Source: an optimization exercise on an open RTL-to-GDS flow (aim: small area). Production flows keep margins and buffers that such runs may drop.
At most, simulation tests tie the RTL to the original design; equivalence was not proved.
The series may have gaps, and a smaller design here may also do less where the tests do not look.
No functional check of the RTL was part of runs 4 to 10.
Power and IR drop assume default switching activity.

### design/flow/flow/run.sh
#!/bin/bash
set -euo pipefail
export BUFFER_PORTS_ARGS="-buffer_cell sky130_fd_sc_hd__buf_1"
bash standard.sh > standard.log 2>&1
### design/flow/design.v
module Top(input clk, input reset,
    output io_in_ready,
    input  io_in_valid,
    input [31:0] io_in_bits,
    input [4:0] io_in_tag,
    input  io_out_ready,
    output io_out_valid,
    output[31:0] io_out_bits,
    output[4:0] io_out_tag,
    input  io_pcIn_valid,
    input  io_pcIn_bits_request,
    input [15:0] io_pcIn_bits_moduleId,
    input [7:0] io_pcIn_bits_portId,
    input [15:0] io_pcIn_bits_pcValue,
    input [3:0] io_pcIn_bits_pcType,
    output io_pcOut_valid,
    output io_pcOut_bits_request,
    output[15:0] io_pcOut_bits_moduleId,
    output[7:0] io_pcOut_bits_portId,
    output[15:0] io_pcOut_bits_pcValue,
    output[3:0] io_pcOut_bits_pcType);
  reg [4:0] st0, st1;
  reg [2:0] ss;
  reg lg_in, lg_out, lg_rep;
  reg recv0, recv1;
  reg [31:0] d0, d1;
  reg [4:0] t0, t1;
  wire r0 = st0 == 5'd0;
  wire r1 = st1 == 5'd0;
  wire f0 = st0 == 5'd29;
  wire f1 = st1 == 5'd29;
  wire g0 = st0 == 5'd30;
  wire g1 = st1 == 5'd30;
  wire v0 = st0 == 5'd31;
  wire v1 = st1 == 5'd31;
  wire iv0 = io_in_valid & ~(r1 & ~lg_in);
  wire iv1 = io_in_valid & (~lg_in | ~r0);
  wire fire0 = iv0 & r0;
  wire fire1 = iv1 & r1;
  assign io_in_ready = r0 | r1;
  wire ch = (v1 & ~lg_out) | ~v0;
  wire ord0 = io_out_ready & ~(v1 & ~lg_out);
  wire ord1 = io_out_ready & (~lg_out | ~v0);
  wire leave0 = v0 & ord0;
  wire leave1 = v1 & ord1;
  assign io_out_valid = v0 | v1;
  assign io_out_bits = ch ? d1 : d0;
  assign io_out_tag = ch ? t1 : t0;
  wire sv = ss == 3'd7;
  wire sr = ss == 3'd0;
  wire req = f0 | f1;
  wire rep0 = sv & lg_rep;
  wire rep1 = sv & ~lg_rep;
  wire [31:0] inc = {io_in_bits[31:1] + 31'd1, io_in_bits[0]};
  always @(posedge clk) begin
    if (reset) begin
      st0 <= 5'd0;
      st1 <= 5'd0;
      ss <= 3'd0;
      lg_in <= 1'b0;
      lg_out <= 1'b0;
      lg_rep <= 1'b0;
    end else begin
      if (r0) begin
        if (fire0) st0 <= 5'd5;
      end else if (!(g0 & ~(rep0 | recv0)) && !(v0 & ~ord0))
        st0 <= st0 + 5'd1;
      if (r1) begin
        if (fire1) st1 <= 5'd5;
      end else if (!(g1 & ~(rep1 | recv1)) && !(v1 & ~ord1))
        st1 <= st1 + 5'd1;
      if (sr) begin
        if (req) ss <= 3'd3;
      end else
        ss <= ss + 3'd1;
      if (io_in_valid & (r0 | r1)) lg_in <= (r1 & ~lg_in) | ~r0;
      if ((v0 | v1) & io_out_ready) lg_out <= ch;
      if (sv) lg_rep <= ~lg_rep;
    end
    recv0 <= f0 & rep0;
    recv1 <= f1 & rep1;
    if (fire0) begin d0 <= inc; t0 <= io_in_tag; end
    if (fire1) begin d1 <= inc; t1 <= io_in_tag; end
  end
  reg [15:0] is0, os0, is1, os1, iss;
  reg pv1, pq1, pv2, pq2, pv3, pq3;
  reg [15:0] pm1, pm2, pm3, pval1, pval2, pval3;
  reg [7:0] pp1, pp2, pp3;
  reg [3:0] pt1, pt2, pt3;
  wire hit1 = io_pcIn_valid & io_pcIn_bits_request & (io_pcIn_bits_moduleId == 16'd3);
  wire clr1 = io_pcIn_valid & io_pcIn_bits_request & (io_pcIn_bits_pcType == 4'd2);
  wire hit2 = pv1 & pq1 & (pm1 == 16'd4);
  wire clr2 = pv1 & pq1 & (pt1 == 4'd2);
  wire hit3 = pv2 & pq2 & (pm2 == 16'd5);
  wire clr3 = pv2 & pq2 & (pt2 == 4'd2);
  wire [15:0] p_is0, p_os0, p_is1, p_os1, p_iss;
  assign p_is0[0] = 1'b1;
  assign p_os0[0] = 1'b1;
  assign p_is1[0] = 1'b1;
  assign p_os1[0] = 1'b1;
  assign p_iss[0] = 1'b1;
  genvar k;
  generate
    for (k = 1; k < 16; k = k + 1) begin : carry
      assign p_is0[k] = p_is0[k-1] & is0[k-1];
      assign p_os0[k] = p_os0[k-1] & os0[k-1];
      assign p_is1[k] = p_is1[k-1] & is1[k-1];
      assign p_os1[k] = p_os1[k-1] & os1[k-1];
      assign p_iss[k] = p_iss[k-1] & iss[k-1];
    end
  endgenerate
  wire [15:0] c_is0 = p_is0 & {16{iv0 & ~r0}};
  wire [15:0] c_os0 = p_os0 & {16{v0 & ~ord0}};
  wire [15:0] c_is1 = p_is1 & {16{iv1 & ~r1}};
  wire [15:0] c_os1 = p_os1 & {16{v1 & ~ord1}};
  wire [15:0] c_iss = p_iss & {16{req & ~sr}};
  wire port1_0 = io_pcIn_bits_portId == 8'd1;
  wire port1_1 = pp1 == 8'd1;
  wire port1_2 = pp2 == 8'd1;
  always @(posedge clk) begin
    if (reset) begin
      pv1 <= 1'b0;
      pv2 <= 1'b0;
      pv3 <= 1'b0;
    end else begin
      pv1 <= io_pcIn_valid;
      pv2 <= pv1;
      pv3 <= pv2;
    end
    pq1 <= io_pcIn_bits_request & ~hit1;
    pm1 <= io_pcIn_bits_moduleId;
    pp1 <= io_pcIn_bits_portId;
    pt1 <= io_pcIn_bits_pcType;
    pval1 <= ({16{hit1 & port1_0}} & is0) | ({16{hit1 & ~port1_0}} & os0) | ({16{~hit1}} & io_pcIn_bits_pcValue);
    pq2 <= pq1 & ~hit2;
    pm2 <= pm1;
    pp2 <= pp1;
    pt2 <= pt1;
    pval2 <= ({16{hit2 & port1_1}} & is1) | ({16{hit2 & ~port1_1}} & os1) | ({16{~hit2}} & pval1);
    pq3 <= pq2 & ~hit3;
    pm3 <= pm2;
    pp3 <= pp2;
    pt3 <= pt2;
    pval3 <= ({16{hit3 & port1_2}} & iss) | ({16{~hit3}} & pval2);
    is0 <= (is0 ^ c_is0) & {16{~(reset | clr1)}};
    os0 <= (os0 ^ c_os0) & {16{~(reset | clr1)}};
    is1 <= (is1 ^ c_is1) & {16{~(reset | clr2)}};
    os1 <= (os1 ^ c_os1) & {16{~(reset | clr2)}};
    iss <= (iss ^ c_iss) & {16{~(reset | clr3)}};
  end
  assign io_pcOut_valid = pv3;
  assign io_pcOut_bits_request = pq3;
  assign io_pcOut_bits_moduleId = pm3;
  assign io_pcOut_bits_portId = pp3;
  assign io_pcOut_bits_pcValue = pval3;
  assign io_pcOut_bits_pcType = pt3;
endmodule
### design/flow/constraint.sdc
create_clock -name core_clock -period 4.0 [get_ports {clk}]
set_input_delay 0.8000 -clock core_clock [delete_from_list [all_inputs] [get_ports {clk}]]
set_output_delay 0.8000 -clock core_clock [all_outputs]
set_load 0.01 [all_outputs]
### design/flow/standard.sh
#!/bin/bash
# synth_recipe.tcl (not shown) runs the flow's synth.tcl, then flattens the netlist and writes it again
# the make line also repeats each setting of config.mk as NAME=value (left out here)
make -C /OpenROAD-flow-scripts/flow DESIGN_CONFIG=/design/flow/config.mk WORK_HOME=/design/flow/orfs CLKGATE_MAP_FILE= SYNTH_SCRIPT=/design/flow/synth_recipe.tcl "${@:-finish}"
### design/flow/config.mk
export PLATFORM = sky130hd
export DESIGN_NAME = Top
export DESIGN_NICKNAME = Top
export VERILOG_FILES = /design/flow/design.v
export SDC_FILE = /design/flow/constraint.sdc
export NUM_CORES = 4
export LEC_CHECK = 0
export CAP_MARGIN = 20
export CORE_MARGIN = 2
export CORE_UTILIZATION = 60
export CTS_CLUSTER_DIAMETER = 100
export CTS_CLUSTER_SIZE = 30
export SLEW_MARGIN = 20
==> results.json, run 1 <==
{
  "status": "no timing/DRC/antenna violations",
  "clkbuf_count": 19,
  "critPathTopFamily": "buffers and inverters",
  "antenna_left": 0,
  "seq_power_share_pct": 59.7,
  "critPathBufInv": 2,
  "dp_cells": 1441,
  "ctsResizeCount": 0,
  "nNonClkInverters": 38,
  "worstHoldStart": "pt1[1]$_DFF_P_",
  "end_kind": "primary output",
  "grt-ovfl-total": 0,
  "cp.depth": 8,
  "layout-drive-gt1-share_pct": 11.8,
  "grt_first_pass_wirelength_um": 39500,
  "critPathArrivalTime_ns": 2.76,
  "wl_met3_um": 1050,
  "synth-xor-area-share_pct": 3.22,
  "power_switching_mw": 1.64,
  "synth_top_family_by_area": "simple AND/OR/NAND/NOR gates",
  "multiInputGateArea_mm2": 0.00475,
  "synthSimpleGateAreaFrac_pct": 14.8,
  "grt_pass1_vias": 7864,
  "worst-r2r-setup-slack_ns": 1.11,
  "ir_worst_vdd_uv": 375,
  "powerDensity_mw_per_mm2": 472,
  "place_hpwl_um": 17800,
  "fp.dieW_um": 145,
  "fill_cells": 1541,
  "timing.hold.ws_ns": 0.340,
  "multi_input_cells": 647,
  "buf_share_pct": 5.39,
  "fmax_mhz": 281,
  "netlist_area_mm2": 0.0120,
  "crit_path_max_fanout": 37,
  "pre_cts_slack_ns": 0.998,
  "synth-async-reset-ratio_pct": 0,
  "grt_usage_pct": 22.7,
  "synthTopCellsByArea": "dfxtp_1 39%, edfxtp_1 19%, mux2_2 9.6%",
  "clkPwrFrac_pct": 26.1,
  "yosys_warnings": 1,
  "top_regs": "d0: 32 flops, d1: 32 flops",
  "yosysTopAreaCell": "dfxtp_1",
  "cts_buffer_depth": 3,
  "cp_slowest_cell": "dfxtp_1",
  "via_per_inst": 5.61,
  "gp_congestion": 0.833,
  "first_iter_violations": 447,
  "setup_viol": 0,
  "cts_root_buffer": "clkbuf_16",
  "met1Wirelength_um": 11100,
  "syn_nets": 1134,
  "whs_endpoint": "pt2[1]$_DFF_P_",
  "synth_top_area_share_pct": 39.5,
  "synth_compound_area_share_pct": 9.13,
  "avgSynthCellArea_um2": 11.6,
  "power_frac_comb_pct": 14.2,
  "drc": 0,
  "hold_buffers": 0,
  "hold_depth": 0,
  "grt.met2_usage_pct": 39.3,
  "yosysMostFrequentCell": "dfxtp_1",
  "p_leak_nw": 4.65,
  "fin_ws_ns": 0.442,
  "hold_viol_final": 0,
  "synth-edff-count": 74,
  "clkCellAreaFrac_pct": 3.09,
  "postPlaceCellArea_mm2": 0.0129,
  "antenna_found_initial": 1,
  "rsz0062_at_grt": "false",
  "pg_comb_uw": 892,
  "final_common_cell": "dfxtp_1",
  "relSlewSlack_pct": 38.0,
  "r2r_cells": 7,
  "crit_path_frequent_cell": "ha_1",
  "timing.critical_path.cells": "ha_1 > and3_1 > ha_1 > nand2b_1 > nand2_1 > buf_4 > mux2_2 > buf_1",
  "worst_pin_slew_ns": 0.928,
  "clk-insertion-delay-late_ns": 0.50,
  "top_usage_layer": "met2",
  "top_power_group": "sequential cells",
  "report.final.slew_viol_count": 0,
  "antenna_cells": 0,
  "yosys-top-cells-count": "236 x dfxtp_1, 102 x mux2_2, 74 x edfxtp_1",
  "required_ns": 3.20,
  "grt_start_max_net_pins": 40,
  "final_cells": 1461,
  "initial_utilization_pct": 61.3,
  "crit_path_start": "st1[1]$_SDFFE_PP0P_",
  "syn_inst": 1028
}
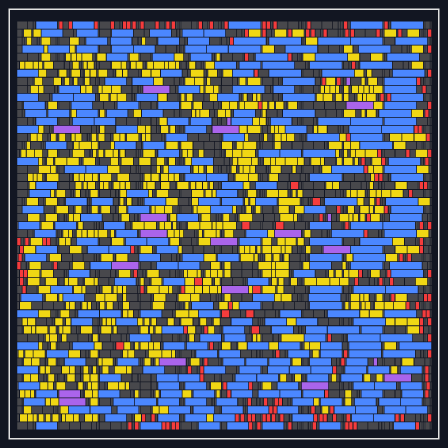
*Placed cells, one color a class, run 1*
Fill, decap, tap and diode cells in gray.
- blue: sequential cells (cells 310; share of their area 54%)
- red: remaining buffers and delay cells (cells 181; share of their area 5.5%)
- purple: clock drivers and dummy loads (cells 20; share of their area 3.2%)
- yellow: combinational and other logic (cells 685; share of their area 38%)
row count: 51
Seq/total area: 52.2%
post-route cell area: 0.0133 mm^2

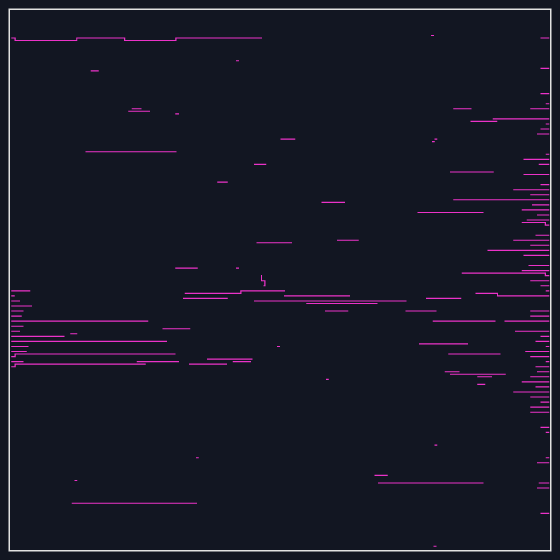
*M3 wires, run 1*
- share of all routed wire: 4.3%
- nets with wire on the layer: 109
- wire length on this layer: 1,050 um
Routed Wire Length: 24,500 um
met3 Resource Use GR: 3.55%
via count: 8,195

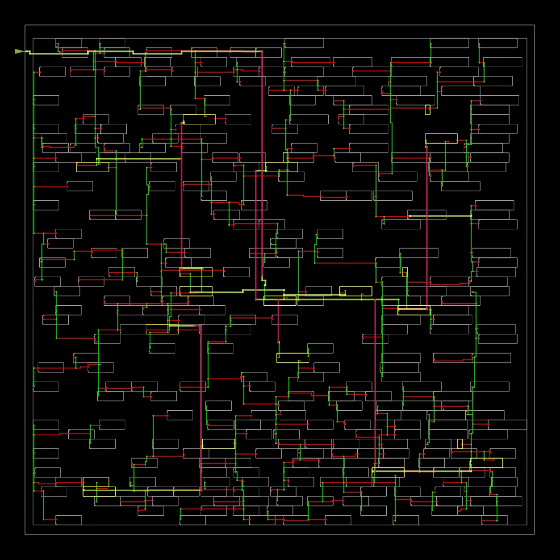
*Clock nets, run 1*
num sequential: 310
Post-Route Skew: 0.0291 ns
Num Clock Sinks: 310

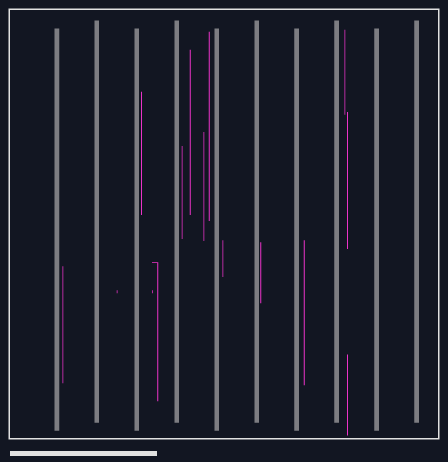
*M4 wires, run 1*
Scale bar: 50 um. Supply wires on this layer in gray.
- wire length on this layer: 502 um
- share of all routed wire: 2.1%
- longest straight run: 63.9 um
- nets with wire on the layer: 10
- main direction: vertical

## Run 2: what changed since run 1
--- a/design/flow/config.mk
+++ b/design/flow/config.mk
@@ -10,4 +10,5 @@
 export CORE_UTILIZATION = 60
-export CTS_CLUSTER_DIAMETER = 100
-export CTS_CLUSTER_SIZE = 30
+export CTS_BUF_LIST = sky130_fd_sc_hd__clkbuf_8
+export CTS_CLUSTER_DIAMETER = 60
+export CTS_CLUSTER_SIZE = 15
 export SLEW_MARGIN = 20
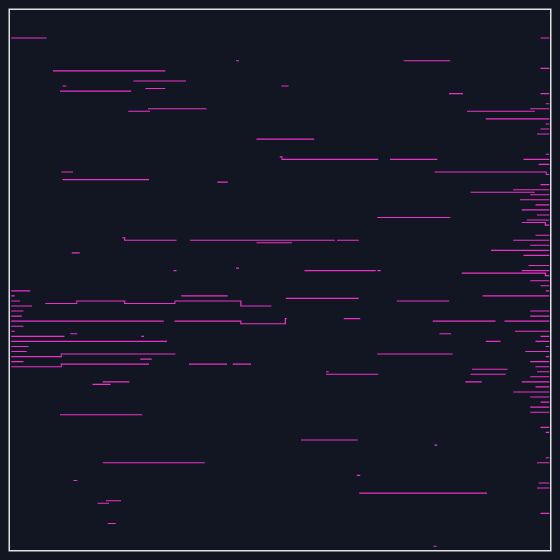
*M3 wires, run 2*
- nets with wire on the layer: 113
- wire length on this layer: 1,260 um
- longest straight run: 41.6 um
met3 Resource Use GR: 4.15%
Routed Wire Length: 24,500 um
via count: 8,251

==> run 2 against run 1 <==
Synthesized cell count is the same. Synthesized area is the same. Sequential power about the same. Via count rose by 0.68%. Sequential share of layout area barely moved. Critical endpoint unchanged. Clock skew is 0.0043 ns lower. Still clean on timing, DRC and antenna. Worst setup slack lost 0.047 ns. Routed wire length barely moved.
==> results.json, run 2 <==
{
  "status": "no timing/DRC/antenna violations",
  "grt.met2_usage_pct": 39.7,
  "seq_power_share_pct": 60.4,
  "dp_cells": 1441,
  "numCtsBuffers": 25,
  "powerDensity_mw_per_mm2": 467,
  "multi_input_cells": 647,
  "crit_path_max_fanout": 37,
  "first_iter_violations": 386,
  "design_area_mm2": 0.0133,
  "final.setup.tns_ns": 0,
  "critPathBufInv": 2,
  "wl_met2_um": 11900,
  "die-height_um": 145,
  "power_frac_comb_pct": 14.3,
  "fill_cells": 1548,
  "fmax_mhz": 277,
  "synth.area.mux_share_pct": 10.4,
  "yosysMostFrequentCell": "dfxtp_1",
  "htreeDepth": 1,
  "die_area_mm2": 0.0211,
  "met1Wirelength_um": 10800,
  "postCtsSetupBuffers": 0,
  "timing.critical_path.cells": "ha_1 > and3_1 > ha_1 > nand2b_1 > nand2_1 > buf_4 > mux2_2 > buf_1",
  "netlist_area_mm2": 0.0120,
  "cts.sinks": 310,
  "synthAdderAreaFrac_pct": 1.99,
  "seq_area_share_pct": 52.2,
  "area_growth_pct": 11.2,
  "routed.top_layer": "met5",
  "grt_usage_pct": 23.0,
  "antenna_found_initial": 1,
  "clkCellAreaFrac_pct": 3.15,
  "rsz0062_at_grt": "false",
  "yosys-top-cells-count": "236 x dfxtp_1, 102 x mux2_2, 74 x edfxtp_1",
  "synth-xor-area-share_pct": 3.22,
  "ctsResizeCount": 0,
  "hold_viol_final": 0,
  "buf_share_pct": 5.39,
  "cp-start-kind": "flop",
  "yosysTopAreaCell": "dfxtp_1",
  "final_cell_mix": "236 x dfxtp_1, 171 x buf_1, 102 x mux2_2, 74 x edfxtp_1, 61 x a21oi_1",
  "power_switching_mw": 1.67,
  "holdCritPathClass": "flop to flop",
  "final_common_cell": "dfxtp_1",
  "fin_ws_ns": 0.395,
  "num-nets-final": 1309,
  "multi_input_area_share_pct": 35.7,
  "layout-drive-gt1-share_pct": 12.9,
  "final_cells": 1479,
  "required_ns": 3.20,
  "drt_first_pass_iters": 4,
  "relSlewSlack_pct": 36.3,
  "hold_depth": 0,
  "timing.hold.ws_ns": 0.345,
  "synth_compound_area_share_pct": 9.13,
  "r2r_start": "st0[1]$_SDFFE_PP0P_",
  "antenna_cells": 0,
  "max-cap-violations": 0,
  "pg_comb_uw": 891,
  "pg_seq_mw": 3.75,
  "ir_worst_vdd_uv": 252,
  "grt_first_pass_wirelength_um": 40000,
  "grtUsageMet1_pct": 30.1,
  "port_buffers": 171,
  "p_leak_nw": 4.68,
  "cts_tree": "built",
  "postPlaceCellArea_mm2": 0.0129,
  "initial_utilization_pct": 61.3,
  "cts_root_buffer": "clkbuf_8",
  "top_usage_layer": "met2",
  "critPathArrivalTime_ns": 2.80,
  "n_tap_cell": 265,
  "worst_pin_slew_ns": 0.954,
  "r2r_cells": 7,
  "crit_path_frequent_cell": "ha_1",
  "report.final.slew_viol_count": 0,
  "yosys_warnings": 1,
  "worst-r2r-setup-slack_ns": 1.11,
  "min_period_ns": 3.60,
  "whs_endpoint": "pp2[0]$_DFF_P_",
  "crit_path_start": "st1[0]$_SDFFE_PP0P_",
  "synth-async-reset-ratio_pct": 0,
  "clkbuf_count": 26,
  "avgSynthCellArea_um2": 11.6,
  "cell_internal_pwr_mw": 4.54,
  "period_share_pct": 90.1,
  "hold_buffers": 0,
  "synth-edff-count": 74,
  "seq_area_mm2": 0.00695,
  "via_per_inst": 5.58,
  "gp_congestion": 0.833,
  "synth_top_family_by_area": "simple AND/OR/NAND/NOR gates",
  "cpPeakStageDelay_ns": 0.41,
  "rows": 51,
  "fp.dieW_um": 145,
  "synth_top_area_share_pct": 39.5,
  "syn_nets": 1134,
  "cts_buffer_depth": 3,
  "swShare_pct": 26.9,
  "grt_start_max_net_pins": 40,
  "yosysUniqueCellTypes": 58,
  "ys_ff_latch": 310,
  "top_power_group": "sequential cells",
  "finalPower_mw": 6.21,
  "grt_pass1_vias": 8021,
  "pre_cts_slack_ns": 0.998,
  "cp_slowest_cell": "buf_4",
  "criticalPathCategory": "flop to primary output",
  "endpoint": "io_out_tag[1]",
  "biggestCellCategory": "flip-flops and latches",
  "top_regs": "d0: 32 flops, d1: 32 flops",
  "cp.depth": 8,
  "multiInputGateArea_mm2": 0.00475,
  "setup_viol": 0,
  "place_hpwl_um": 17800,
  "synthTopCellsByArea": "dfxtp_1 39%, edfxtp_1 19%, mux2_2 9.6%",
  "critPathTopFamily": "buffers and inverters",
  "end_kind": "primary output",
  "worstHoldStart": "pp1[0]$_DFF_P_",
  "reg2reg_to": "os1[14]$_DFF_P_",
  "io_pins": 172,
  "avgRoutedWirePerCell_um": 16.6,
  "cts.clk_slew.worst_paths_ns": 0.10,
  "antenna_left": 0,
  "drc": 0,
  "design.seq.count": 310,
  "grt-ovfl-total": 0,
  "wl_met3_um": 1260,
  "nNonClkInverters": 38,
  "syn_inst": 1028,
  "synthFlopType": "dfxtp_1",
  "synthSimpleGateAreaFrac_pct": 14.8,
  "core-area_mm2": 0.0195
}
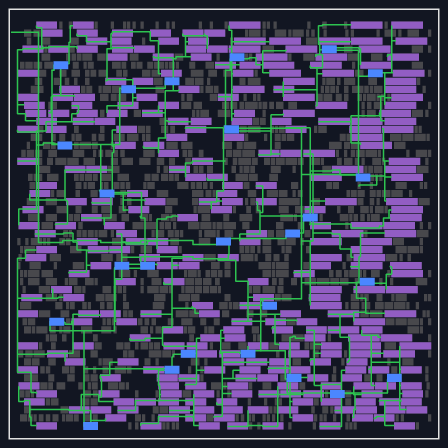
*Clock distribution, run 2*
- green: clock wires (length 3,180 um)
- purple: flip-flops (count 310)
- blue: clock drivers (count 25)
- flops lie: all over the die
Worst-Skew Late Latency: 0.56 ns
Post-Route Skew: 0.0249 ns
Clk. pwr: 1.57 mW
Clk network pwr share: 25.3%

## Run 3: what changed since run 2
==> design/flow/run.sh (new file) <==
#!/bin/bash
# synth_recipe.tcl (not shown) runs the flow's synth.tcl, then flattens the netlist and writes it again
# the make line also repeats each setting of config.mk as NAME=value (left out here)
make -C /OpenROAD-flow-scripts/flow DESIGN_CONFIG=/design/flow/config.mk WORK_HOME=/design/flow/orfs CLKGATE_MAP_FILE= SYNTH_SCRIPT=/design/flow/synth_recipe.tcl finish
--- a/design/flow/config.mk
+++ b/design/flow/config.mk
@@ -9,6 +9,3 @@
 export CORE_MARGIN = 2
-export CORE_UTILIZATION = 60
-export CTS_BUF_LIST = sky130_fd_sc_hd__clkbuf_8
-export CTS_CLUSTER_DIAMETER = 60
-export CTS_CLUSTER_SIZE = 15
+export CORE_UTILIZATION = 40
 export SLEW_MARGIN = 20
removed: design/flow/flow/run.sh
removed: design/flow/standard.sh
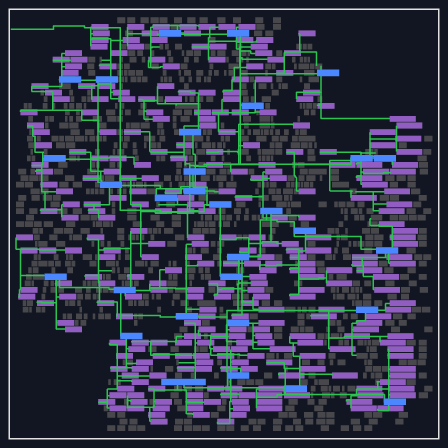
*Clock distribution, run 3*
- green: clock wires (length 3,580 um)
- purple: flip-flops (count 310)
- blue: clock drivers (count 31)
- routed clock nets: 32
- flops lie: all over the die
Worst-Skew Late Latency: 0.55 ns
Clk network pwr share: 36.3%
Clk. pwr: 2.78 mW

==> run 3 against run 2 <==
Still clean on timing, DRC and antenna. Worst hold slack lost 0.00062 ns. Flip-flop and latch count is the same. Routed wire length grew 15%. Via count grew 1.8%. Worst setup slack lost 0.12 ns. Non-clock buffer count shrank 2. Critical path depth is the same. Design area grew 14%. Cell count grew 9.7%. Core utilization shrank 17 points. Synthesized cell count is the same. Global-route usage shrank 5.2 points. Highest routed layer is now met4.
==> results.json, run 3 <==
{
  "gp_congestion": 0.823,
  "synthSimpleGateAreaFrac_pct": 14.8,
  "num-nets-final": 1313,
  "top_regs": "d0: 32 flops, d1: 32 flops",
  "relSlewSlack_pct": 32.4,
  "worst-r2r-setup-slack_ns": 1.09,
  "required_ns": 3.20,
  "cts.sinks": 310,
  "status": "no timing/DRC/antenna violations",
  "die-height_um": 177,
  "numCtsBuffers": 31,
  "nNonClkInverters": 38,
  "synthAdderAreaFrac_pct": 1.99,
  "ir_worst_vdd_uv": 316,
  "grtUsageMet1_pct": 23.8,
  "multi_input_area_share_pct": 31.5,
  "period_share_pct": 93.2,
  "seq_area_mm2": 0.00695,
  "design_area_mm2": 0.0151,
  "pg_comb_mw": 1.13,
  "criticalPathCategory": "flop to primary output",
  "design.seq.count": 310,
  "grt_start_max_net_pins": 38,
  "yosys-top-cells-count": "236 x dfxtp_1, 102 x mux2_2, 74 x edfxtp_1",
  "cts_root_buffer": "clkbuf_16",
  "critPathBufInv": 2,
  "first_iter_violations": 482,
  "final.setup.tns_ns": 0,
  "biggestCellCategory": "flip-flops and latches",
  "antenna_left": 0,
  "yosysUniqueCellTypes": 58,
  "syn_inst": 1028,
  "dp_cells": 1564,
  "multiInputGateArea_mm2": 0.00476,
  "final_cell_mix": "236 x dfxtp_1, 171 x clkdlybuf4s50_1, 102 x mux2_2, 74 x edfxtp_1, 61 x a21oi_1",
  "synth-xor-area-share_pct": 3.22,
  "synth.area.mux_share_pct": 10.4,
  "clkCellAreaFrac_pct": 6.52,
  "seq_area_share_pct": 45.9,
  "hold_depth": 0,
  "fp.dieW_um": 177,
  "cp-start-kind": "flop",
  "setup_viol": 0,
  "grt.met2_usage_pct": 30.0,
  "port_buffers": 171,
  "synth_compound_area_share_pct": 9.13,
  "yosysTopAreaCell": "dfxtp_1",
  "antenna_cells": 2,
  "initial_utilization_pct": 40.5,
  "holdCritPathClass": "flop to flop",
  "seq_power_share_pct": 49.0,
  "antenna_found_initial": 2,
  "n_tap_cell": 390,
  "critPathArrivalTime_ns": 2.93,
  "cell_internal_pwr_mw": 5.77,
  "grt_usage_pct": 17.7,
  "yosys_warnings": 1,
  "wl_met2_um": 13400,
  "grt_first_pass_wirelength_um": 43800,
  "avgRoutedWirePerCell_um": 17.4,
  "multi_input_cells": 647,
  "yosysMostFrequentCell": "dfxtp_1",
  "fill_cells": 2644,
  "report.final.slew_viol_count": 0,
  "htreeDepth": 1,
  "fmax_mhz": 268,
  "via_per_inst": 5.17,
  "hold_buffers": 0,
  "r2r_cells": 7
}
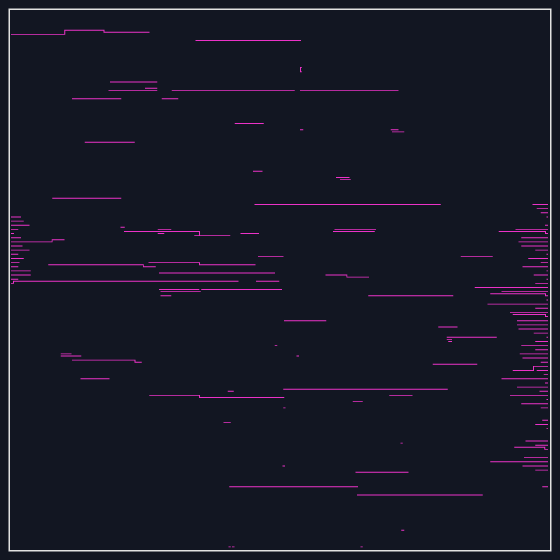
*M3 wires, run 3*
- longest straight run: 73.6 um
- nets with wire on the layer: 115
met3 Resource Use GR: 2.92%
Routed Wire Length: 28,200 um
via count: 8,397

## Run 4: what changed since run 3
--- a/design/flow/design.v
+++ b/design/flow/design.v
@@ -53,3 +53,11 @@
   wire rep1 = sv & ~lg_rep;
-  wire [31:0] inc = {io_in_bits[31:1] + 31'd1, io_in_bits[0]};
+  wire [31:0] icy;
+  assign icy[1:0] = 2'b11;
+  genvar j;
+  generate
+    for (j = 2; j < 32; j = j + 1) begin : incc
+      assign icy[j] = icy[j-1] & io_in_bits[j-1];
+    end
+  endgenerate
+  wire [31:0] inc = {io_in_bits[31:1] ^ icy[31:1], io_in_bits[0]};
   always @(posedge clk) begin
==> design/flow/flow/run.sh (new file) <==
#!/bin/bash
set -euo pipefail
export BUFFER_PORTS_ARGS="-buffer_cell sky130_fd_sc_hd__buf_1"
bash standard.sh > standard.log 2>&1
==> design/flow/standard.sh (new file) <==
#!/bin/bash
# synth_recipe.tcl (not shown) runs the flow's synth.tcl, then flattens the netlist and writes it again
# the make line also repeats each setting of config.mk as NAME=value (left out here)
make -C /OpenROAD-flow-scripts/flow DESIGN_CONFIG=/design/flow/config.mk WORK_HOME=/design/flow/orfs CLKGATE_MAP_FILE= SYNTH_SCRIPT=/design/flow/synth_recipe.tcl "${@:-finish}"
--- a/design/flow/config.mk
+++ b/design/flow/config.mk
@@ -9,3 +9,5 @@
 export CORE_MARGIN = 2
-export CORE_UTILIZATION = 40
+export CORE_UTILIZATION = 60
+export CTS_CLUSTER_DIAMETER = 100
+export CTS_CLUSTER_SIZE = 30
 export SLEW_MARGIN = 20
removed: design/flow/run.sh
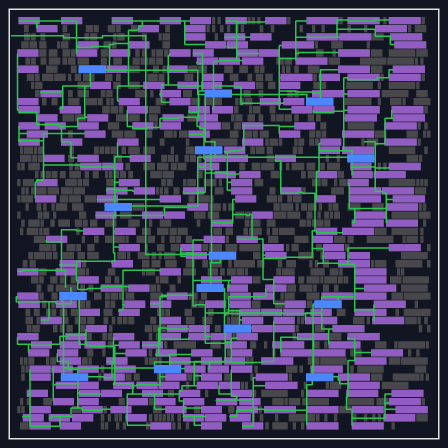
*Clock distribution, run 4*
- purple: flip-flops (count 310)
- green: clock wires (length 2,980 um)
- blue: clock drivers (count 14)
- routed clock nets: 15
Clk. pwr: 1.64 mW
Post-Route Skew: 0.0277 ns
Clk network pwr share: 26.3%
Worst-Skew Late Latency: 0.49 ns

==> run 4 against run 3 <==
The layout now fails its checks (setup timing). Sequential power hardly changed. Combinational power is 22% lower. Via count is 6.7% lower. Count of clock-buffer cells in the layout is 27 lower. Flip-flop and latch count stayed put. Maximum frequency is 30% lower. Non-clock buffer count stayed put. Core utilization is 18 points higher. Clock power is 41% lower. Critical path type is now input pin to flop. Synthesized area is 2.2% lower. Worst setup slack worse by 1.6 ns. Synthesized cell count is 7.2% lower.
==> results.json, run 4 <==
{
  "ctsResizeCount": 5,
  "gp_congestion": 0.772,
  "layout-drive-gt1-share_pct": 15.6,
  "rsz0062_at_grt": "true",
  "yosysMostFrequentCell": "dfxtp_1",
  "design.seq.count": 310,
  "ir_worst_vdd_uv": 404,
  "antenna_found_initial": 0,
  "htreeDepth": 1,
  "area_growth_pct": 14.7,
  "holdCritPathClass": "flop to flop",
  "cp_slowest_cell": "xor2_2",
  "hold_depth": 0,
  "grt-ovfl-total": 0,
  "synthTopCellsByArea": "dfxtp_1 40%, edfxtp_1 19%, mux2_2 9.8%",
  "criticalPathCategory": "input pin to flop",
  "p_leak_nw": 4.62,
  "pg_comb_uw": 878,
  "cts.clk_slew.worst_paths_ns": 0.11,
  "signal_buffers": 179,
  "grt_usage_pct": 22.4,
  "cts_root_buffer": "clkbuf_16",
  "multi_input_area_share_pct": 36.6,
  "n_tap_cell": 265,
  "final_cell_mix": "236 x dfxtp_1, 169 x buf_1, 102 x mux2_2, 74 x edfxtp_1, 67 x a21oi_1",
  "netlist_area_mm2": 0.0117,
  "hold_viol_final": 0,
  "whs_endpoint": "pm3[2]$_DFF_P_",
  "synth_top_family_by_area": "simple AND/OR/NAND/NOR gates",
  "drc": 0,
  "cp-start-kind": "input pin",
  "yosysTopAreaCell": "dfxtp_1",
  "synth_top_area_share_pct": 40.4,
  "num-nets-final": 1249,
  "syn_inst": 954,
  "io_pins": 172,
  "top_usage_layer": "met2",
  "power_switching_mw": 1.61,
  "syn_nets": 1088,
  "reg2reg_to": "os1[15]$_DFF_P_",
  "pg_seq_mw": 3.74,
  "yosys-top-cells-count": "236 x dfxtp_1, 102 x mux2_2, 74 x edfxtp_1",
  "postCtsSetupBuffers": 0,
  "power_frac_comb_pct": 14.0,
  "post-route-util_pct": 69.6,
  "cts_buffer_depth": 3,
  "final_common_cell": "dfxtp_1",
  "fmax_mhz": 189,
  "required_ns": 4.24,
  "biggestCellCategory": "flip-flops and latches",
  "cp.depth": 31,
  "route.final.wire_length_um": 23300,
  "grt_start_max_net_pins": 41,
  "critPathArrivalTime_ns": 5.55,
  "initial_utilization_pct": 60.7,
  "via_per_inst": 5.66,
  "dp_cells": 1363,
  "report.final.slew_viol_count": 0,
  "setup_viol": 18,
  "period_share_pct": 133,
  "worst_pin_slew_ns": 1.04,
  "buf_share_pct": 5.37,
  "swShare_pct": 25.8,
  "met3_usage_pct": 3.17,
  "status": "complete, but fails checks",
  "yosysUniqueCellTypes": 54,
  "grt.met2_usage_pct": 38.9,
  "crit_path_start": "io_in_bits[1]",
  "ys_seq_area_share_pct": 59.4,
  "yosys_warnings": 1,
  "cell_internal_pwr_mw": 4.65,
  "pre_cts_slack_ns": -1.88,
  "cts_tree": "built",
  "rows": 51,
  "synthAdderAreaFrac_pct": 5.03,
  "critPathBufInv": 1,
  "end_kind": "flop",
  "critPathTopFamily": "adder cells",
  "violations": "setup timing",
  "fp.dieW_um": 144,
  "worstHoldStart": "pm2[2]$_DFF_P_",
  "routed.top_layer": "met4",
  "cts.sinks": 310,
  "endpoint": "d1[31]$_DFFE_PP_",
  "fin_ws_ns": -1.30,
  "finalPower_mw": 6.26,
  "drt_first_pass_iters": 5,
  "synth-async-reset-ratio_pct": 0,
  "antenna_cells": 0,
  "clkCellAreaFrac_pct": 3.09,
  "nNonClkInverters": 27,
  "crit_path_frequent_cell": "ha_4",
  "synth_compound_area_share_pct": 9.67,
  "synth-xor-area-share_pct": 1.35,
  "r2r_cells": 7,
  "timing.hold.ws_ns": 0.345,
  "synth.area.mux_share_pct": 10.2,
  "port_buffers": 171,
  "grt_first_pass_wirelength_um": 36900,
  "top_regs": "d0: 32 flops, d1: 32 flops",
  "hold_buffers": 0,
  "r2r_start": "st0[0]$_SDFFE_PP0P_",
  "top_power_group": "sequential cells",
  "avgSynthCellArea_um2": 12.3,
  "cpPeakStageDelay_ns": 0.17,
  "antenna_left": 0,
  "design_area_mm2": 0.0134,
  "fill_cells": 1524,
  "seq_power_share_pct": 59.7,
  "synthFlopType": "dfxtp_1",
  "worst-r2r-setup-slack_ns": 1.38,
  "wl_met3_um": 1040,
  "relSlewSlack_pct": 30.7,
  "synth-edff-count": 74,
  "crit_path_max_fanout": 2,
  "wl_met2_um": 11500,
  "die-height_um": 144,
  "postPlaceCellArea_mm2": 0.0130,
  "die_area_mm2": 0.0206,
  "min_period_ns": 5.30,
  "avgRoutedWirePerCell_um": 16.9,
  "seq_area_share_pct": 51.8,
  "multi_input_cells": 583,
  "place_hpwl_um": 16600,
  "multiInputGateArea_mm2": 0.00490,
  "core-area_mm2": 0.0193,
  "final.setup.tns_ns": -12.66,
  "vias": 7838,
  "grt_pass1_vias": 7397,
  "seq_area_mm2": 0.00695,
  "met1Wirelength_um": 10400,
  "first_iter_violations": 386,
  "synthSimpleGateAreaFrac_pct": 12.3,
  "powerDensity_mw_per_mm2": 466,
  "max-cap-violations": 0,
  "final_cells": 1385,
  "ys_ff_latch": 310,
  "grtUsageMet1_pct": 29.7
}
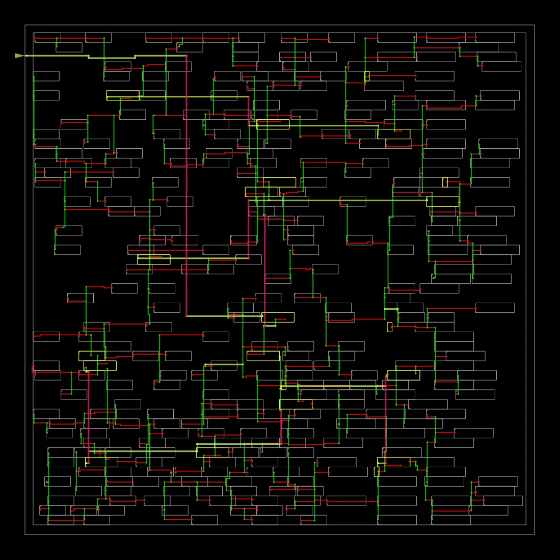
*Clock nets, run 4*
CLK BUF: 20
Num CTS Buffers: 14

## Run 5: what changed since run 4
--- a/design/flow/design.v
+++ b/design/flow/design.v
@@ -53,11 +53,3 @@
   wire rep1 = sv & ~lg_rep;
-  wire [31:0] icy;
-  assign icy[1:0] = 2'b11;
-  genvar j;
-  generate
-    for (j = 2; j < 32; j = j + 1) begin : incc
-      assign icy[j] = icy[j-1] & io_in_bits[j-1];
-    end
-  endgenerate
-  wire [31:0] inc = {io_in_bits[31:1] ^ icy[31:1], io_in_bits[0]};
+  wire [31:0] inc = {io_in_bits[31:1] + 31'd1, io_in_bits[0]};
   always @(posedge clk) begin
@@ -103,26 +95,2 @@
   wire clr3 = pv2 & pq2 & (pt2 == 4'd2);
-  wire [15:0] p_is0, p_os0, p_is1, p_os1, p_iss;
-  assign p_is0[0] = 1'b1;
-  assign p_os0[0] = 1'b1;
-  assign p_is1[0] = 1'b1;
-  assign p_os1[0] = 1'b1;
-  assign p_iss[0] = 1'b1;
-  genvar k;
-  generate
-    for (k = 1; k < 16; k = k + 1) begin : carry
-      assign p_is0[k] = p_is0[k-1] & is0[k-1];
-      assign p_os0[k] = p_os0[k-1] & os0[k-1];
-      assign p_is1[k] = p_is1[k-1] & is1[k-1];
-      assign p_os1[k] = p_os1[k-1] & os1[k-1];
-      assign p_iss[k] = p_iss[k-1] & iss[k-1];
-    end
-  endgenerate
-  wire [15:0] c_is0 = p_is0 & {16{iv0 & ~r0}};
-  wire [15:0] c_os0 = p_os0 & {16{v0 & ~ord0}};
-  wire [15:0] c_is1 = p_is1 & {16{iv1 & ~r1}};
-  wire [15:0] c_os1 = p_os1 & {16{v1 & ~ord1}};
-  wire [15:0] c_iss = p_iss & {16{req & ~sr}};
-  wire port1_0 = io_pcIn_bits_portId == 8'd1;
-  wire port1_1 = pp1 == 8'd1;
-  wire port1_2 = pp2 == 8'd1;
   always @(posedge clk) begin
@@ -141,3 +109,3 @@
     pt1 <= io_pcIn_bits_pcType;
-    pval1 <= ({16{hit1 & port1_0}} & is0) | ({16{hit1 & ~port1_0}} & os0) | ({16{~hit1}} & io_pcIn_bits_pcValue);
+    pval1 <= hit1 ? ((io_pcIn_bits_portId == 8'd1) ? is0 : os0) : io_pcIn_bits_pcValue;
     pq2 <= pq1 & ~hit2;
@@ -146,3 +114,3 @@
     pt2 <= pt1;
-    pval2 <= ({16{hit2 & port1_1}} & is1) | ({16{hit2 & ~port1_1}} & os1) | ({16{~hit2}} & pval1);
+    pval2 <= hit2 ? ((pp1 == 8'd1) ? is1 : os1) : pval1;
     pq3 <= pq2 & ~hit3;
@@ -151,8 +119,21 @@
     pt3 <= pt2;
-    pval3 <= ({16{hit3 & port1_2}} & iss) | ({16{~hit3}} & pval2);
-    is0 <= (is0 ^ c_is0) & {16{~(reset | clr1)}};
-    os0 <= (os0 ^ c_os0) & {16{~(reset | clr1)}};
-    is1 <= (is1 ^ c_is1) & {16{~(reset | clr2)}};
-    os1 <= (os1 ^ c_os1) & {16{~(reset | clr2)}};
-    iss <= (iss ^ c_iss) & {16{~(reset | clr3)}};
+    pval3 <= hit3 ? ((pp2 == 8'd1) ? iss : 16'd0) : pval2;
+    if (reset | clr1) begin
+      is0 <= 16'd0;
+      os0 <= 16'd0;
+    end else begin
+      if (iv0 & ~r0) is0 <= is0 + 16'd1;
+      if (v0 & ~ord0) os0 <= os0 + 16'd1;
+    end
+    if (reset | clr2) begin
+      is1 <= 16'd0;
+      os1 <= 16'd0;
+    end else begin
+      if (iv1 & ~r1) is1 <= is1 + 16'd1;
+      if (v1 & ~ord1) os1 <= os1 + 16'd1;
+    end
+    if (reset | clr3)
+      iss <= 16'd0;
+    else if (req & ~sr)
+      iss <= iss + 16'd1;
   end
==> design/flow/run.sh (new file) <==
#!/bin/bash
# synth_recipe.tcl (not shown) runs the flow's synth.tcl, then flattens the netlist and writes it again
# the make line also repeats each setting of config.mk as NAME=value (left out here)
make -C /OpenROAD-flow-scripts/flow DESIGN_CONFIG=/design/flow/config.mk WORK_HOME=/design/flow/orfs CLKGATE_MAP_FILE= SYNTH_SCRIPT=/design/flow/synth_recipe.tcl finish
--- a/design/flow/config.mk
+++ b/design/flow/config.mk
@@ -9,5 +9,3 @@
 export CORE_MARGIN = 2
-export CORE_UTILIZATION = 60
-export CTS_CLUSTER_DIAMETER = 100
-export CTS_CLUSTER_SIZE = 30
+export CORE_UTILIZATION = 40
 export SLEW_MARGIN = 20
removed: design/flow/flow/run.sh
removed: design/flow/standard.sh
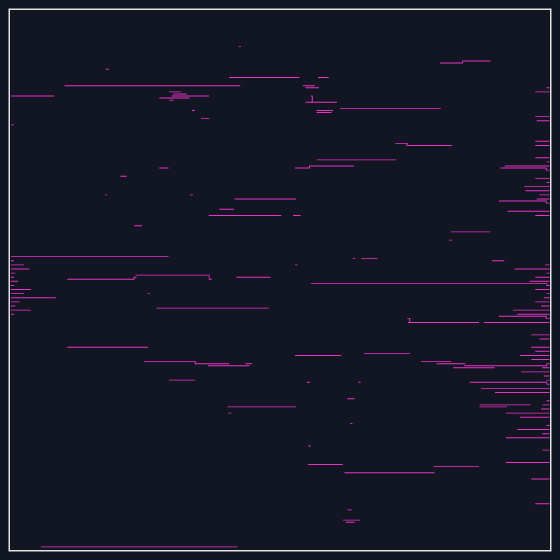
*M3 wires, run 5*
- nets with wire on the layer: 114
- longest straight run: 77.7 um
- main direction: horizontal
- wire length on this layer: 1,430 um
- share of all routed wire: 5.1%
via count: 8,541
Routed Wire Length: 27,800 um
met3 Resource Use GR: 3.43%

==> run 5 against run 4 <==
Now clean on timing, DRC and antenna. Flip-flop and latch count unchanged. Register-to-register slack about the same. Worst hold slack worse by 0.0033 ns. Count of clock-buffer cells in the layout up 28. Clock power up 89%. Largest power group unchanged.
==> results.json, run 5 <==
{
  "n_tap_cell": 390,
  "multi_input_cells": 667,
  "synth-edff-count": 74,
  "avgSynthCellArea_um2": 11.5,
  "final_cells": 1652,
  "finalPower_mw": 8.06,
  "cell_internal_pwr_mw": 6.00,
  "die-height_um": 178,
  "criticalPathCategory": "flop to primary output",
  "grt-ovfl-total": 0,
  "antenna_left": 0,
  "antenna_found_initial": 2,
  "powerDensity_mw_per_mm2": 522,
  "max-cap-violations": 0,
  "io_pins": 172,
  "hold_depth": 0,
  "yosys_warnings": 1,
  "timing.hold.ws_ns": 0.341,
  "core-area_mm2": 0.0298,
  "synthSimpleGateAreaFrac_pct": 14.5,
  "fp.dieW_um": 178,
  "swShare_pct": 25.5,
  "cp-start-kind": "flop",
  "ctsResizeCount": 1,
  "fin_ws_ns": 0.208,
  "crit_path_max_fanout": 37,
  "grt.met2_usage_pct": 29.3,
  "yosysUniqueCellTypes": 60,
  "design_area_mm2": 0.0154,
  "worstHoldStart": "pp2[1]$_DFF_P_",
  "rsz0062_at_grt": "false",
  "cpPeakStageDelay_ns": 0.48,
  "period_share_pct": 94.8,
  "ir_worst_vdd_uv": 319,
  "setup_viol": 0,
  "final_common_cell": "dfxtp_1",
  "yosys-top-cells-count": "236 x dfxtp_1, 103 x mux2_2, 74 x edfxtp_1",
  "clkCellAreaFrac_pct": 7.23,
  "holdCritPathClass": "flop to flop",
  "clkbuf_count": 48,
  "synth_top_family_by_area": "simple AND/OR/NAND/NOR gates",
  "ys_seq_area_share_pct": 57.1,
  "seq_area_share_pct": 45.0,
  "critPathBufInv": 2,
  "area_growth_pct": 27.0,
  "design.seq.count": 310,
  "antenna_cells": 1,
  "multiInputGateArea_mm2": 0.00493,
  "synthAdderAreaFrac_pct": 1.96,
  "grt_first_pass_wirelength_um": 43500,
  "ys_ff_latch": 310,
  "routed.top_layer": "met4",
  "via_per_inst": 5.17,
  "endpoint": "io_out_bits[28]",
  "reg2reg_to": "is0[13]$_SDFFE_PP0P_",
  "gp_congestion": 0.788,
  "required_ns": 3.20,
  "r2r_cells": 6,
  "htreeDepth": 2,
  "pre_cts_slack_ns": 0.568,
  "grt_pass1_vias": 8276,
  "synth_compound_area_share_pct": 8.42,
  "port_buffers": 171,
  "top_power_group": "sequential cells",
  "hold_viol_final": 0,
  "avgRoutedWirePerCell_um": 16.8,
  "yosysMostFrequentCell": "dfxtp_1",
  "synthTopCellsByArea": "dfxtp_1 39%, edfxtp_1 18%, mux2_2 9.5%",
  "grtUsageMet1_pct": 22.6,
  "end_kind": "primary output",
  "final_cell_mix": "236 x dfxtp_1, 171 x clkdlybuf4s50_1, 103 x mux2_2, 74 x edfxtp_1, 60 x nand2_1",
  "synth.area.mux_share_pct": 11.4,
  "yosysTopAreaCell": "dfxtp_1",
  "top_regs": "d0: 32 flops, d1: 32 flops",
  "signal_buffers": 182,
  "multi_input_area_share_pct": 31.9,
  "critPathArrivalTime_ns": 2.99,
  "biggestCellCategory": "flip-flops and latches",
  "first_iter_violations": 461,
  "final.setup.tns_ns": 0,
  "status": "no timing/DRC/antenna violations",
  "min_period_ns": 3.79,
  "pg_comb_mw": 1.20,
  "clkPwrFrac_pct": 38.5,
  "layout-drive-gt1-share_pct": 14.4,
  "postCtsSetupBuffers": 0,
  "grt_start_max_net_pins": 40,
  "cts_buffer_depth": 3,
  "synth-xor-area-share_pct": 4.03,
  "num-nets-final": 1344,
  "relSlewSlack_pct": 29.2,
  "post-route-util_pct": 51.8,
  "initial_utilization_pct": 40.8,
  "rows": 63,
  "crit_path_start": "st1[1]$_SDFFE_PP0P_",
  "synth-async-reset-ratio_pct": 0,
  "synthFlopType": "dfxtp_1",
  "cp_slowest_cell": "clkdlybuf4s50_1",
  "dp_cells": 1589,
  "seq_area_mm2": 0.00695,
  "synth_top_area_share_pct": 38.9,
  "drt_first_pass_iters": 7,
  "p_leak_nw": 5.47,
  "worst_pin_slew_ns": 1.06,
  "power_frac_comb_pct": 14.9,
  "pg_seq_mw": 3.75,
  "grt_usage_pct": 17.4,
  "cts.clk_slew.worst_paths_ns": 0.06,
  "top_usage_layer": "met2",
  "critPathTopFamily": "buffers and inverters",
  "power_switching_mw": 2.05,
  "place_hpwl_um": 19900,
  "syn_nets": 1163,
  "whs_endpoint": "pp3[1]$_DFF_P_"
}
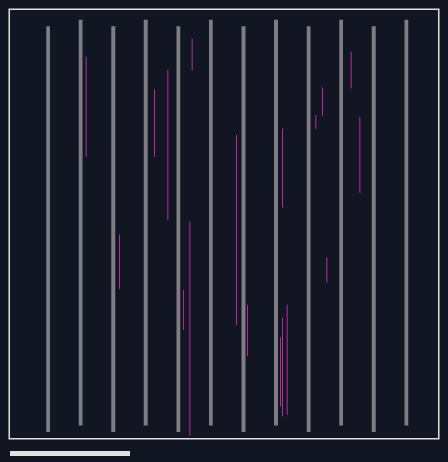
*M4 wires, run 5*
Scale bar: 50 um. Supply wires on this layer in gray.
- wire length on this layer: 594 um
- longest straight run: 89.1 um
- share of all routed wire: 2.1%

## Run 6: what changed since run 5
--- a/design/flow/config.mk
+++ b/design/flow/config.mk
@@ -10,2 +10,3 @@
 export CORE_UTILIZATION = 40
+export CTS_BUF_LIST = sky130_fd_sc_hd__clkbuf_4
 export SLEW_MARGIN = 20
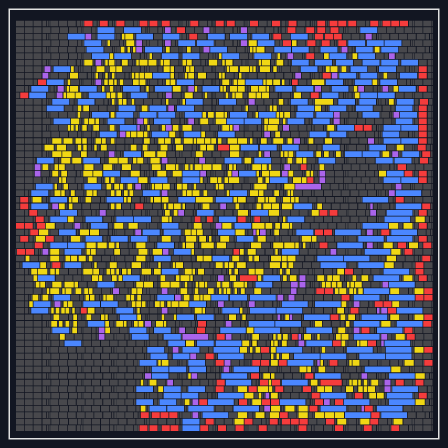
*Placed cells, one color a class, run 6*
Fill, decap, tap and diode cells in gray.
- purple: clock drivers and dummy loads (cells 124; share of their area 6.3%)
- yellow: combinational and other logic (cells 708; share of their area 34%)
- red: remaining buffers and delay cells (cells 183; share of their area 12%)
- blue: sequential cells (cells 310; share of their area 47%)
post-layout util: 51.4%
Seq/total area: 45.4%
Core Region: 0.0298 mm^2
row count: 63

==> run 6 against run 5 <==
Still clean on timing, DRC and antenna. Clock skew rose by 0.038 ns. Worst setup slack gained 0.0062 ns. Sequential power is essentially flat. Critical path depth did not move. Sequential share of layout area rose by 0.43 points. Synthesized cell count unchanged. Largest power group unchanged. Highest routed layer unchanged.
==> results.json, run 6 <==
{
  "status": "no timing/DRC/antenna violations",
  "route.final.wire_length_um": 28500,
  "yosysMostFrequentCell": "dfxtp_1",
  "pg_comb_mw": 1.21,
  "multiInputGateArea_mm2": 0.00494,
  "synthTopCellsByArea": "dfxtp_1 39%, edfxtp_1 18%, mux2_2 9.5%",
  "synthSimpleGateAreaFrac_pct": 14.5,
  "pg_seq_mw": 3.76,
  "final.setup.tns_ns": 0,
  "worst-r2r-setup-slack_ns": 1.39,
  "top_regs": "d0: 32 flops, d1: 32 flops",
  "synthAdderAreaFrac_pct": 1.96,
  "min_period_ns": 3.79,
  "routed.top_layer": "met4",
  "p_leak_nw": 5.49,
  "biggestCellCategory": "flip-flops and latches",
  "cp_slowest_cell": "clkdlybuf4s50_1",
  "holdCritPathClass": "flop to flop",
  "whs_endpoint": "pm2[9]$_DFF_P_",
  "report.final.slew_viol_count": 0,
  "num-nets-final": 1390,
  "hold_viol_final": 0,
  "multi_input_cells": 667,
  "met3_usage_pct": 4.37,
  "ys_seq_area_share_pct": 57.1,
  "timing.critical_path.cells": "ha_1 > and3_1 > ha_1 > nand2b_2 > nand2_4 > clkbuf_16 > mux2_2 > clkdlybuf4s50_1",
  "grt-ovfl-total": 0,
  "die-height_um": 178,
  "crit_path_max_fanout": 18,
  "antenna_left": 0,
  "synth-async-reset-ratio_pct": 0,
  "finalPower_mw": 7.55,
  "setup_viol": 0,
  "top_power_group": "sequential cells",
  "critPathArrivalTime_ns": 2.99,
  "synth_compound_area_share_pct": 8.42,
  "crit_path_frequent_cell": "ha_1",
  "worstHoldStart": "pm1[9]$_DFF_P_",
  "wl_met2_um": 13600,
  "cts.sinks": 310,
  "yosys_warnings": 1,
  "swShare_pct": 27.0,
  "r2r_cells": 6,
  "drt_first_pass_iters": 4,
  "grt_pass1_vias": 8654,
  "initial_utilization_pct": 40.8,
  "synth_top_family_by_area": "simple AND/OR/NAND/NOR gates",
  "max-cap-violations": 0,
  "antenna_found_initial": 3,
  "r2r_start": "st1[0]$_SDFFE_PP0P_",
  "cpPeakStageDelay_ns": 0.48,
  "cell_internal_pwr_mw": 5.51,
  "htreeDepth": 3,
  "synth-edff-count": 74,
  "first_iter_violations": 413,
  "relSlewSlack_pct": 30.1,
  "wl_met3_um": 1530,
  "yosysTopAreaCell": "dfxtp_1",
  "final_cells": 1717,
  "cp.depth": 8,
  "pre_cts_slack_ns": 0.568,
  "p_clk_mw": 2.58,
  "grt_start_max_net_pins": 40,
  "yosysUniqueCellTypes": 60,
  "avgSynthCellArea_um2": 11.5,
  "top_usage_layer": "met2",
  "cts_tree": "built",
  "endpoint": "io_out_bits[1]",
  "postPlaceCellArea_mm2": 0.0143,
  "drc": 0,
  "crit_path_start": "st1[1]$_SDFFE_PP0P_",
  "powerDensity_mw_per_mm2": 493,
  "grt.met2_usage_pct": 29.5,
  "ys_ff_latch": 310,
  "syn_nets": 1163,
  "syn_inst": 1057,
  "die_area_mm2": 0.0318,
  "postCtsSetupBuffers": 0,
  "required_ns": 3.20,
  "synth.area.mux_share_pct": 11.4,
  "multi_input_area_share_pct": 32.2,
  "synth-xor-area-share_pct": 4.03,
  "power_frac_comb_pct": 16.1,
  "area_growth_pct": 25.9,
  "dp_cells": 1589,
  "io_pins": 172,
  "antenna_cells": 2,
  "grt_usage_pct": 17.8,
  "period_share_pct": 94.6,
  "hold_depth": 0,
  "fin_ws_ns": 0.214,
  "n_tap_cell": 390,
  "rsz0062_at_grt": "false",
  "grt_first_pass_wirelength_um": 44200,
  "final_common_cell": "dfxtp_1",
  "reg2reg_to": "is0[5]$_SDFFE_PP0P_",
  "worst_pin_slew_ns": 1.05,
  "gp_congestion": 0.788,
  "end_kind": "primary output",
  "cp-start-kind": "flop",
  "fmax_mhz": 264,
  "design.seq.count": 310,
  "netlist_area_mm2": 0.0122,
  "met1Wirelength_um": 12600,
  "signal_buffers": 183,
  "clkPwrFrac_pct": 34.2,
  "vias": 8836,
  "critPathBufInv": 2,
  "timing.hold.ws_ns": 0.333,
  "fp.dieW_um": 178,
  "buf_share_pct": 12.0,
  "design_area_mm2": 0.0153,
  "clkCellAreaFrac_pct": 6.12,
  "ir_worst_vdd_uv": 253,
  "cts.clk_slew.worst_paths_ns": 0.07,
  "hold_buffers": 0
}
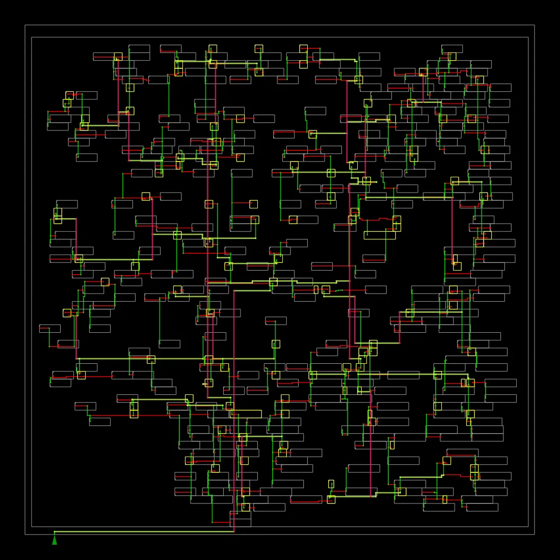
*Clock nets, run 6*
Num CTS Buffers: 81
Post-Route Skew: 0.0564 ns
Worst-Skew Late Latency: 0.70 ns
CLK BUF: 108

## Run 7: what changed since run 6
--- a/design/flow/config.mk
+++ b/design/flow/config.mk
@@ -7,2 +7,3 @@
 export LEC_CHECK = 0
+export ABC_AREA = 1
 export CAP_MARGIN = 20
@@ -10,3 +11,2 @@
 export CORE_UTILIZATION = 40
-export CTS_BUF_LIST = sky130_fd_sc_hd__clkbuf_4
 export SLEW_MARGIN = 20
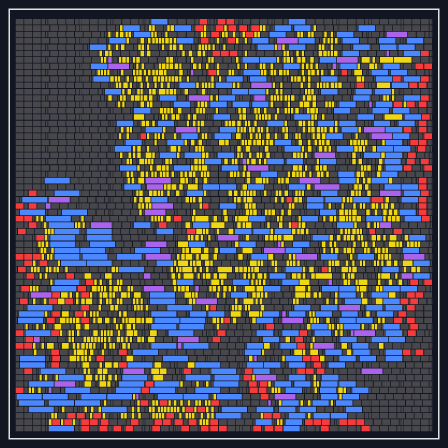
*Placed cells, one color a class, run 7*
Fill, decap, tap and diode cells in gray.
- blue: sequential cells (cells 310; share of their area 45%)
- red: remaining buffers and delay cells (cells 182; share of their area 12%)
- purple: clock drivers and dummy loads (cells 62; share of their area 7.2%)
- yellow: combinational and other logic (cells 1,246; share of their area 37%)
Core Region: 0.0316 mm^2
post-route cell area: 0.0161 mm^2
Seq/total area: 43.1%
row count: 65
post-layout util: 51.0%

==> run 7 against run 6 <==
Combinational power about the same. Routed wire length up 13%. Non-clock buffer count fell by 1. Count of clock-buffer cells in the layout decreased by 63. Core utilization down 0.34 points. Highest routed layer is now met5. Clock skew is 0.040 ns lower. Worst hold slack better by 0.016 ns. Sequential power hardly changed. Synthesized cell count grew 51%. Worst setup slack better by 0.093 ns. Largest cell class unchanged. Clock power is 21% higher. Cell count rose by 28%.
==> results.json, run 7 <==
{
  "powerDensity_mw_per_mm2": 504,
  "hold_depth": 0,
  "crit_path_max_fanout": 33,
  "fin_skew_ns": 0.0163,
  "fill_cells": 3014,
  "seq_area_mm2": 0.00695,
  "endpoint": "io_out_bits[3]",
  "clkbuf_count": 45,
  "setup_viol": 0,
  "pg_seq_mw": 3.79,
  "p_leak_nw": 6.35,
  "syn_nets": 1697,
  "rsz0062_at_grt": "false",
  "signal_buffers": 182,
  "holdCritPathClass": "flop to flop",
  "worstHoldStart": "pm2[10]$_DFF_P_",
  "multiInputGateArea_mm2": 0.00523,
  "fin_ws_ns": 0.307,
  "synth_top_family_by_area": "simple AND/OR/NAND/NOR gates",
  "clk-insertion-delay-late_ns": 0.51,
  "cts.clk_slew.worst_paths_ns": 0.06,
  "max-cap-violations": 0,
  "avgSynthCellArea_um2": 8.07,
  "grt_first_pass_wirelength_um": 52000,
  "buf_share_pct": 11.2,
  "crit_path_start": "st0[0]$_SDFFE_PP0P_",
  "postPlaceCellArea_mm2": 0.0150,
  "syn_inst": 1591,
  "whs_endpoint": "pm3[10]$_DFF_P_",
  "yosysMostFrequentCell": "nand2_1",
  "synthSimpleGateAreaFrac_pct": 30.6,
  "r2r_cells": 13,
  "synthFlopType": "dfxtp_1",
  "top_usage_layer": "met2",
  "fmax_mhz": 271,
  "route.final.wire_length_um": 32200,
  "yosysTopAreaCell": "dfxtp_1",
  "design.seq.count": 310,
  "relSlewSlack_pct": 46.3,
  "cp_slowest_cell": "clkdlybuf4s50_1",
  "n_tap_cell": 402,
  "routed.top_layer": "met5",
  "grt_pass1_vias": 10200,
  "antenna_found_initial": 1,
  "area_growth_pct": 25.4,
  "synth.area.mux_share_pct": 0,
  "pg_comb_mw": 1.21,
  "cts_root_buffer": "clkbuf_16",
  "ys_seq_area_share_pct": 54.1,
  "dp_cells": 2139,
  "wl_met3_um": 2130,
  "final.setup.tns_ns": 0,
  "avgRoutedWirePerCell_um": 14.6,
  "synth_top_area_share_pct": 36.8,
  "ys_ff_latch": 310,
  "num-nets-final": 1881,
  "cts_tree": "built",
  "critPathTopFamily": "buffers and inverters",
  "report.final.slew_viol_count": 0,
  "synth-edff-count": 74,
  "power_switching_mw": 2.15,
  "yosys_warnings": 1,
  "wl_met2_um": 14800,
  "initial_utilization_pct": 40.7,
  "grt.met2_usage_pct": 32.1,
  "r2r_start": "st1[0]$_SDFFE_PP0P_",
  "final_cells": 2202,
  "seq_power_share_pct": 46.6,
  "pre_cts_slack_ns": 0.746,
  "htreeDepth": 2,
  "cpPeakStageDelay_ns": 0.53,
  "worst-r2r-setup-slack_ns": 1.67,
  "postCtsSetupBuffers": 0,
  "final_cell_mix": "536 x nand2_1, 236 x dfxtp_1, 188 x nor2_1, 171 x clkdlybuf4s50_1, 125 x inv_1",
  "via_per_inst": 4.85,
  "timing.hold.ws_ns": 0.349,
  "drt_first_pass_iters": 5,
  "required_ns": 3.20,
  "p_clk_mw": 3.13,
  "grt_usage_pct": 19.3,
  "die_area_mm2": 0.0336,
  "io_pins": 172,
  "min_period_ns": 3.69,
  "biggestCellCategory": "flip-flops and latches",
  "place_hpwl_um": 24200,
  "final_common_cell": "nand2_1",
  "swShare_pct": 26.4,
  "timing.critical_path.cells": "ha_1 > inv_1 > nor2_1 > ha_1 > inv_1 > a21oi_4 > buf_6 > nand2_1 > nand2_1 > clkdlybuf4s50_1",
  "netlist_area_mm2": 0.0128,
  "gp_congestion": 0.878,
  "period_share_pct": 92.3,
  "yosysUniqueCellTypes": 41,
  "fp.dieW_um": 183,
  "top_power_group": "sequential cells",
  "cp-start-kind": "flop",
  "ir_worst_vdd_uv": 290,
  "end_kind": "primary output",
  "die-height_um": 183,
  "cts_buffer_depth": 3,
  "criticalPathCategory": "flop to primary output",
  "met1Wirelength_um": 14400,
  "clkCellAreaFrac_pct": 6.98,
  "critPathArrivalTime_ns": 2.89,
  "nNonClkInverters": 131,
  "synthTopCellsByArea": "dfxtp_1 37%, edfxtp_1 17%, nand2_1 16%",
  "cp.depth": 10,
  "multi_input_cells": 1115,
  "layout-drive-gt1-share_pct": 5.83,
  "first_iter_violations": 680,
  "hold_buffers": 0,
  "finalPower_mw": 8.12,
  "power_frac_comb_pct": 14.9,
  "numCtsBuffers": 35,
  "synth-async-reset-ratio_pct": 0,
  "top_regs": "d0: 32 flops, d1: 32 flops",
  "status": "no timing/DRC/antenna violations",
  "multi_input_area_share_pct": 32.5,
  "grtUsageMet1_pct": 25.0,
  "clkPwrFrac_pct": 38.5,
  "synth_compound_area_share_pct": 5.74,
  "antenna_cells": 0,
  "grt_start_max_net_pins": 38,
  "drc": 0,
  "critPathBufInv": 4,
  "cell_internal_pwr_mw": 5.98,
  "ctsResizeCount": 0,
  "worst_pin_slew_ns": 0.800
}
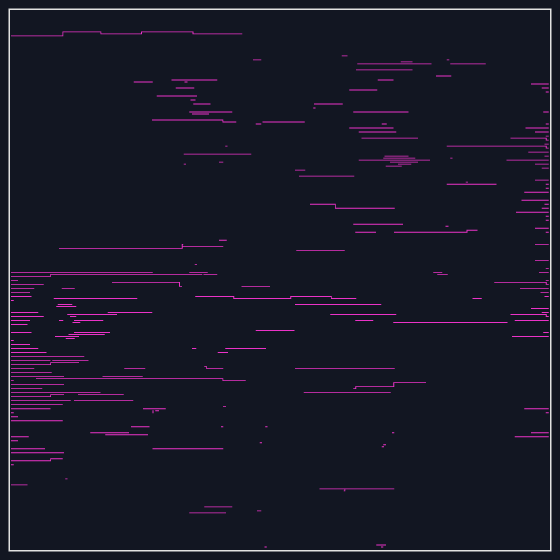
*M3 wires, run 7*
- longest straight run: 63.3 um
- main direction: horizontal
via count: 10,700
met3 Resource Use GR: 4.11%

## Run 8: what changed since run 7
--- a/design/flow/config.mk
+++ b/design/flow/config.mk
@@ -7,6 +7,7 @@
 export LEC_CHECK = 0
-export ABC_AREA = 1
 export CAP_MARGIN = 20
 export CORE_MARGIN = 2
-export CORE_UTILIZATION = 40
+export CORE_UTILIZATION = 60
+export CTS_CLUSTER_DIAMETER = 100
+export CTS_CLUSTER_SIZE = 30
 export SLEW_MARGIN = 20
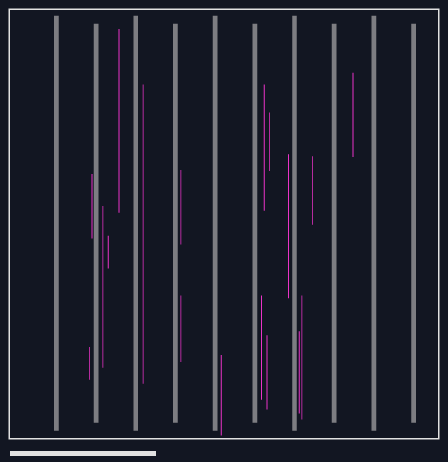
*M4 wires, run 8*
Scale bar: 50 um. Supply wires on this layer in gray.
- share of all routed wire: 2.5%
- longest straight run: 102 um
- main direction: vertical
Routed Wire Length: 25,800 um
via count: 8,539

==> run 8 against run 7 <==
Synthesized area fell by 5.3%. Die area fell by 36%. Critical path depth fell by 2. Total power fell by 19%. Worst setup slack got worse by 0.12 ns. Design area fell by 9.5%. Sequential power fell by 1%. Clock skew rose by 0.012 ns. Clock power fell by 47%. Maximum frequency fell by 3.3%. Largest power group unchanged. Highest routed layer is now met4.
==> results.json, run 8 <==
{
  "fin_ws_ns": 0.183,
  "clkPwrFrac_pct": 25.2,
  "report.final.slew_viol_count": 0,
  "fp.dieW_um": 146,
  "crit_path_start": "st1[1]$_SDFFE_PP0P_",
  "antenna_found_initial": 0,
  "whs_endpoint": "pp2[0]$_DFF_P_",
  "final_common_cell": "dfxtp_1",
  "grt_usage_pct": 23.5,
  "multiInputGateArea_mm2": 0.00492,
  "max-cap-violations": 0,
  "drc": 0,
  "cell_internal_pwr_mw": 4.85,
  "cp-start-kind": "flop",
  "r2r_cells": 6,
  "cts_tree": "built",
  "wl_met2_um": 12500,
  "status": "no timing/DRC/antenna violations",
  "postPlaceCellArea_mm2": 0.0141,
  "synth_top_area_share_pct": 38.9,
  "avgRoutedWirePerCell_um": 17.3,
  "p_clk_mw": 1.66,
  "netlist_area_mm2": 0.0122,
  "grt_pass1_vias": 8030,
  "io_pins": 172,
  "design.seq.count": 310,
  "required_ns": 3.20,
  "timing.hold.ws_ns": 0.354,
  "clkCellAreaFrac_pct": 2.84,
  "grt_start_max_net_pins": 40,
  "ir_worst_vdd_uv": 357,
  "n_tap_cell": 270,
  "first_iter_violations": 444,
  "htreeDepth": 1,
  "cp_slowest_cell": "clkdlybuf4s50_1",
  "grtUsageMet1_pct": 31.9,
  "die_area_mm2": 0.0214,
  "syn_nets": 1163,
  "hold_buffers": 0,
  "r2r_start": "st1[0]$_SDFFE_PP0P_",
  "synth_compound_area_share_pct": 8.42,
  "min_period_ns": 3.82,
  "layout-drive-gt1-share_pct": 11.9,
  "p_leak_nw": 5.12,
  "cts_buffer_depth": 3,
  "post-route-util_pct": 72.7,
  "grt_first_pass_wirelength_um": 41100,
  "setup_viol": 0,
  "gp_congestion": 0.821,
  "crit_path_frequent_cell": "ha_1",
  "antenna_left": 0,
  "endpoint": "io_out_tag[4]",
  "yosys_warnings": 1,
  "final_cells": 1490,
  "power_switching_mw": 1.75,
  "buf_share_pct": 12.4,
  "top_regs": "d0: 32 flops, d1: 32 flops",
  "crit_path_max_fanout": 37,
  "pre_cts_slack_ns": 0.744,
  "fin_skew_ns": 0.0287,
  "synth_top_family_by_area": "simple AND/OR/NAND/NOR gates",
  "final_cell_mix": "236 x dfxtp_1, 171 x clkdlybuf4s50_1, 103 x mux2_2, 74 x edfxtp_1, 60 x nand2_1",
  "worstHoldStart": "pp1[0]$_DFF_P_",
  "port_buffers": 171,
  "ys_ff_latch": 310,
  "area_growth_pct": 19.9,
  "nNonClkInverters": 41,
  "critPathBufInv": 2,
  "synth-xor-area-share_pct": 4.03,
  "hold_depth": 0,
  "timing.critical_path.cells": "ha_1 > and3_1 > ha_1 > nand2b_1 > nand2_1 > buf_12 > mux2_2 > clkdlybuf4s50_1",
  "place_hpwl_um": 18600,
  "criticalPathCategory": "flop to primary output",
  "clkbuf_count": 20,
  "clk-insertion-delay-late_ns": 0.50,
  "fill_cells": 1478,
  "finalPower_mw": 6.60,
  "synth.area.mux_share_pct": 11.4,
  "grt.met2_usage_pct": 39.6,
  "postCtsSetupBuffers": 0,
  "seq_area_mm2": 0.00695,
  "grt-ovfl-total": 0,
  "cpPeakStageDelay_ns": 0.49,
  "critPathArrivalTime_ns": 3.02,
  "multi_input_area_share_pct": 33.7,
  "worst_pin_slew_ns": 1.06,
  "met3_usage_pct": 3.59,
  "cts.clk_slew.worst_paths_ns": 0.12,
  "top_usage_layer": "met2",
  "top_power_group": "sequential cells",
  "hold_viol_final": 0,
  "yosysUniqueCellTypes": 60,
  "via_per_inst": 5.73,
  "synthTopCellsByArea": "dfxtp_1 39%, edfxtp_1 18%, mux2_2 9.5%",
  "cts.sinks": 310,
  "yosysMostFrequentCell": "dfxtp_1",
  "syn_inst": 1057,
  "powerDensity_mw_per_mm2": 453,
  "power_frac_comb_pct": 18.0,
  "rsz0062_at_grt": "false",
  "avgSynthCellArea_um2": 11.5,
  "die-height_um": 146,
  "fmax_mhz": 262,
  "ctsResizeCount": 0,
  "yosys-top-cells-count": "236 x dfxtp_1, 103 x mux2_2, 74 x edfxtp_1",
  "critPathTopFamily": "buffers and inverters",
  "synth-edff-count": 74,
  "routed.top_layer": "met4",
  "numCtsBuffers": 14,
  "end_kind": "primary output",
  "ys_seq_area_share_pct": 57.1,
  "multi_input_cells": 667,
  "reg2reg_to": "is0[10]$_SDFFE_PP0P_",
  "drt_first_pass_iters": 5,
  "seq_power_share_pct": 56.8,
  "num-nets-final": 1321,
  "yosysTopAreaCell": "dfxtp_1",
  "dp_cells": 1468,
  "worst-r2r-setup-slack_ns": 1.36,
  "pg_seq_mw": 3.75,
  "period_share_pct": 95.4,
  "met1Wirelength_um": 11300,
  "cts_root_buffer": "clkbuf_16",
  "holdCritPathClass": "flop to flop",
  "final.setup.tns_ns": 0,
  "relSlewSlack_pct": 28.8,
  "pg_comb_mw": 1.19,
  "synth-async-reset-ratio_pct": 0,
  "cp.depth": 8,
  "initial_utilization_pct": 60.7,
  "synthAdderAreaFrac_pct": 1.96,
  "biggestCellCategory": "flip-flops and latches",
  "signal_buffers": 181,
  "swShare_pct": 26.5,
  "antenna_cells": 0,
  "synthSimpleGateAreaFrac_pct": 14.5,
  "synthFlopType": "dfxtp_1",
  "wl_met3_um": 1370
}
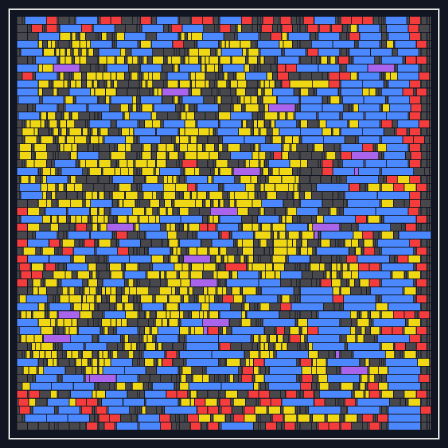
*Placed cells, one color a class, run 8*
Fill, decap, tap and diode cells in gray.
- blue: sequential cells (cells 310; share of their area 49%)
- yellow: combinational and other logic (cells 708; share of their area 36%)
- red: remaining buffers and delay cells (cells 181; share of their area 13%)
- purple: clock drivers and dummy loads (cells 21; share of their area 2.9%)
Seq/total area: 47.7%
post-route cell area: 0.0146 mm^2
row count: 52
Core Region: 0.0200 mm^2

## Run 9: what changed since run 8
--- a/design/flow/design.v
+++ b/design/flow/design.v
@@ -95,2 +95,21 @@
   wire clr3 = pv2 & pq2 & (pt2 == 4'd2);
+  wire [15:0] c_is0, c_os0, c_is1, c_os1, c_iss;
+  assign c_is0[0] = iv0 & ~r0;
+  assign c_os0[0] = v0 & ~ord0;
+  assign c_is1[0] = iv1 & ~r1;
+  assign c_os1[0] = v1 & ~ord1;
+  assign c_iss[0] = req & ~sr;
+  genvar k;
+  generate
+    for (k = 1; k < 16; k = k + 1) begin : carry
+      assign c_is0[k] = c_is0[k-1] & is0[k-1];
+      assign c_os0[k] = c_os0[k-1] & os0[k-1];
+      assign c_is1[k] = c_is1[k-1] & is1[k-1];
+      assign c_os1[k] = c_os1[k-1] & os1[k-1];
+      assign c_iss[k] = c_iss[k-1] & iss[k-1];
+    end
+  endgenerate
+  wire port1_0 = io_pcIn_bits_portId == 8'd1;
+  wire port1_1 = pp1 == 8'd1;
+  wire port1_2 = pp2 == 8'd1;
   always @(posedge clk) begin
@@ -109,3 +128,3 @@
     pt1 <= io_pcIn_bits_pcType;
-    pval1 <= hit1 ? ((io_pcIn_bits_portId == 8'd1) ? is0 : os0) : io_pcIn_bits_pcValue;
+    pval1 <= ({16{hit1 & port1_0}} & is0) | ({16{hit1 & ~port1_0}} & os0) | ({16{~hit1}} & io_pcIn_bits_pcValue);
     pq2 <= pq1 & ~hit2;
@@ -114,3 +133,3 @@
     pt2 <= pt1;
-    pval2 <= hit2 ? ((pp1 == 8'd1) ? is1 : os1) : pval1;
+    pval2 <= ({16{hit2 & port1_1}} & is1) | ({16{hit2 & ~port1_1}} & os1) | ({16{~hit2}} & pval1);
     pq3 <= pq2 & ~hit3;
@@ -119,21 +138,8 @@
     pt3 <= pt2;
-    pval3 <= hit3 ? ((pp2 == 8'd1) ? iss : 16'd0) : pval2;
-    if (reset | clr1) begin
-      is0 <= 16'd0;
-      os0 <= 16'd0;
-    end else begin
-      if (iv0 & ~r0) is0 <= is0 + 16'd1;
-      if (v0 & ~ord0) os0 <= os0 + 16'd1;
-    end
-    if (reset | clr2) begin
-      is1 <= 16'd0;
-      os1 <= 16'd0;
-    end else begin
-      if (iv1 & ~r1) is1 <= is1 + 16'd1;
-      if (v1 & ~ord1) os1 <= os1 + 16'd1;
-    end
-    if (reset | clr3)
-      iss <= 16'd0;
-    else if (req & ~sr)
-      iss <= iss + 16'd1;
+    pval3 <= ({16{hit3 & port1_2}} & iss) | ({16{~hit3}} & pval2);
+    is0 <= (is0 ^ c_is0) & {16{~(reset | clr1)}};
+    os0 <= (os0 ^ c_os0) & {16{~(reset | clr1)}};
+    is1 <= (is1 ^ c_is1) & {16{~(reset | clr2)}};
+    os1 <= (os1 ^ c_os1) & {16{~(reset | clr2)}};
+    iss <= (iss ^ c_iss) & {16{~(reset | clr3)}};
   end
--- a/design/flow/config.mk
+++ b/design/flow/config.mk
@@ -9,5 +9,3 @@
 export CORE_MARGIN = 2
-export CORE_UTILIZATION = 60
-export CTS_CLUSTER_DIAMETER = 100
-export CTS_CLUSTER_SIZE = 30
+export CORE_UTILIZATION = 40
 export SLEW_MARGIN = 20
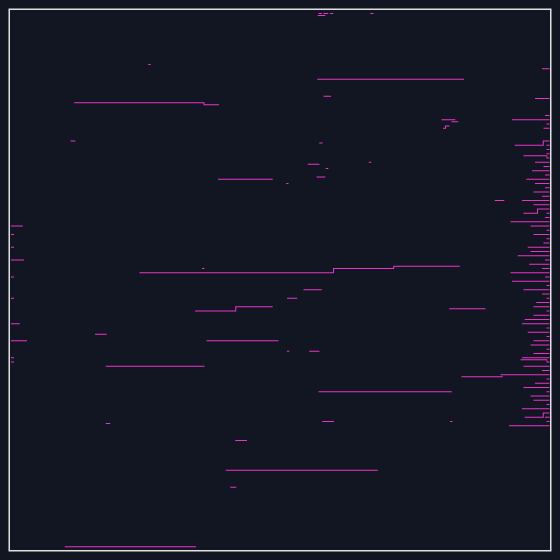
*M3 wires, run 9*
- share of all routed wire: 3.7%
- longest straight run: 61.9 um
- wire length on this layer: 873 um
- main direction: horizontal
- nets with wire on the layer: 100
via count: 6,884
Routed Wire Length: 23,400 um
met3 Resource Use GR: 2.55%

==> run 9 against run 8 <==
Still clean. Worst setup slack worse by 0.14 ns. Total power is 25% higher. Via count decreased by 19%. Maximum frequency decreased by 3.6%. Clock skew decreased by 0.019 ns. Synthesized area fell by 6.3%. Largest cell class unchanged.
==> results.json, run 9 <==
{
  "timing.hold.ws_ns": 0.345,
  "fin_ws_ns": 0.0405,
  "port_buffers": 171,
  "hold_viol_final": 0,
  "postCtsSetupBuffers": 0,
  "fmax_mhz": 253,
  "cts_tree": "built",
  "clkPwrFrac_pct": 39.1,
  "synthAdderAreaFrac_pct": 9.77,
  "critPathBufInv": 1,
  "swShare_pct": 24.0,
  "nNonClkInverters": 14,
  "grt_pass1_vias": 6838,
  "synth-xor-area-share_pct": 2.61,
  "yosysUniqueCellTypes": 51,
  "final.setup.tns_ns": 0,
  "syn_nets": 1012,
  "ir_worst_vdd_uv": 391,
  "timing.critical_path.cells": "inv_4 > ha_4 > or4b_4 > o21ai_2 > nor2_1 > ha_2 > ha_4 > ha_4 > ha_4 > ha_4 > ha_4 > ha_4 > ha_4 > ha_4 > ha_4 > ha_4 > ha_4 > ha_4 > ha_4 > ha_4 > xor2_1 > and2_1",
  "numCtsBuffers": 31,
  "top_usage_layer": "met2",
  "place_hpwl_um": 16400,
  "multiInputGateArea_mm2": 0.00492,
  "ys_seq_area_share_pct": 60.9,
  "synth_top_family_by_area": "simple AND/OR/NAND/NOR gates",
  "hold_depth": 0,
  "p_leak_nw": 6.10,
  "synth_top_area_share_pct": 41.4,
  "synth_compound_area_share_pct": 3.38,
  "drt_first_pass_iters": 4,
  "r2r_cells": 22,
  "syn_inst": 836,
  "fp.dieW_um": 173,
  "hold_buffers": 0,
  "n_tap_cell": 378,
  "yosysTopAreaCell": "dfxtp_1",
  "cp-start-kind": "flop",
  "crit_path_max_fanout": 4,
  "seq_area_mm2": 0.00696,
  "crit_path_frequent_cell": "ha_4",
  "worst_pin_slew_ns": 0.778,
  "rows": 61,
  "status": "no timing/DRC/antenna violations",
  "multi_input_area_share_pct": 31.5,
  "netlist_area_mm2": 0.0114,
  "r2r_start": "st1[0]$_SDFFE_PP0P_",
  "critPathArrivalTime_ns": 4.41,
  "synth.area.mux_share_pct": 10.3,
  "power_switching_mw": 1.97,
  "layout-drive-gt1-share_pct": 28.8,
  "ctsResizeCount": 47,
  "final_cell_mix": "231 x dfxtp_1, 171 x clkdlybuf4s50_1, 103 x mux2_2, 81 x and2_1, 74 x edfxtp_1",
  "via_per_inst": 4.70,
  "crit_path_start": "st1[0]$_SDFFE_PP0P_",
  "pre_cts_slack_ns": -0.591,
  "buf_share_pct": 12.9,
  "first_iter_violations": 358,
  "finalPower_mw": 8.22,
  "synth-async-reset-ratio_pct": 0,
  "end_kind": "flop",
  "required_ns": 4.45,
  "worstHoldStart": "pm2[0]$_DFF_P_",
  "grt_usage_pct": 15.3,
  "design.seq.count": 310,
  "top_power_group": "sequential cells",
  "period_share_pct": 99.0,
  "grt_start_max_net_pins": 41,
  "cell_internal_pwr_mw": 6.25,
  "ys_ff_latch": 310,
  "synth-edff-count": 74,
  "design_area_mm2": 0.0156,
  "power_frac_comb_pct": 15.4,
  "avgRoutedWirePerCell_um": 15.9,
  "wl_met2_um": 10500,
  "htreeDepth": 1,
  "cp.depth": 22,
  "top_regs": "d0: 32 flops, d1: 32 flops",
  "cts_buffer_depth": 3,
  "die_area_mm2": 0.0299,
  "cts_root_buffer": "clkbuf_16",
  "avgSynthCellArea_um2": 13.6,
  "num-nets-final": 1237,
  "die-height_um": 173,
  "multi_input_cells": 493,
  "criticalPathCategory": "flop to flop",
  "cts.sinks": 310,
  "relSlewSlack_pct": 48.0,
  "cp_slowest_cell": "or4b_4",
  "fin_skew_ns": 0.00983,
  "clkbuf_count": 39,
  "report.final.slew_viol_count": 0,
  "p_clk_mw": 3.22,
  "synthSimpleGateAreaFrac_pct": 11.9,
  "area_growth_pct": 37.0,
  "yosys-top-cells-count": "236 x dfxtp_1, 103 x mux2_2, 89 x ha_1",
  "seq_power_share_pct": 45.5
}
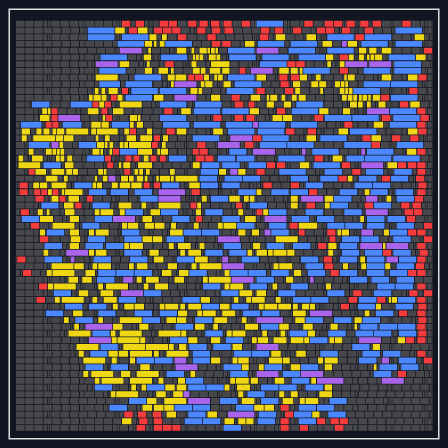
*Placed cells, one color a class, run 9*
Fill, decap, tap and diode cells in gray.
- purple: clock drivers and dummy loads (cells 58; share of their area 7.8%)
- yellow: combinational and other logic (cells 507; share of their area 33%)
- blue: sequential cells (cells 310; share of their area 46%)
- red: remaining buffers and delay cells (cells 211; share of their area 13%)
post-layout util: 55.9%
Core Region: 0.0279 mm^2
Seq/total area: 44.6%

## Run 10: large edit since run 9, in outline
design/flow/design.v: 152 -> 2208 lines; modules unchanged: 0
  RREncode: new, 8 lines
  RREncode_1: new, 8 lines
  RREncode_2: new, 8 lines
  incThroughOffload: new, 490 lines
  RREncode_3: new, 8 lines
  RREncode_4: new, 8 lines
  RREncode_5: new, 8 lines
  incThroughOffload_1: new, 490 lines
  gRRDistributor: new, 78 lines
  RRDistributorComponent: new, 43 lines
  gRRArbiter: new, 126 lines
  RRAggregatorComponent: new, 39 lines
  gRRArbiter_1: new, 67 lines
  gRRDistributor_1: new, 78 lines
  gReplicatedComponent: new, 204 lines
  RREncode_6: new, 8 lines
  RREncode_7: new, 8 lines
  RREncode_8: new, 8 lines
  sendConst: new, 353 lines
  gOffloadedComponent: new, 105 lines
  Top: edited, 152 -> 63 lines
==> module sendConst as of run 10 <==
module sendConst(input clk, input reset,
    output io_in_ready,
    input  io_in_valid,
    input [31:0] io_in_bits,
    input [4:0] io_in_tag,
    input  io_out_ready,
    output io_out_valid,
    output[31:0] io_out_bits,
    output[4:0] io_out_tag,
    input  io_pcIn_valid,
    input  io_pcIn_bits_request,
    input [15:0] io_pcIn_bits_moduleId,
    input [7:0] io_pcIn_bits_portId,
    input [15:0] io_pcIn_bits_pcValue,
    input [3:0] io_pcIn_bits_pcType,
    output io_pcOut_valid,
    output io_pcOut_bits_request,
    output[15:0] io_pcOut_bits_moduleId,
    output[7:0] io_pcOut_bits_portId,
    output[15:0] io_pcOut_bits_pcValue,
    output[3:0] io_pcOut_bits_pcType);
  reg[0:0] R0;
  wire T1;
  wire T2;
  wire T3;
  wire T4;
  wire T5;
  wire T6;
  wire T7;
  reg[3:0] R8;
  wire T9;
  wire[3:0] T10;
  wire T11;
  reg[15:0] R12;
  wire T13;
  wire[15:0] T14;
  wire[15:0] T15;
  wire[15:0] T16;
  reg[15:0] R17;
  wire T18;
  wire T19;
  wire T20;
  wire T21;
  wire T22;
  wire T23;
  wire[7:0] T24;
  wire[7:0] T25;
  wire T26;
  wire T27;
  wire[1:0] T28;
  wire rThreadEncoder_io_chosen;
  wire T29;
  reg[0:0] subStateTh_0;
  wire T30;
  wire T31;
  wire T32;
  wire vThreadEncoder_io_chosen;
  wire T33;
  wire AllOffloadsValid_0;
  wire T34;
  wire T35;
  wire T36;
  reg[7:0] State_0;
  wire T37;
  wire T38;
  wire T39;
  wire T40;
  wire[1:0] T41;
  wire T42;
  wire T43;
  wire[7:0] T44;
  wire[7:0] T45;
  wire[7:0] T46;
  wire T47;
  wire T48;
  wire T49;
  wire T50;
  wire T51;
  wire[7:0] T52;
  wire T53;
  wire T54;
  wire T55;
  wire T56;
  wire T57;
  wire T58;
  wire T59;
  wire T60;
  wire T61;
  wire T62;
  wire[1:0] T63;
  wire sThreadEncoder_io_chosen;
  wire T64;
  wire T65;
  wire T66;
  wire T67;
  wire[4:0] T68;
  wire[4:0] T69;
  reg[4:0] inputTag_0;
  wire[4:0] T70;
  wire T71;
  wire T72;
  wire[7:0] T73;
  wire[7:0] T74;
  wire[7:0] T75;
  wire[7:0] T76;
  wire[7:0] T77;
  wire[7:0] T78;
  wire[7:0] T79;
  reg[7:0] EmitReturnState_0;
  wire[7:0] T80;
  wire[7:0] T81;
  wire T82;
  wire T83;
  wire T84;
  wire T85;
  wire T86;
  wire T87;
  wire T88;
  wire[3:0] T89;
  wire T90;
  wire[15:0] T91;
  wire[15:0] T92;
  wire[15:0] T93;
  reg[15:0] R94;
  wire T95;
  wire T96;
  wire T97;
  wire T98;
  wire T99;
  wire T100;
  wire T101;
  wire[3:0] T102;
  wire T103;
  wire[15:0] T104;
  wire[15:0] T105;
  wire[15:0] T106;
  wire T107;
  wire[15:0] T108;
  reg[7:0] R109;
  wire T110;
  wire[7:0] T111;
  wire T112;
  reg[15:0] R113;
  wire T114;
  wire[15:0] T115;
  wire T116;
  reg[0:0] R117;
  wire T118;
  wire T119;
  wire T120;
  wire[31:0] T121;
  wire[31:0] T122;
  reg[31:0] outputReg_0;
  wire[31:0] T123;
  assign io_pcOut_valid = R0;
  assign T1 = T3 || T2;
  assign T2 = ! T3;
  assign T3 = T4 && io_pcIn_bits_request;
  assign T4 = io_pcIn_valid && T5;
  assign T5 = io_pcIn_bits_moduleId == 16'h5 ;
  assign T6 = T2 ? io_pcIn_valid : T7;
  assign T7 = T3 ? 1'h1  : R0;
  assign io_pcOut_bits_pcType = R8;
  assign T9 = T3 || T2;
  assign T10 = T11 ? io_pcIn_bits_pcType : R8;
  assign T11 = T3 || T2;
  assign io_pcOut_bits_pcValue = R12;
  assign T13 = T3 || T2;
  assign T14 = T2 ? io_pcIn_bits_pcValue : T15;
  assign T15 = T3 ? T16 : R12;
  assign T16 = T107 ? R94 : R17;
  assign T18 = T87 || T19;
  assign T19 = T86 && T20;
  assign T20 = io_out_valid && T21;
  assign T21 = ! io_out_ready;
  assign io_out_valid = T22;
  assign T22 = T85 && T23;
  assign T23 = T24 == 8'hff ;
  assign T24 = State_0 & T25;
  assign T25 = {4'h8 {T26}};
  assign T26 = T27;
  assign T27 = T28[1'h0 :1'h0 ];
  assign T28 = 1'h1  << rThreadEncoder_io_chosen;
  assign T29 = subStateTh_0 == 1'h0 ;
  assign T30 = T35 ? 1'h1  : T31;
  assign T31 = T32 ? 1'h0  : subStateTh_0;
  assign T32 = 1'h0  == vThreadEncoder_io_chosen;
  assign T33 = T34 && AllOffloadsValid_0;
  assign AllOffloadsValid_0 = 1'h1 ;
  assign T34 = subStateTh_0 == 1'h1 ;
  assign T35 = T82 && T36;
  assign T36 = State_0 != 8'hff ;
  assign T37 = T48 || T38;
  assign T38 = T42 && T39;
  assign T39 = T40;
  assign T40 = T41[1'h0 :1'h0 ];
  assign T41 = 1'h1  << vThreadEncoder_io_chosen;
  assign T42 = T47 && T43;
  assign T43 = T45 == T44;
  assign T44 = {6'h0 , 2'h2 };
  assign T45 = State_0 & T46;
  assign T46 = {4'h8 {T39}};
  assign T47 = vThreadEncoder_io_chosen != 1'h1 ;
  assign T48 = T54 || T49;
  assign T49 = T50 && T39;
  assign T50 = T53 && T51;
  assign T51 = T45 == T52;
  assign T52 = {7'h0 , 1'h1 };
  assign T53 = vThreadEncoder_io_chosen != 1'h1 ;
  assign T54 = T60 || T55;
  assign T55 = T56 && T26;
  assign T56 = T57 && io_out_ready;
  assign T57 = T59 && T58;
  assign T58 = T24 == 8'hff ;
  assign T59 = rThreadEncoder_io_chosen != 1'h1 ;
  assign T60 = T67 && T61;
  assign T61 = T62;
  assign T62 = T63[1'h0 :1'h0 ];
  assign T63 = 1'h1  << sThreadEncoder_io_chosen;
  assign T64 = T66 && T65;
  assign T65 = State_0 == 8'h0 ;
  assign T66 = subStateTh_0 == 1'h0 ;
  assign T67 = T72 && io_in_valid;
  assign io_out_tag = T68;
  assign T68 = inputTag_0 & T69;
  assign T69 = {3'h5 {T26}};
  assign T70 = T60 ? io_in_tag : inputTag_0;
  assign io_in_ready = T71;
  assign T71 = sThreadEncoder_io_chosen != 1'h1 ;
  assign T72 = sThreadEncoder_io_chosen != 1'h1 ;
  assign T73 = T38 ? 8'hff  : T74;
  assign T74 = T49 ? T81 : T75;
  assign T75 = T55 ? T78 : T76;
  assign T76 = T60 ? T77 : State_0;
  assign T77 = {7'h0 , 1'h1 };
  assign T78 = EmitReturnState_0 & T79;
  assign T79 = {4'h8 {T26}};
  assign T80 = T38 ? 8'h0  : EmitReturnState_0;
  assign T81 = {6'h0 , 2'h2 };
  assign T82 = T84 && T83;
  assign T83 = State_0 != 8'h0 ;
  assign T84 = 1'h0  == rThreadEncoder_io_chosen;
  assign T85 = rThreadEncoder_io_chosen != 1'h1 ;
  assign T86 = ! T87;
  assign T87 = T90 && T88;
  assign T88 = io_pcIn_bits_pcType == T89;
  assign T89 = {2'h0 , 2'h2 };
  assign T90 = io_pcIn_valid && io_pcIn_bits_request;
  assign T91 = T19 ? T93 : T92;
  assign T92 = T87 ? 16'h0  : R17;
  assign T93 = R17 + 16'h1 ;
  assign T95 = T100 || T96;
  assign T96 = T99 && T97;
  assign T97 = io_in_valid && T98;
  assign T98 = ! io_in_ready;
  assign T99 = ! T100;
  assign T100 = T103 && T101;
  assign T101 = io_pcIn_bits_pcType == T102;
  assign T102 = {2'h0 , 2'h2 };
  assign T103 = io_pcIn_valid && io_pcIn_bits_request;
  assign T104 = T96 ? T106 : T105;
  assign T105 = T100 ? 16'h0  : R94;
  assign T106 = R94 + 16'h1 ;
  assign T107 = T108 == 16'h1 ;
  assign T108 = {8'h0 , io_pcIn_bits_portId};
  assign io_pcOut_bits_portId = R109;
  assign T110 = T3 || T2;
  assign T111 = T112 ? io_pcIn_bits_portId : R109;
  assign T112 = T3 || T2;
  assign io_pcOut_bits_moduleId = R113;
  assign T114 = T3 || T2;
  assign T115 = T116 ? io_pcIn_bits_moduleId : R113;
  assign T116 = T3 || T2;
  assign io_pcOut_bits_request = R117;
  assign T118 = T3 || T2;
  assign T119 = T2 ? io_pcIn_bits_request : T120;
  assign T120 = T3 ? 1'h0  : R117;
  assign io_out_bits = T121;
  assign T121 = outputReg_0 & T122;
  assign T122 = {6'h20 {T26}};
  assign T123 = T49 ? 32'h2  : outputReg_0;
  RREncode_6 rThreadEncoder(
       .io_valid_0( T29 ),
       .io_chosen( rThreadEncoder_io_chosen ),
       .io_ready(  ));
  RREncode_7 vThreadEncoder(
       .io_valid_0( T33 ),
       .io_chosen( vThreadEncoder_io_chosen ),
       .io_ready(  ));
  RREncode_8 sThreadEncoder(
       .io_valid_0( T64 ),
       .io_chosen( sThreadEncoder_io_chosen ),
       .io_ready(  ));
  always @(posedge clk) begin
    if(reset) begin
      R0 <= 1'h0 ;
    end else if(T1) begin
      R0 <= T6;
    end
    if(reset) begin
      R8 <= 4'h0 ;
    end else if(T9) begin
      R8 <= T10;
    end
    if(reset) begin
      R12 <= 16'h0 ;
    end else if(T13) begin
      R12 <= T14;
    end
    if(reset) begin
      R17 <= 16'h0 ;
    end else if(T18) begin
      R17 <= T91;
    end
    subStateTh_0 <= reset ? 1'h0  : T30;
    if(reset) begin
      State_0 <= 8'h0 ;
    end else if(T37) begin
      State_0 <= T73;
    end
    if(T60) begin
      inputTag_0 <= T70;
    end
    if(reset) begin
      EmitReturnState_0 <= 8'h0 ;
    end else if(T38) begin
      EmitReturnState_0 <= T80;
    end
    if(reset) begin
      R94 <= 16'h0 ;
    end else if(T95) begin
      R94 <= T104;
    end
    if(reset) begin
      R109 <= 8'h0 ;
    end else if(T110) begin
      R109 <= T111;
    end
    if(reset) begin
      R113 <= 16'h0 ;
    end else if(T114) begin
      R113 <= T115;
    end
    if(reset) begin
      R117 <= 1'h1 ;
    end else if(T118) begin
      R117 <= T119;
    end
    if(T49) begin
      outputReg_0 <= T123;
    end
  end
endmodule
==> module RREncode_7 as of run 10 <==
module RREncode_7(
    input  io_valid_0,
    output io_chosen,
    input  io_ready);
  wire choose;
  assign io_chosen = choose;
  assign choose = io_valid_0 ? 1'h0  : 1'h1 ;
endmodule
==> module gRRDistributor as of run 10 <==
module gRRDistributor(input clk, input reset,
    input  io_out_0_ready,
    output io_out_0_valid,
    output[31:0] io_out_0_bits,
    output[4:0] io_out_0_tag,
    input  io_out_1_ready,
    output io_out_1_valid,
    output[31:0] io_out_1_bits,
    output[4:0] io_out_1_tag,
    output io_in_ready,
    input  io_in_valid,
    input [31:0] io_in_bits,
    input [4:0] io_in_tag,
    output io_chosen);
  wire T0;
  wire T1;
  wire T2;
  wire T3;
  wire T4;
  wire T5;
  reg[0:0] last_grant;
  wire T6;
  wire T7;
  wire T8;
  wire T9;
  wire T10;
  wire T11;
  wire T12;
  wire T13;
  wire T14;
  wire T15;
  wire T16;
  wire T17;
  wire T18;
  wire choose;
  wire T19;
  wire T20;
  wire T21;
  wire T22;
  assign io_out_0_valid = T0;
  assign T0 = T1 && io_in_valid;
  assign T1 = T22 || T2;
  assign T2 = ! T3;
  assign T3 = T13 || T4;
  assign T4 = io_out_1_ready && T5;
  assign T5 = 1'h1  > last_grant;
  assign T6 = io_in_valid && io_in_ready;
  assign io_in_ready = T7;
  assign T7 = io_out_0_ready || io_out_1_ready;
  assign io_out_1_valid = T8;
  assign T8 = T9 && io_in_valid;
  assign T9 = T15 || T10;
  assign T10 = ! T11;
  assign T11 = T12 || io_out_0_ready;
  assign T12 = T13 || T4;
  assign T13 = io_out_0_ready && T14;
  assign T14 = 1'h0  > last_grant;
  assign T15 = T17 && T16;
  assign T16 = 1'h1  > last_grant;
  assign T17 = ! T13;
  assign T18 = T6 ? choose : last_grant;
  assign choose = T20 ? 1'h1  : T19;
  assign T19 = io_out_0_ready ? 1'h0  : 1'h1 ;
  assign T20 = io_out_1_ready && T21;
  assign T21 = 1'h1  > last_grant;
  assign T22 = 1'h0  > last_grant;
  assign io_out_1_tag = io_in_tag;
  assign io_out_0_tag = io_in_tag;
  assign io_out_1_bits = io_in_bits;
  assign io_out_0_bits = io_in_bits;
  always @(posedge clk) begin
    if(reset) begin
      last_grant <= 1'h0 ;
    end else if(T6) begin
      last_grant <= T18;
    end
  end
endmodule
==> module RREncode_6 as of run 10 <==
module RREncode_6(
    input  io_valid_0,
    output io_chosen,
    input  io_ready);
  wire choose;
  assign io_chosen = choose;
  assign choose = io_valid_0 ? 1'h0  : 1'h1 ;
endmodule
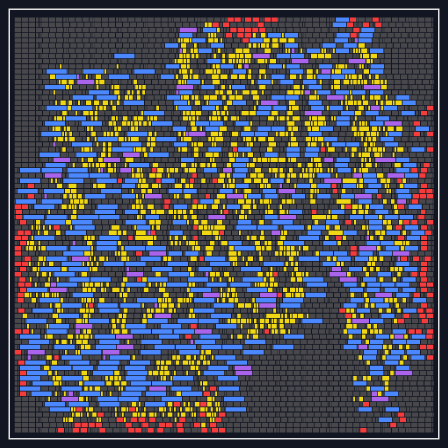
*Placed cells, one color a class, run 10*
Fill, decap, tap and diode cells in gray.
- yellow: combinational and other logic (cells 1,323; share of their area 37%)
- purple: clock drivers and dummy loads (cells 88; share of their area 7.0%)
- red: remaining buffers and delay cells (cells 200; share of their area 8.5%)
- blue: sequential cells (cells 440; share of their area 48%)
row count: 80
Seq/total area: 46.4%
Core Region: 0.0477 mm^2
post-route cell area: 0.0234 mm^2

==> run 10 against run 9 <==
Routed wire length grew 99%. Count of clock-buffer cells in the layout grew 29. Cell count grew 82%. Via count grew 110%. Synthesized area grew 70%. Flip-flop and latch count grew 130. Maximum frequency grew 5.5%. Worst setup slack gained 0.21 ns. Global-route usage grew 3.0 points. First-iteration DRC count grew 140%. Non-clock buffer count shrank 11. Die area grew 68%.
==> results.json, run 10 <==
{
  "fp.dieW_um": 224,
  "htreeDepth": 2,
  "ys_seq_area_share_pct": 56.0,
  "layout-drive-gt1-share_pct": 8.34,
  "multiInputGateArea_mm2": 0.00819,
  "io_pins": 172,
  "n_tap_cell": 615,
  "yosys-top-cells-count": "237 x dfxtp_1, 218 x nor2_1, 203 x edfxtp_1",
  "hold_viol_final": 0,
  "grtUsageMet1_pct": 24.3,
  "wl_met2_um": 22300,
  "final_common_cell": "dfxtp_1",
  "port_buffers": 171,
  "num-nets-final": 2112,
  "synth_top_family_by_area": "simple AND/OR/NAND/NOR gates",
  "cts_buffer_depth": 3,
  "synth_top_area_share_pct": 31.5,
  "antenna_found_initial": 2,
  "fin_ws_ns": 0.247,
  "pg_comb_mw": 2.20,
  "top_usage_layer": "met2",
  "clkCellAreaFrac_pct": 6.73,
  "yosysUniqueCellTypes": 71,
  "syn_inst": 1859,
  "grt_usage_pct": 18.3,
  "synth-xor-area-share_pct": 6.52,
  "netlist_area_mm2": 0.0194,
  "clkPwrFrac_pct": 35.6,
  "postCtsSetupBuffers": 0,
  "postPlaceCellArea_mm2": 0.0218,
  "grt_start_max_net_pins": 81,
  "area_growth_pct": 20.7,
  "cp_slowest_cell": "clkdlybuf4s50_1",
  "syn_nets": 1959,
  "die-height_um": 224,
  "clk-insertion-delay-late_ns": 0.58,
  "via_per_inst": 5.31,
  "grt-ovfl-total": 0,
  "swShare_pct": 28.7,
  "finalPower_mw": 12.2,
  "antenna_left": 0,
  "critPathArrivalTime_ns": 2.95,
  "report.final.slew_viol_count": 0,
  "synth_compound_area_share_pct": 5.15,
  "timing.hold.ws_ns": 0.450,
  "synth-async-reset-ratio_pct": 0,
  "met3_usage_pct": 2.69,
  "dp_cells": 2578,
  "pre_cts_slack_ns": 0.796,
  "top_power_group": "sequential cells",
  "synthFlopType": "dfxtp_1",
  "cell_internal_pwr_mw": 8.71,
  "ctsResizeCount": 0,
  "synthSimpleGateAreaFrac_pct": 24.6,
  "relSlewSlack_pct": 35.8,
  "critPathBufInv": 3,
  "whs_endpoint": "generatedTop.offComp.R12[14]$_SDFF_PP0_",
  "power_switching_mw": 3.51,
  "cts.clk_slew.worst_paths_ns": 0.06,
  "fmax_mhz": 266,
  "wl_met3_um": 2070,
  "final.setup.tns_ns": 0,
  "initial_utilization_pct": 40.5,
  "worst_pin_slew_ns": 0.954,
  "hold_buffers": 0,
  "multi_input_area_share_pct": 35.0,
  "criticalPathCategory": "flop to primary output",
  "min_period_ns": 3.75,
  "rsz0062_at_grt": "false",
  "cts_tree": "built",
  "yosys_warnings": 7,
  "critPathTopFamily": "buffers and inverters",
  "synth.area.mux_share_pct": 4.54,
  "final_cells": 2668,
  "die_area_mm2": 0.0502,
  "timing.critical_path.cells": "buf_4 > nand4b_2 > o21ai_2 > buf_4 > nand3b_1 > nand2_1 > clkdlybuf4s50_1",
  "numCtsBuffers": 47,
  "synth-edff-count": 203,
  "endpoint": "io_out_bits[8]",
  "synthAdderAreaFrac_pct": 0.840,
  "grt.met2_usage_pct": 30.8,
  "required_ns": 3.20,
  "powerDensity_mw_per_mm2": 523,
  "cp.depth": 7,
  "holdCritPathClass": "flop to flop",
  "routed.top_layer": "met4",
  "yosysMostFrequentCell": "dfxtp_1",
  "avgSynthCellArea_um2": 10.4,
  "crit_path_frequent_cell": "buf_4",
  "vias": 14200,
  "route.final.wire_length_um": 46500,
  "post-route-util_pct": 48.9,
  "power_frac_comb_pct": 18.0,
  "place_hpwl_um": 32100,
  "fill_cells": 4364,
  "worst-r2r-setup-slack_ns": 0.77,
  "status": "no timing/DRC/antenna violations",
  "r2r_start": "generatedTop.offComp.State_0[6]$_SDFFE_PP0P_",
  "period_share_pct": 93.8,
  "met1Wirelength_um": 21100,
  "drc": 0,
  "p_leak_nw": 8.04,
  "synthTopCellsByArea": "edfxtp_1 31%, dfxtp_1 25%, xor2_1 4.3%",
  "signal_buffers": 200,
  "final_cell_mix": "237 x dfxtp_1, 217 x nor2_1, 203 x edfxtp_1, 195 x nand2_1, 170 x clkdlybuf4s50_1",
  "cts_root_buffer": "clkbuf_16",
  "avgRoutedWirePerCell_um": 17.4,
  "gp_congestion": 0.812,
  "grt_pass1_vias": 13500,
  "ys_ff_latch": 440,
  "yosysTopAreaCell": "edfxtp_1",
  "hold_depth": 2,
  "drt_first_pass_iters": 5,
  "cp-start-kind": "flop",
  "r2r_cells": 9,
  "buf_share_pct": 8.25,
  "grt_first_pass_wirelength_um": 73300,
  "nNonClkInverters": 18,
  "multi_input_cells": 1305,
  "antenna_cells": 2,
  "biggestCellCategory": "flip-flops and latches"
}
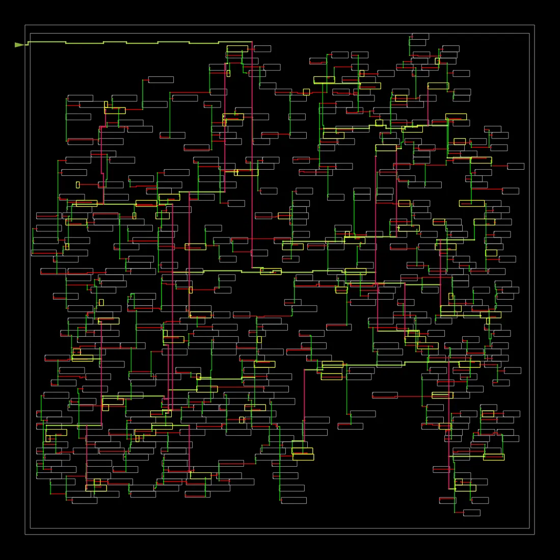
*Clock nets, run 10*
Clk. pwr: 4.35 mW
Post-Route Skew: 0.0274 ns
CLK BUF: 68
num sequential: 440
Num Clock Sinks: 440

-- afterwards: timing with drivers on the ports --
No port has a modelled driver above. Below, the same layouts with a new extraction and two added sets of constraints.
Step 1: set_driving_cell puts a clkbuf_16 on clk and a buf_2 on each other input, an assumption about the parent block.
Step 2 moves the port delays by t, midway between the first and last clock arrival at a register: inputs arrive t later, outputs are due t later. That takes back most of the time a late clock gives input paths.
Slacks: ideal / step 1 / step 2; pairs: ideal / step 1.
run | shift t [ns] | slack for setup (ns) | worst register clock-pin slew, ns | cell pins on the clock port's net
run 1 | 0.532 | 0.442 / 0.396 / 0.928 | 0.11 / 0.11 | 1
run 2 | 0.597 | 0.395 / 0.351 / 0.948 | 0.10 / 0.10 | 1
run 3 | 0.599 | 0.272 / 0.222 / 0.702 | 0.06 / 0.06 | 1
run 4 | 0.530 | -1.302 / -1.290 / -1.821 | 0.11 / 0.11 | 1
run 5 | 0.552 | 0.208 / 0.159 / 0.711 | 0.06 / 0.06 | 1
run 6 | 0.713 | 0.214 / 0.172 / 0.744 | 0.07 / 0.07 | 1
run 7 | 0.555 | 0.307 / 0.257 / 0.812 | 0.06 / 0.06 | 1
run 8 | 0.530 | 0.183 / 0.136 / 0.666 | 0.12 / 0.12 | 1
run 9 | 0.595 | 0.041 / 0.041 / -0.413 | 0.07 / 0.07 | 1
run 10 | 0.625 | 0.247 / 0.192 / 0.766 | 0.06 / 0.06 | 1
With both steps, setup timing fails in run 9, where it was met with ideal ports. The setup slack of run 4, which loses most, moves by +0.012 ns with the drivers and by -0.519 ns with both steps.
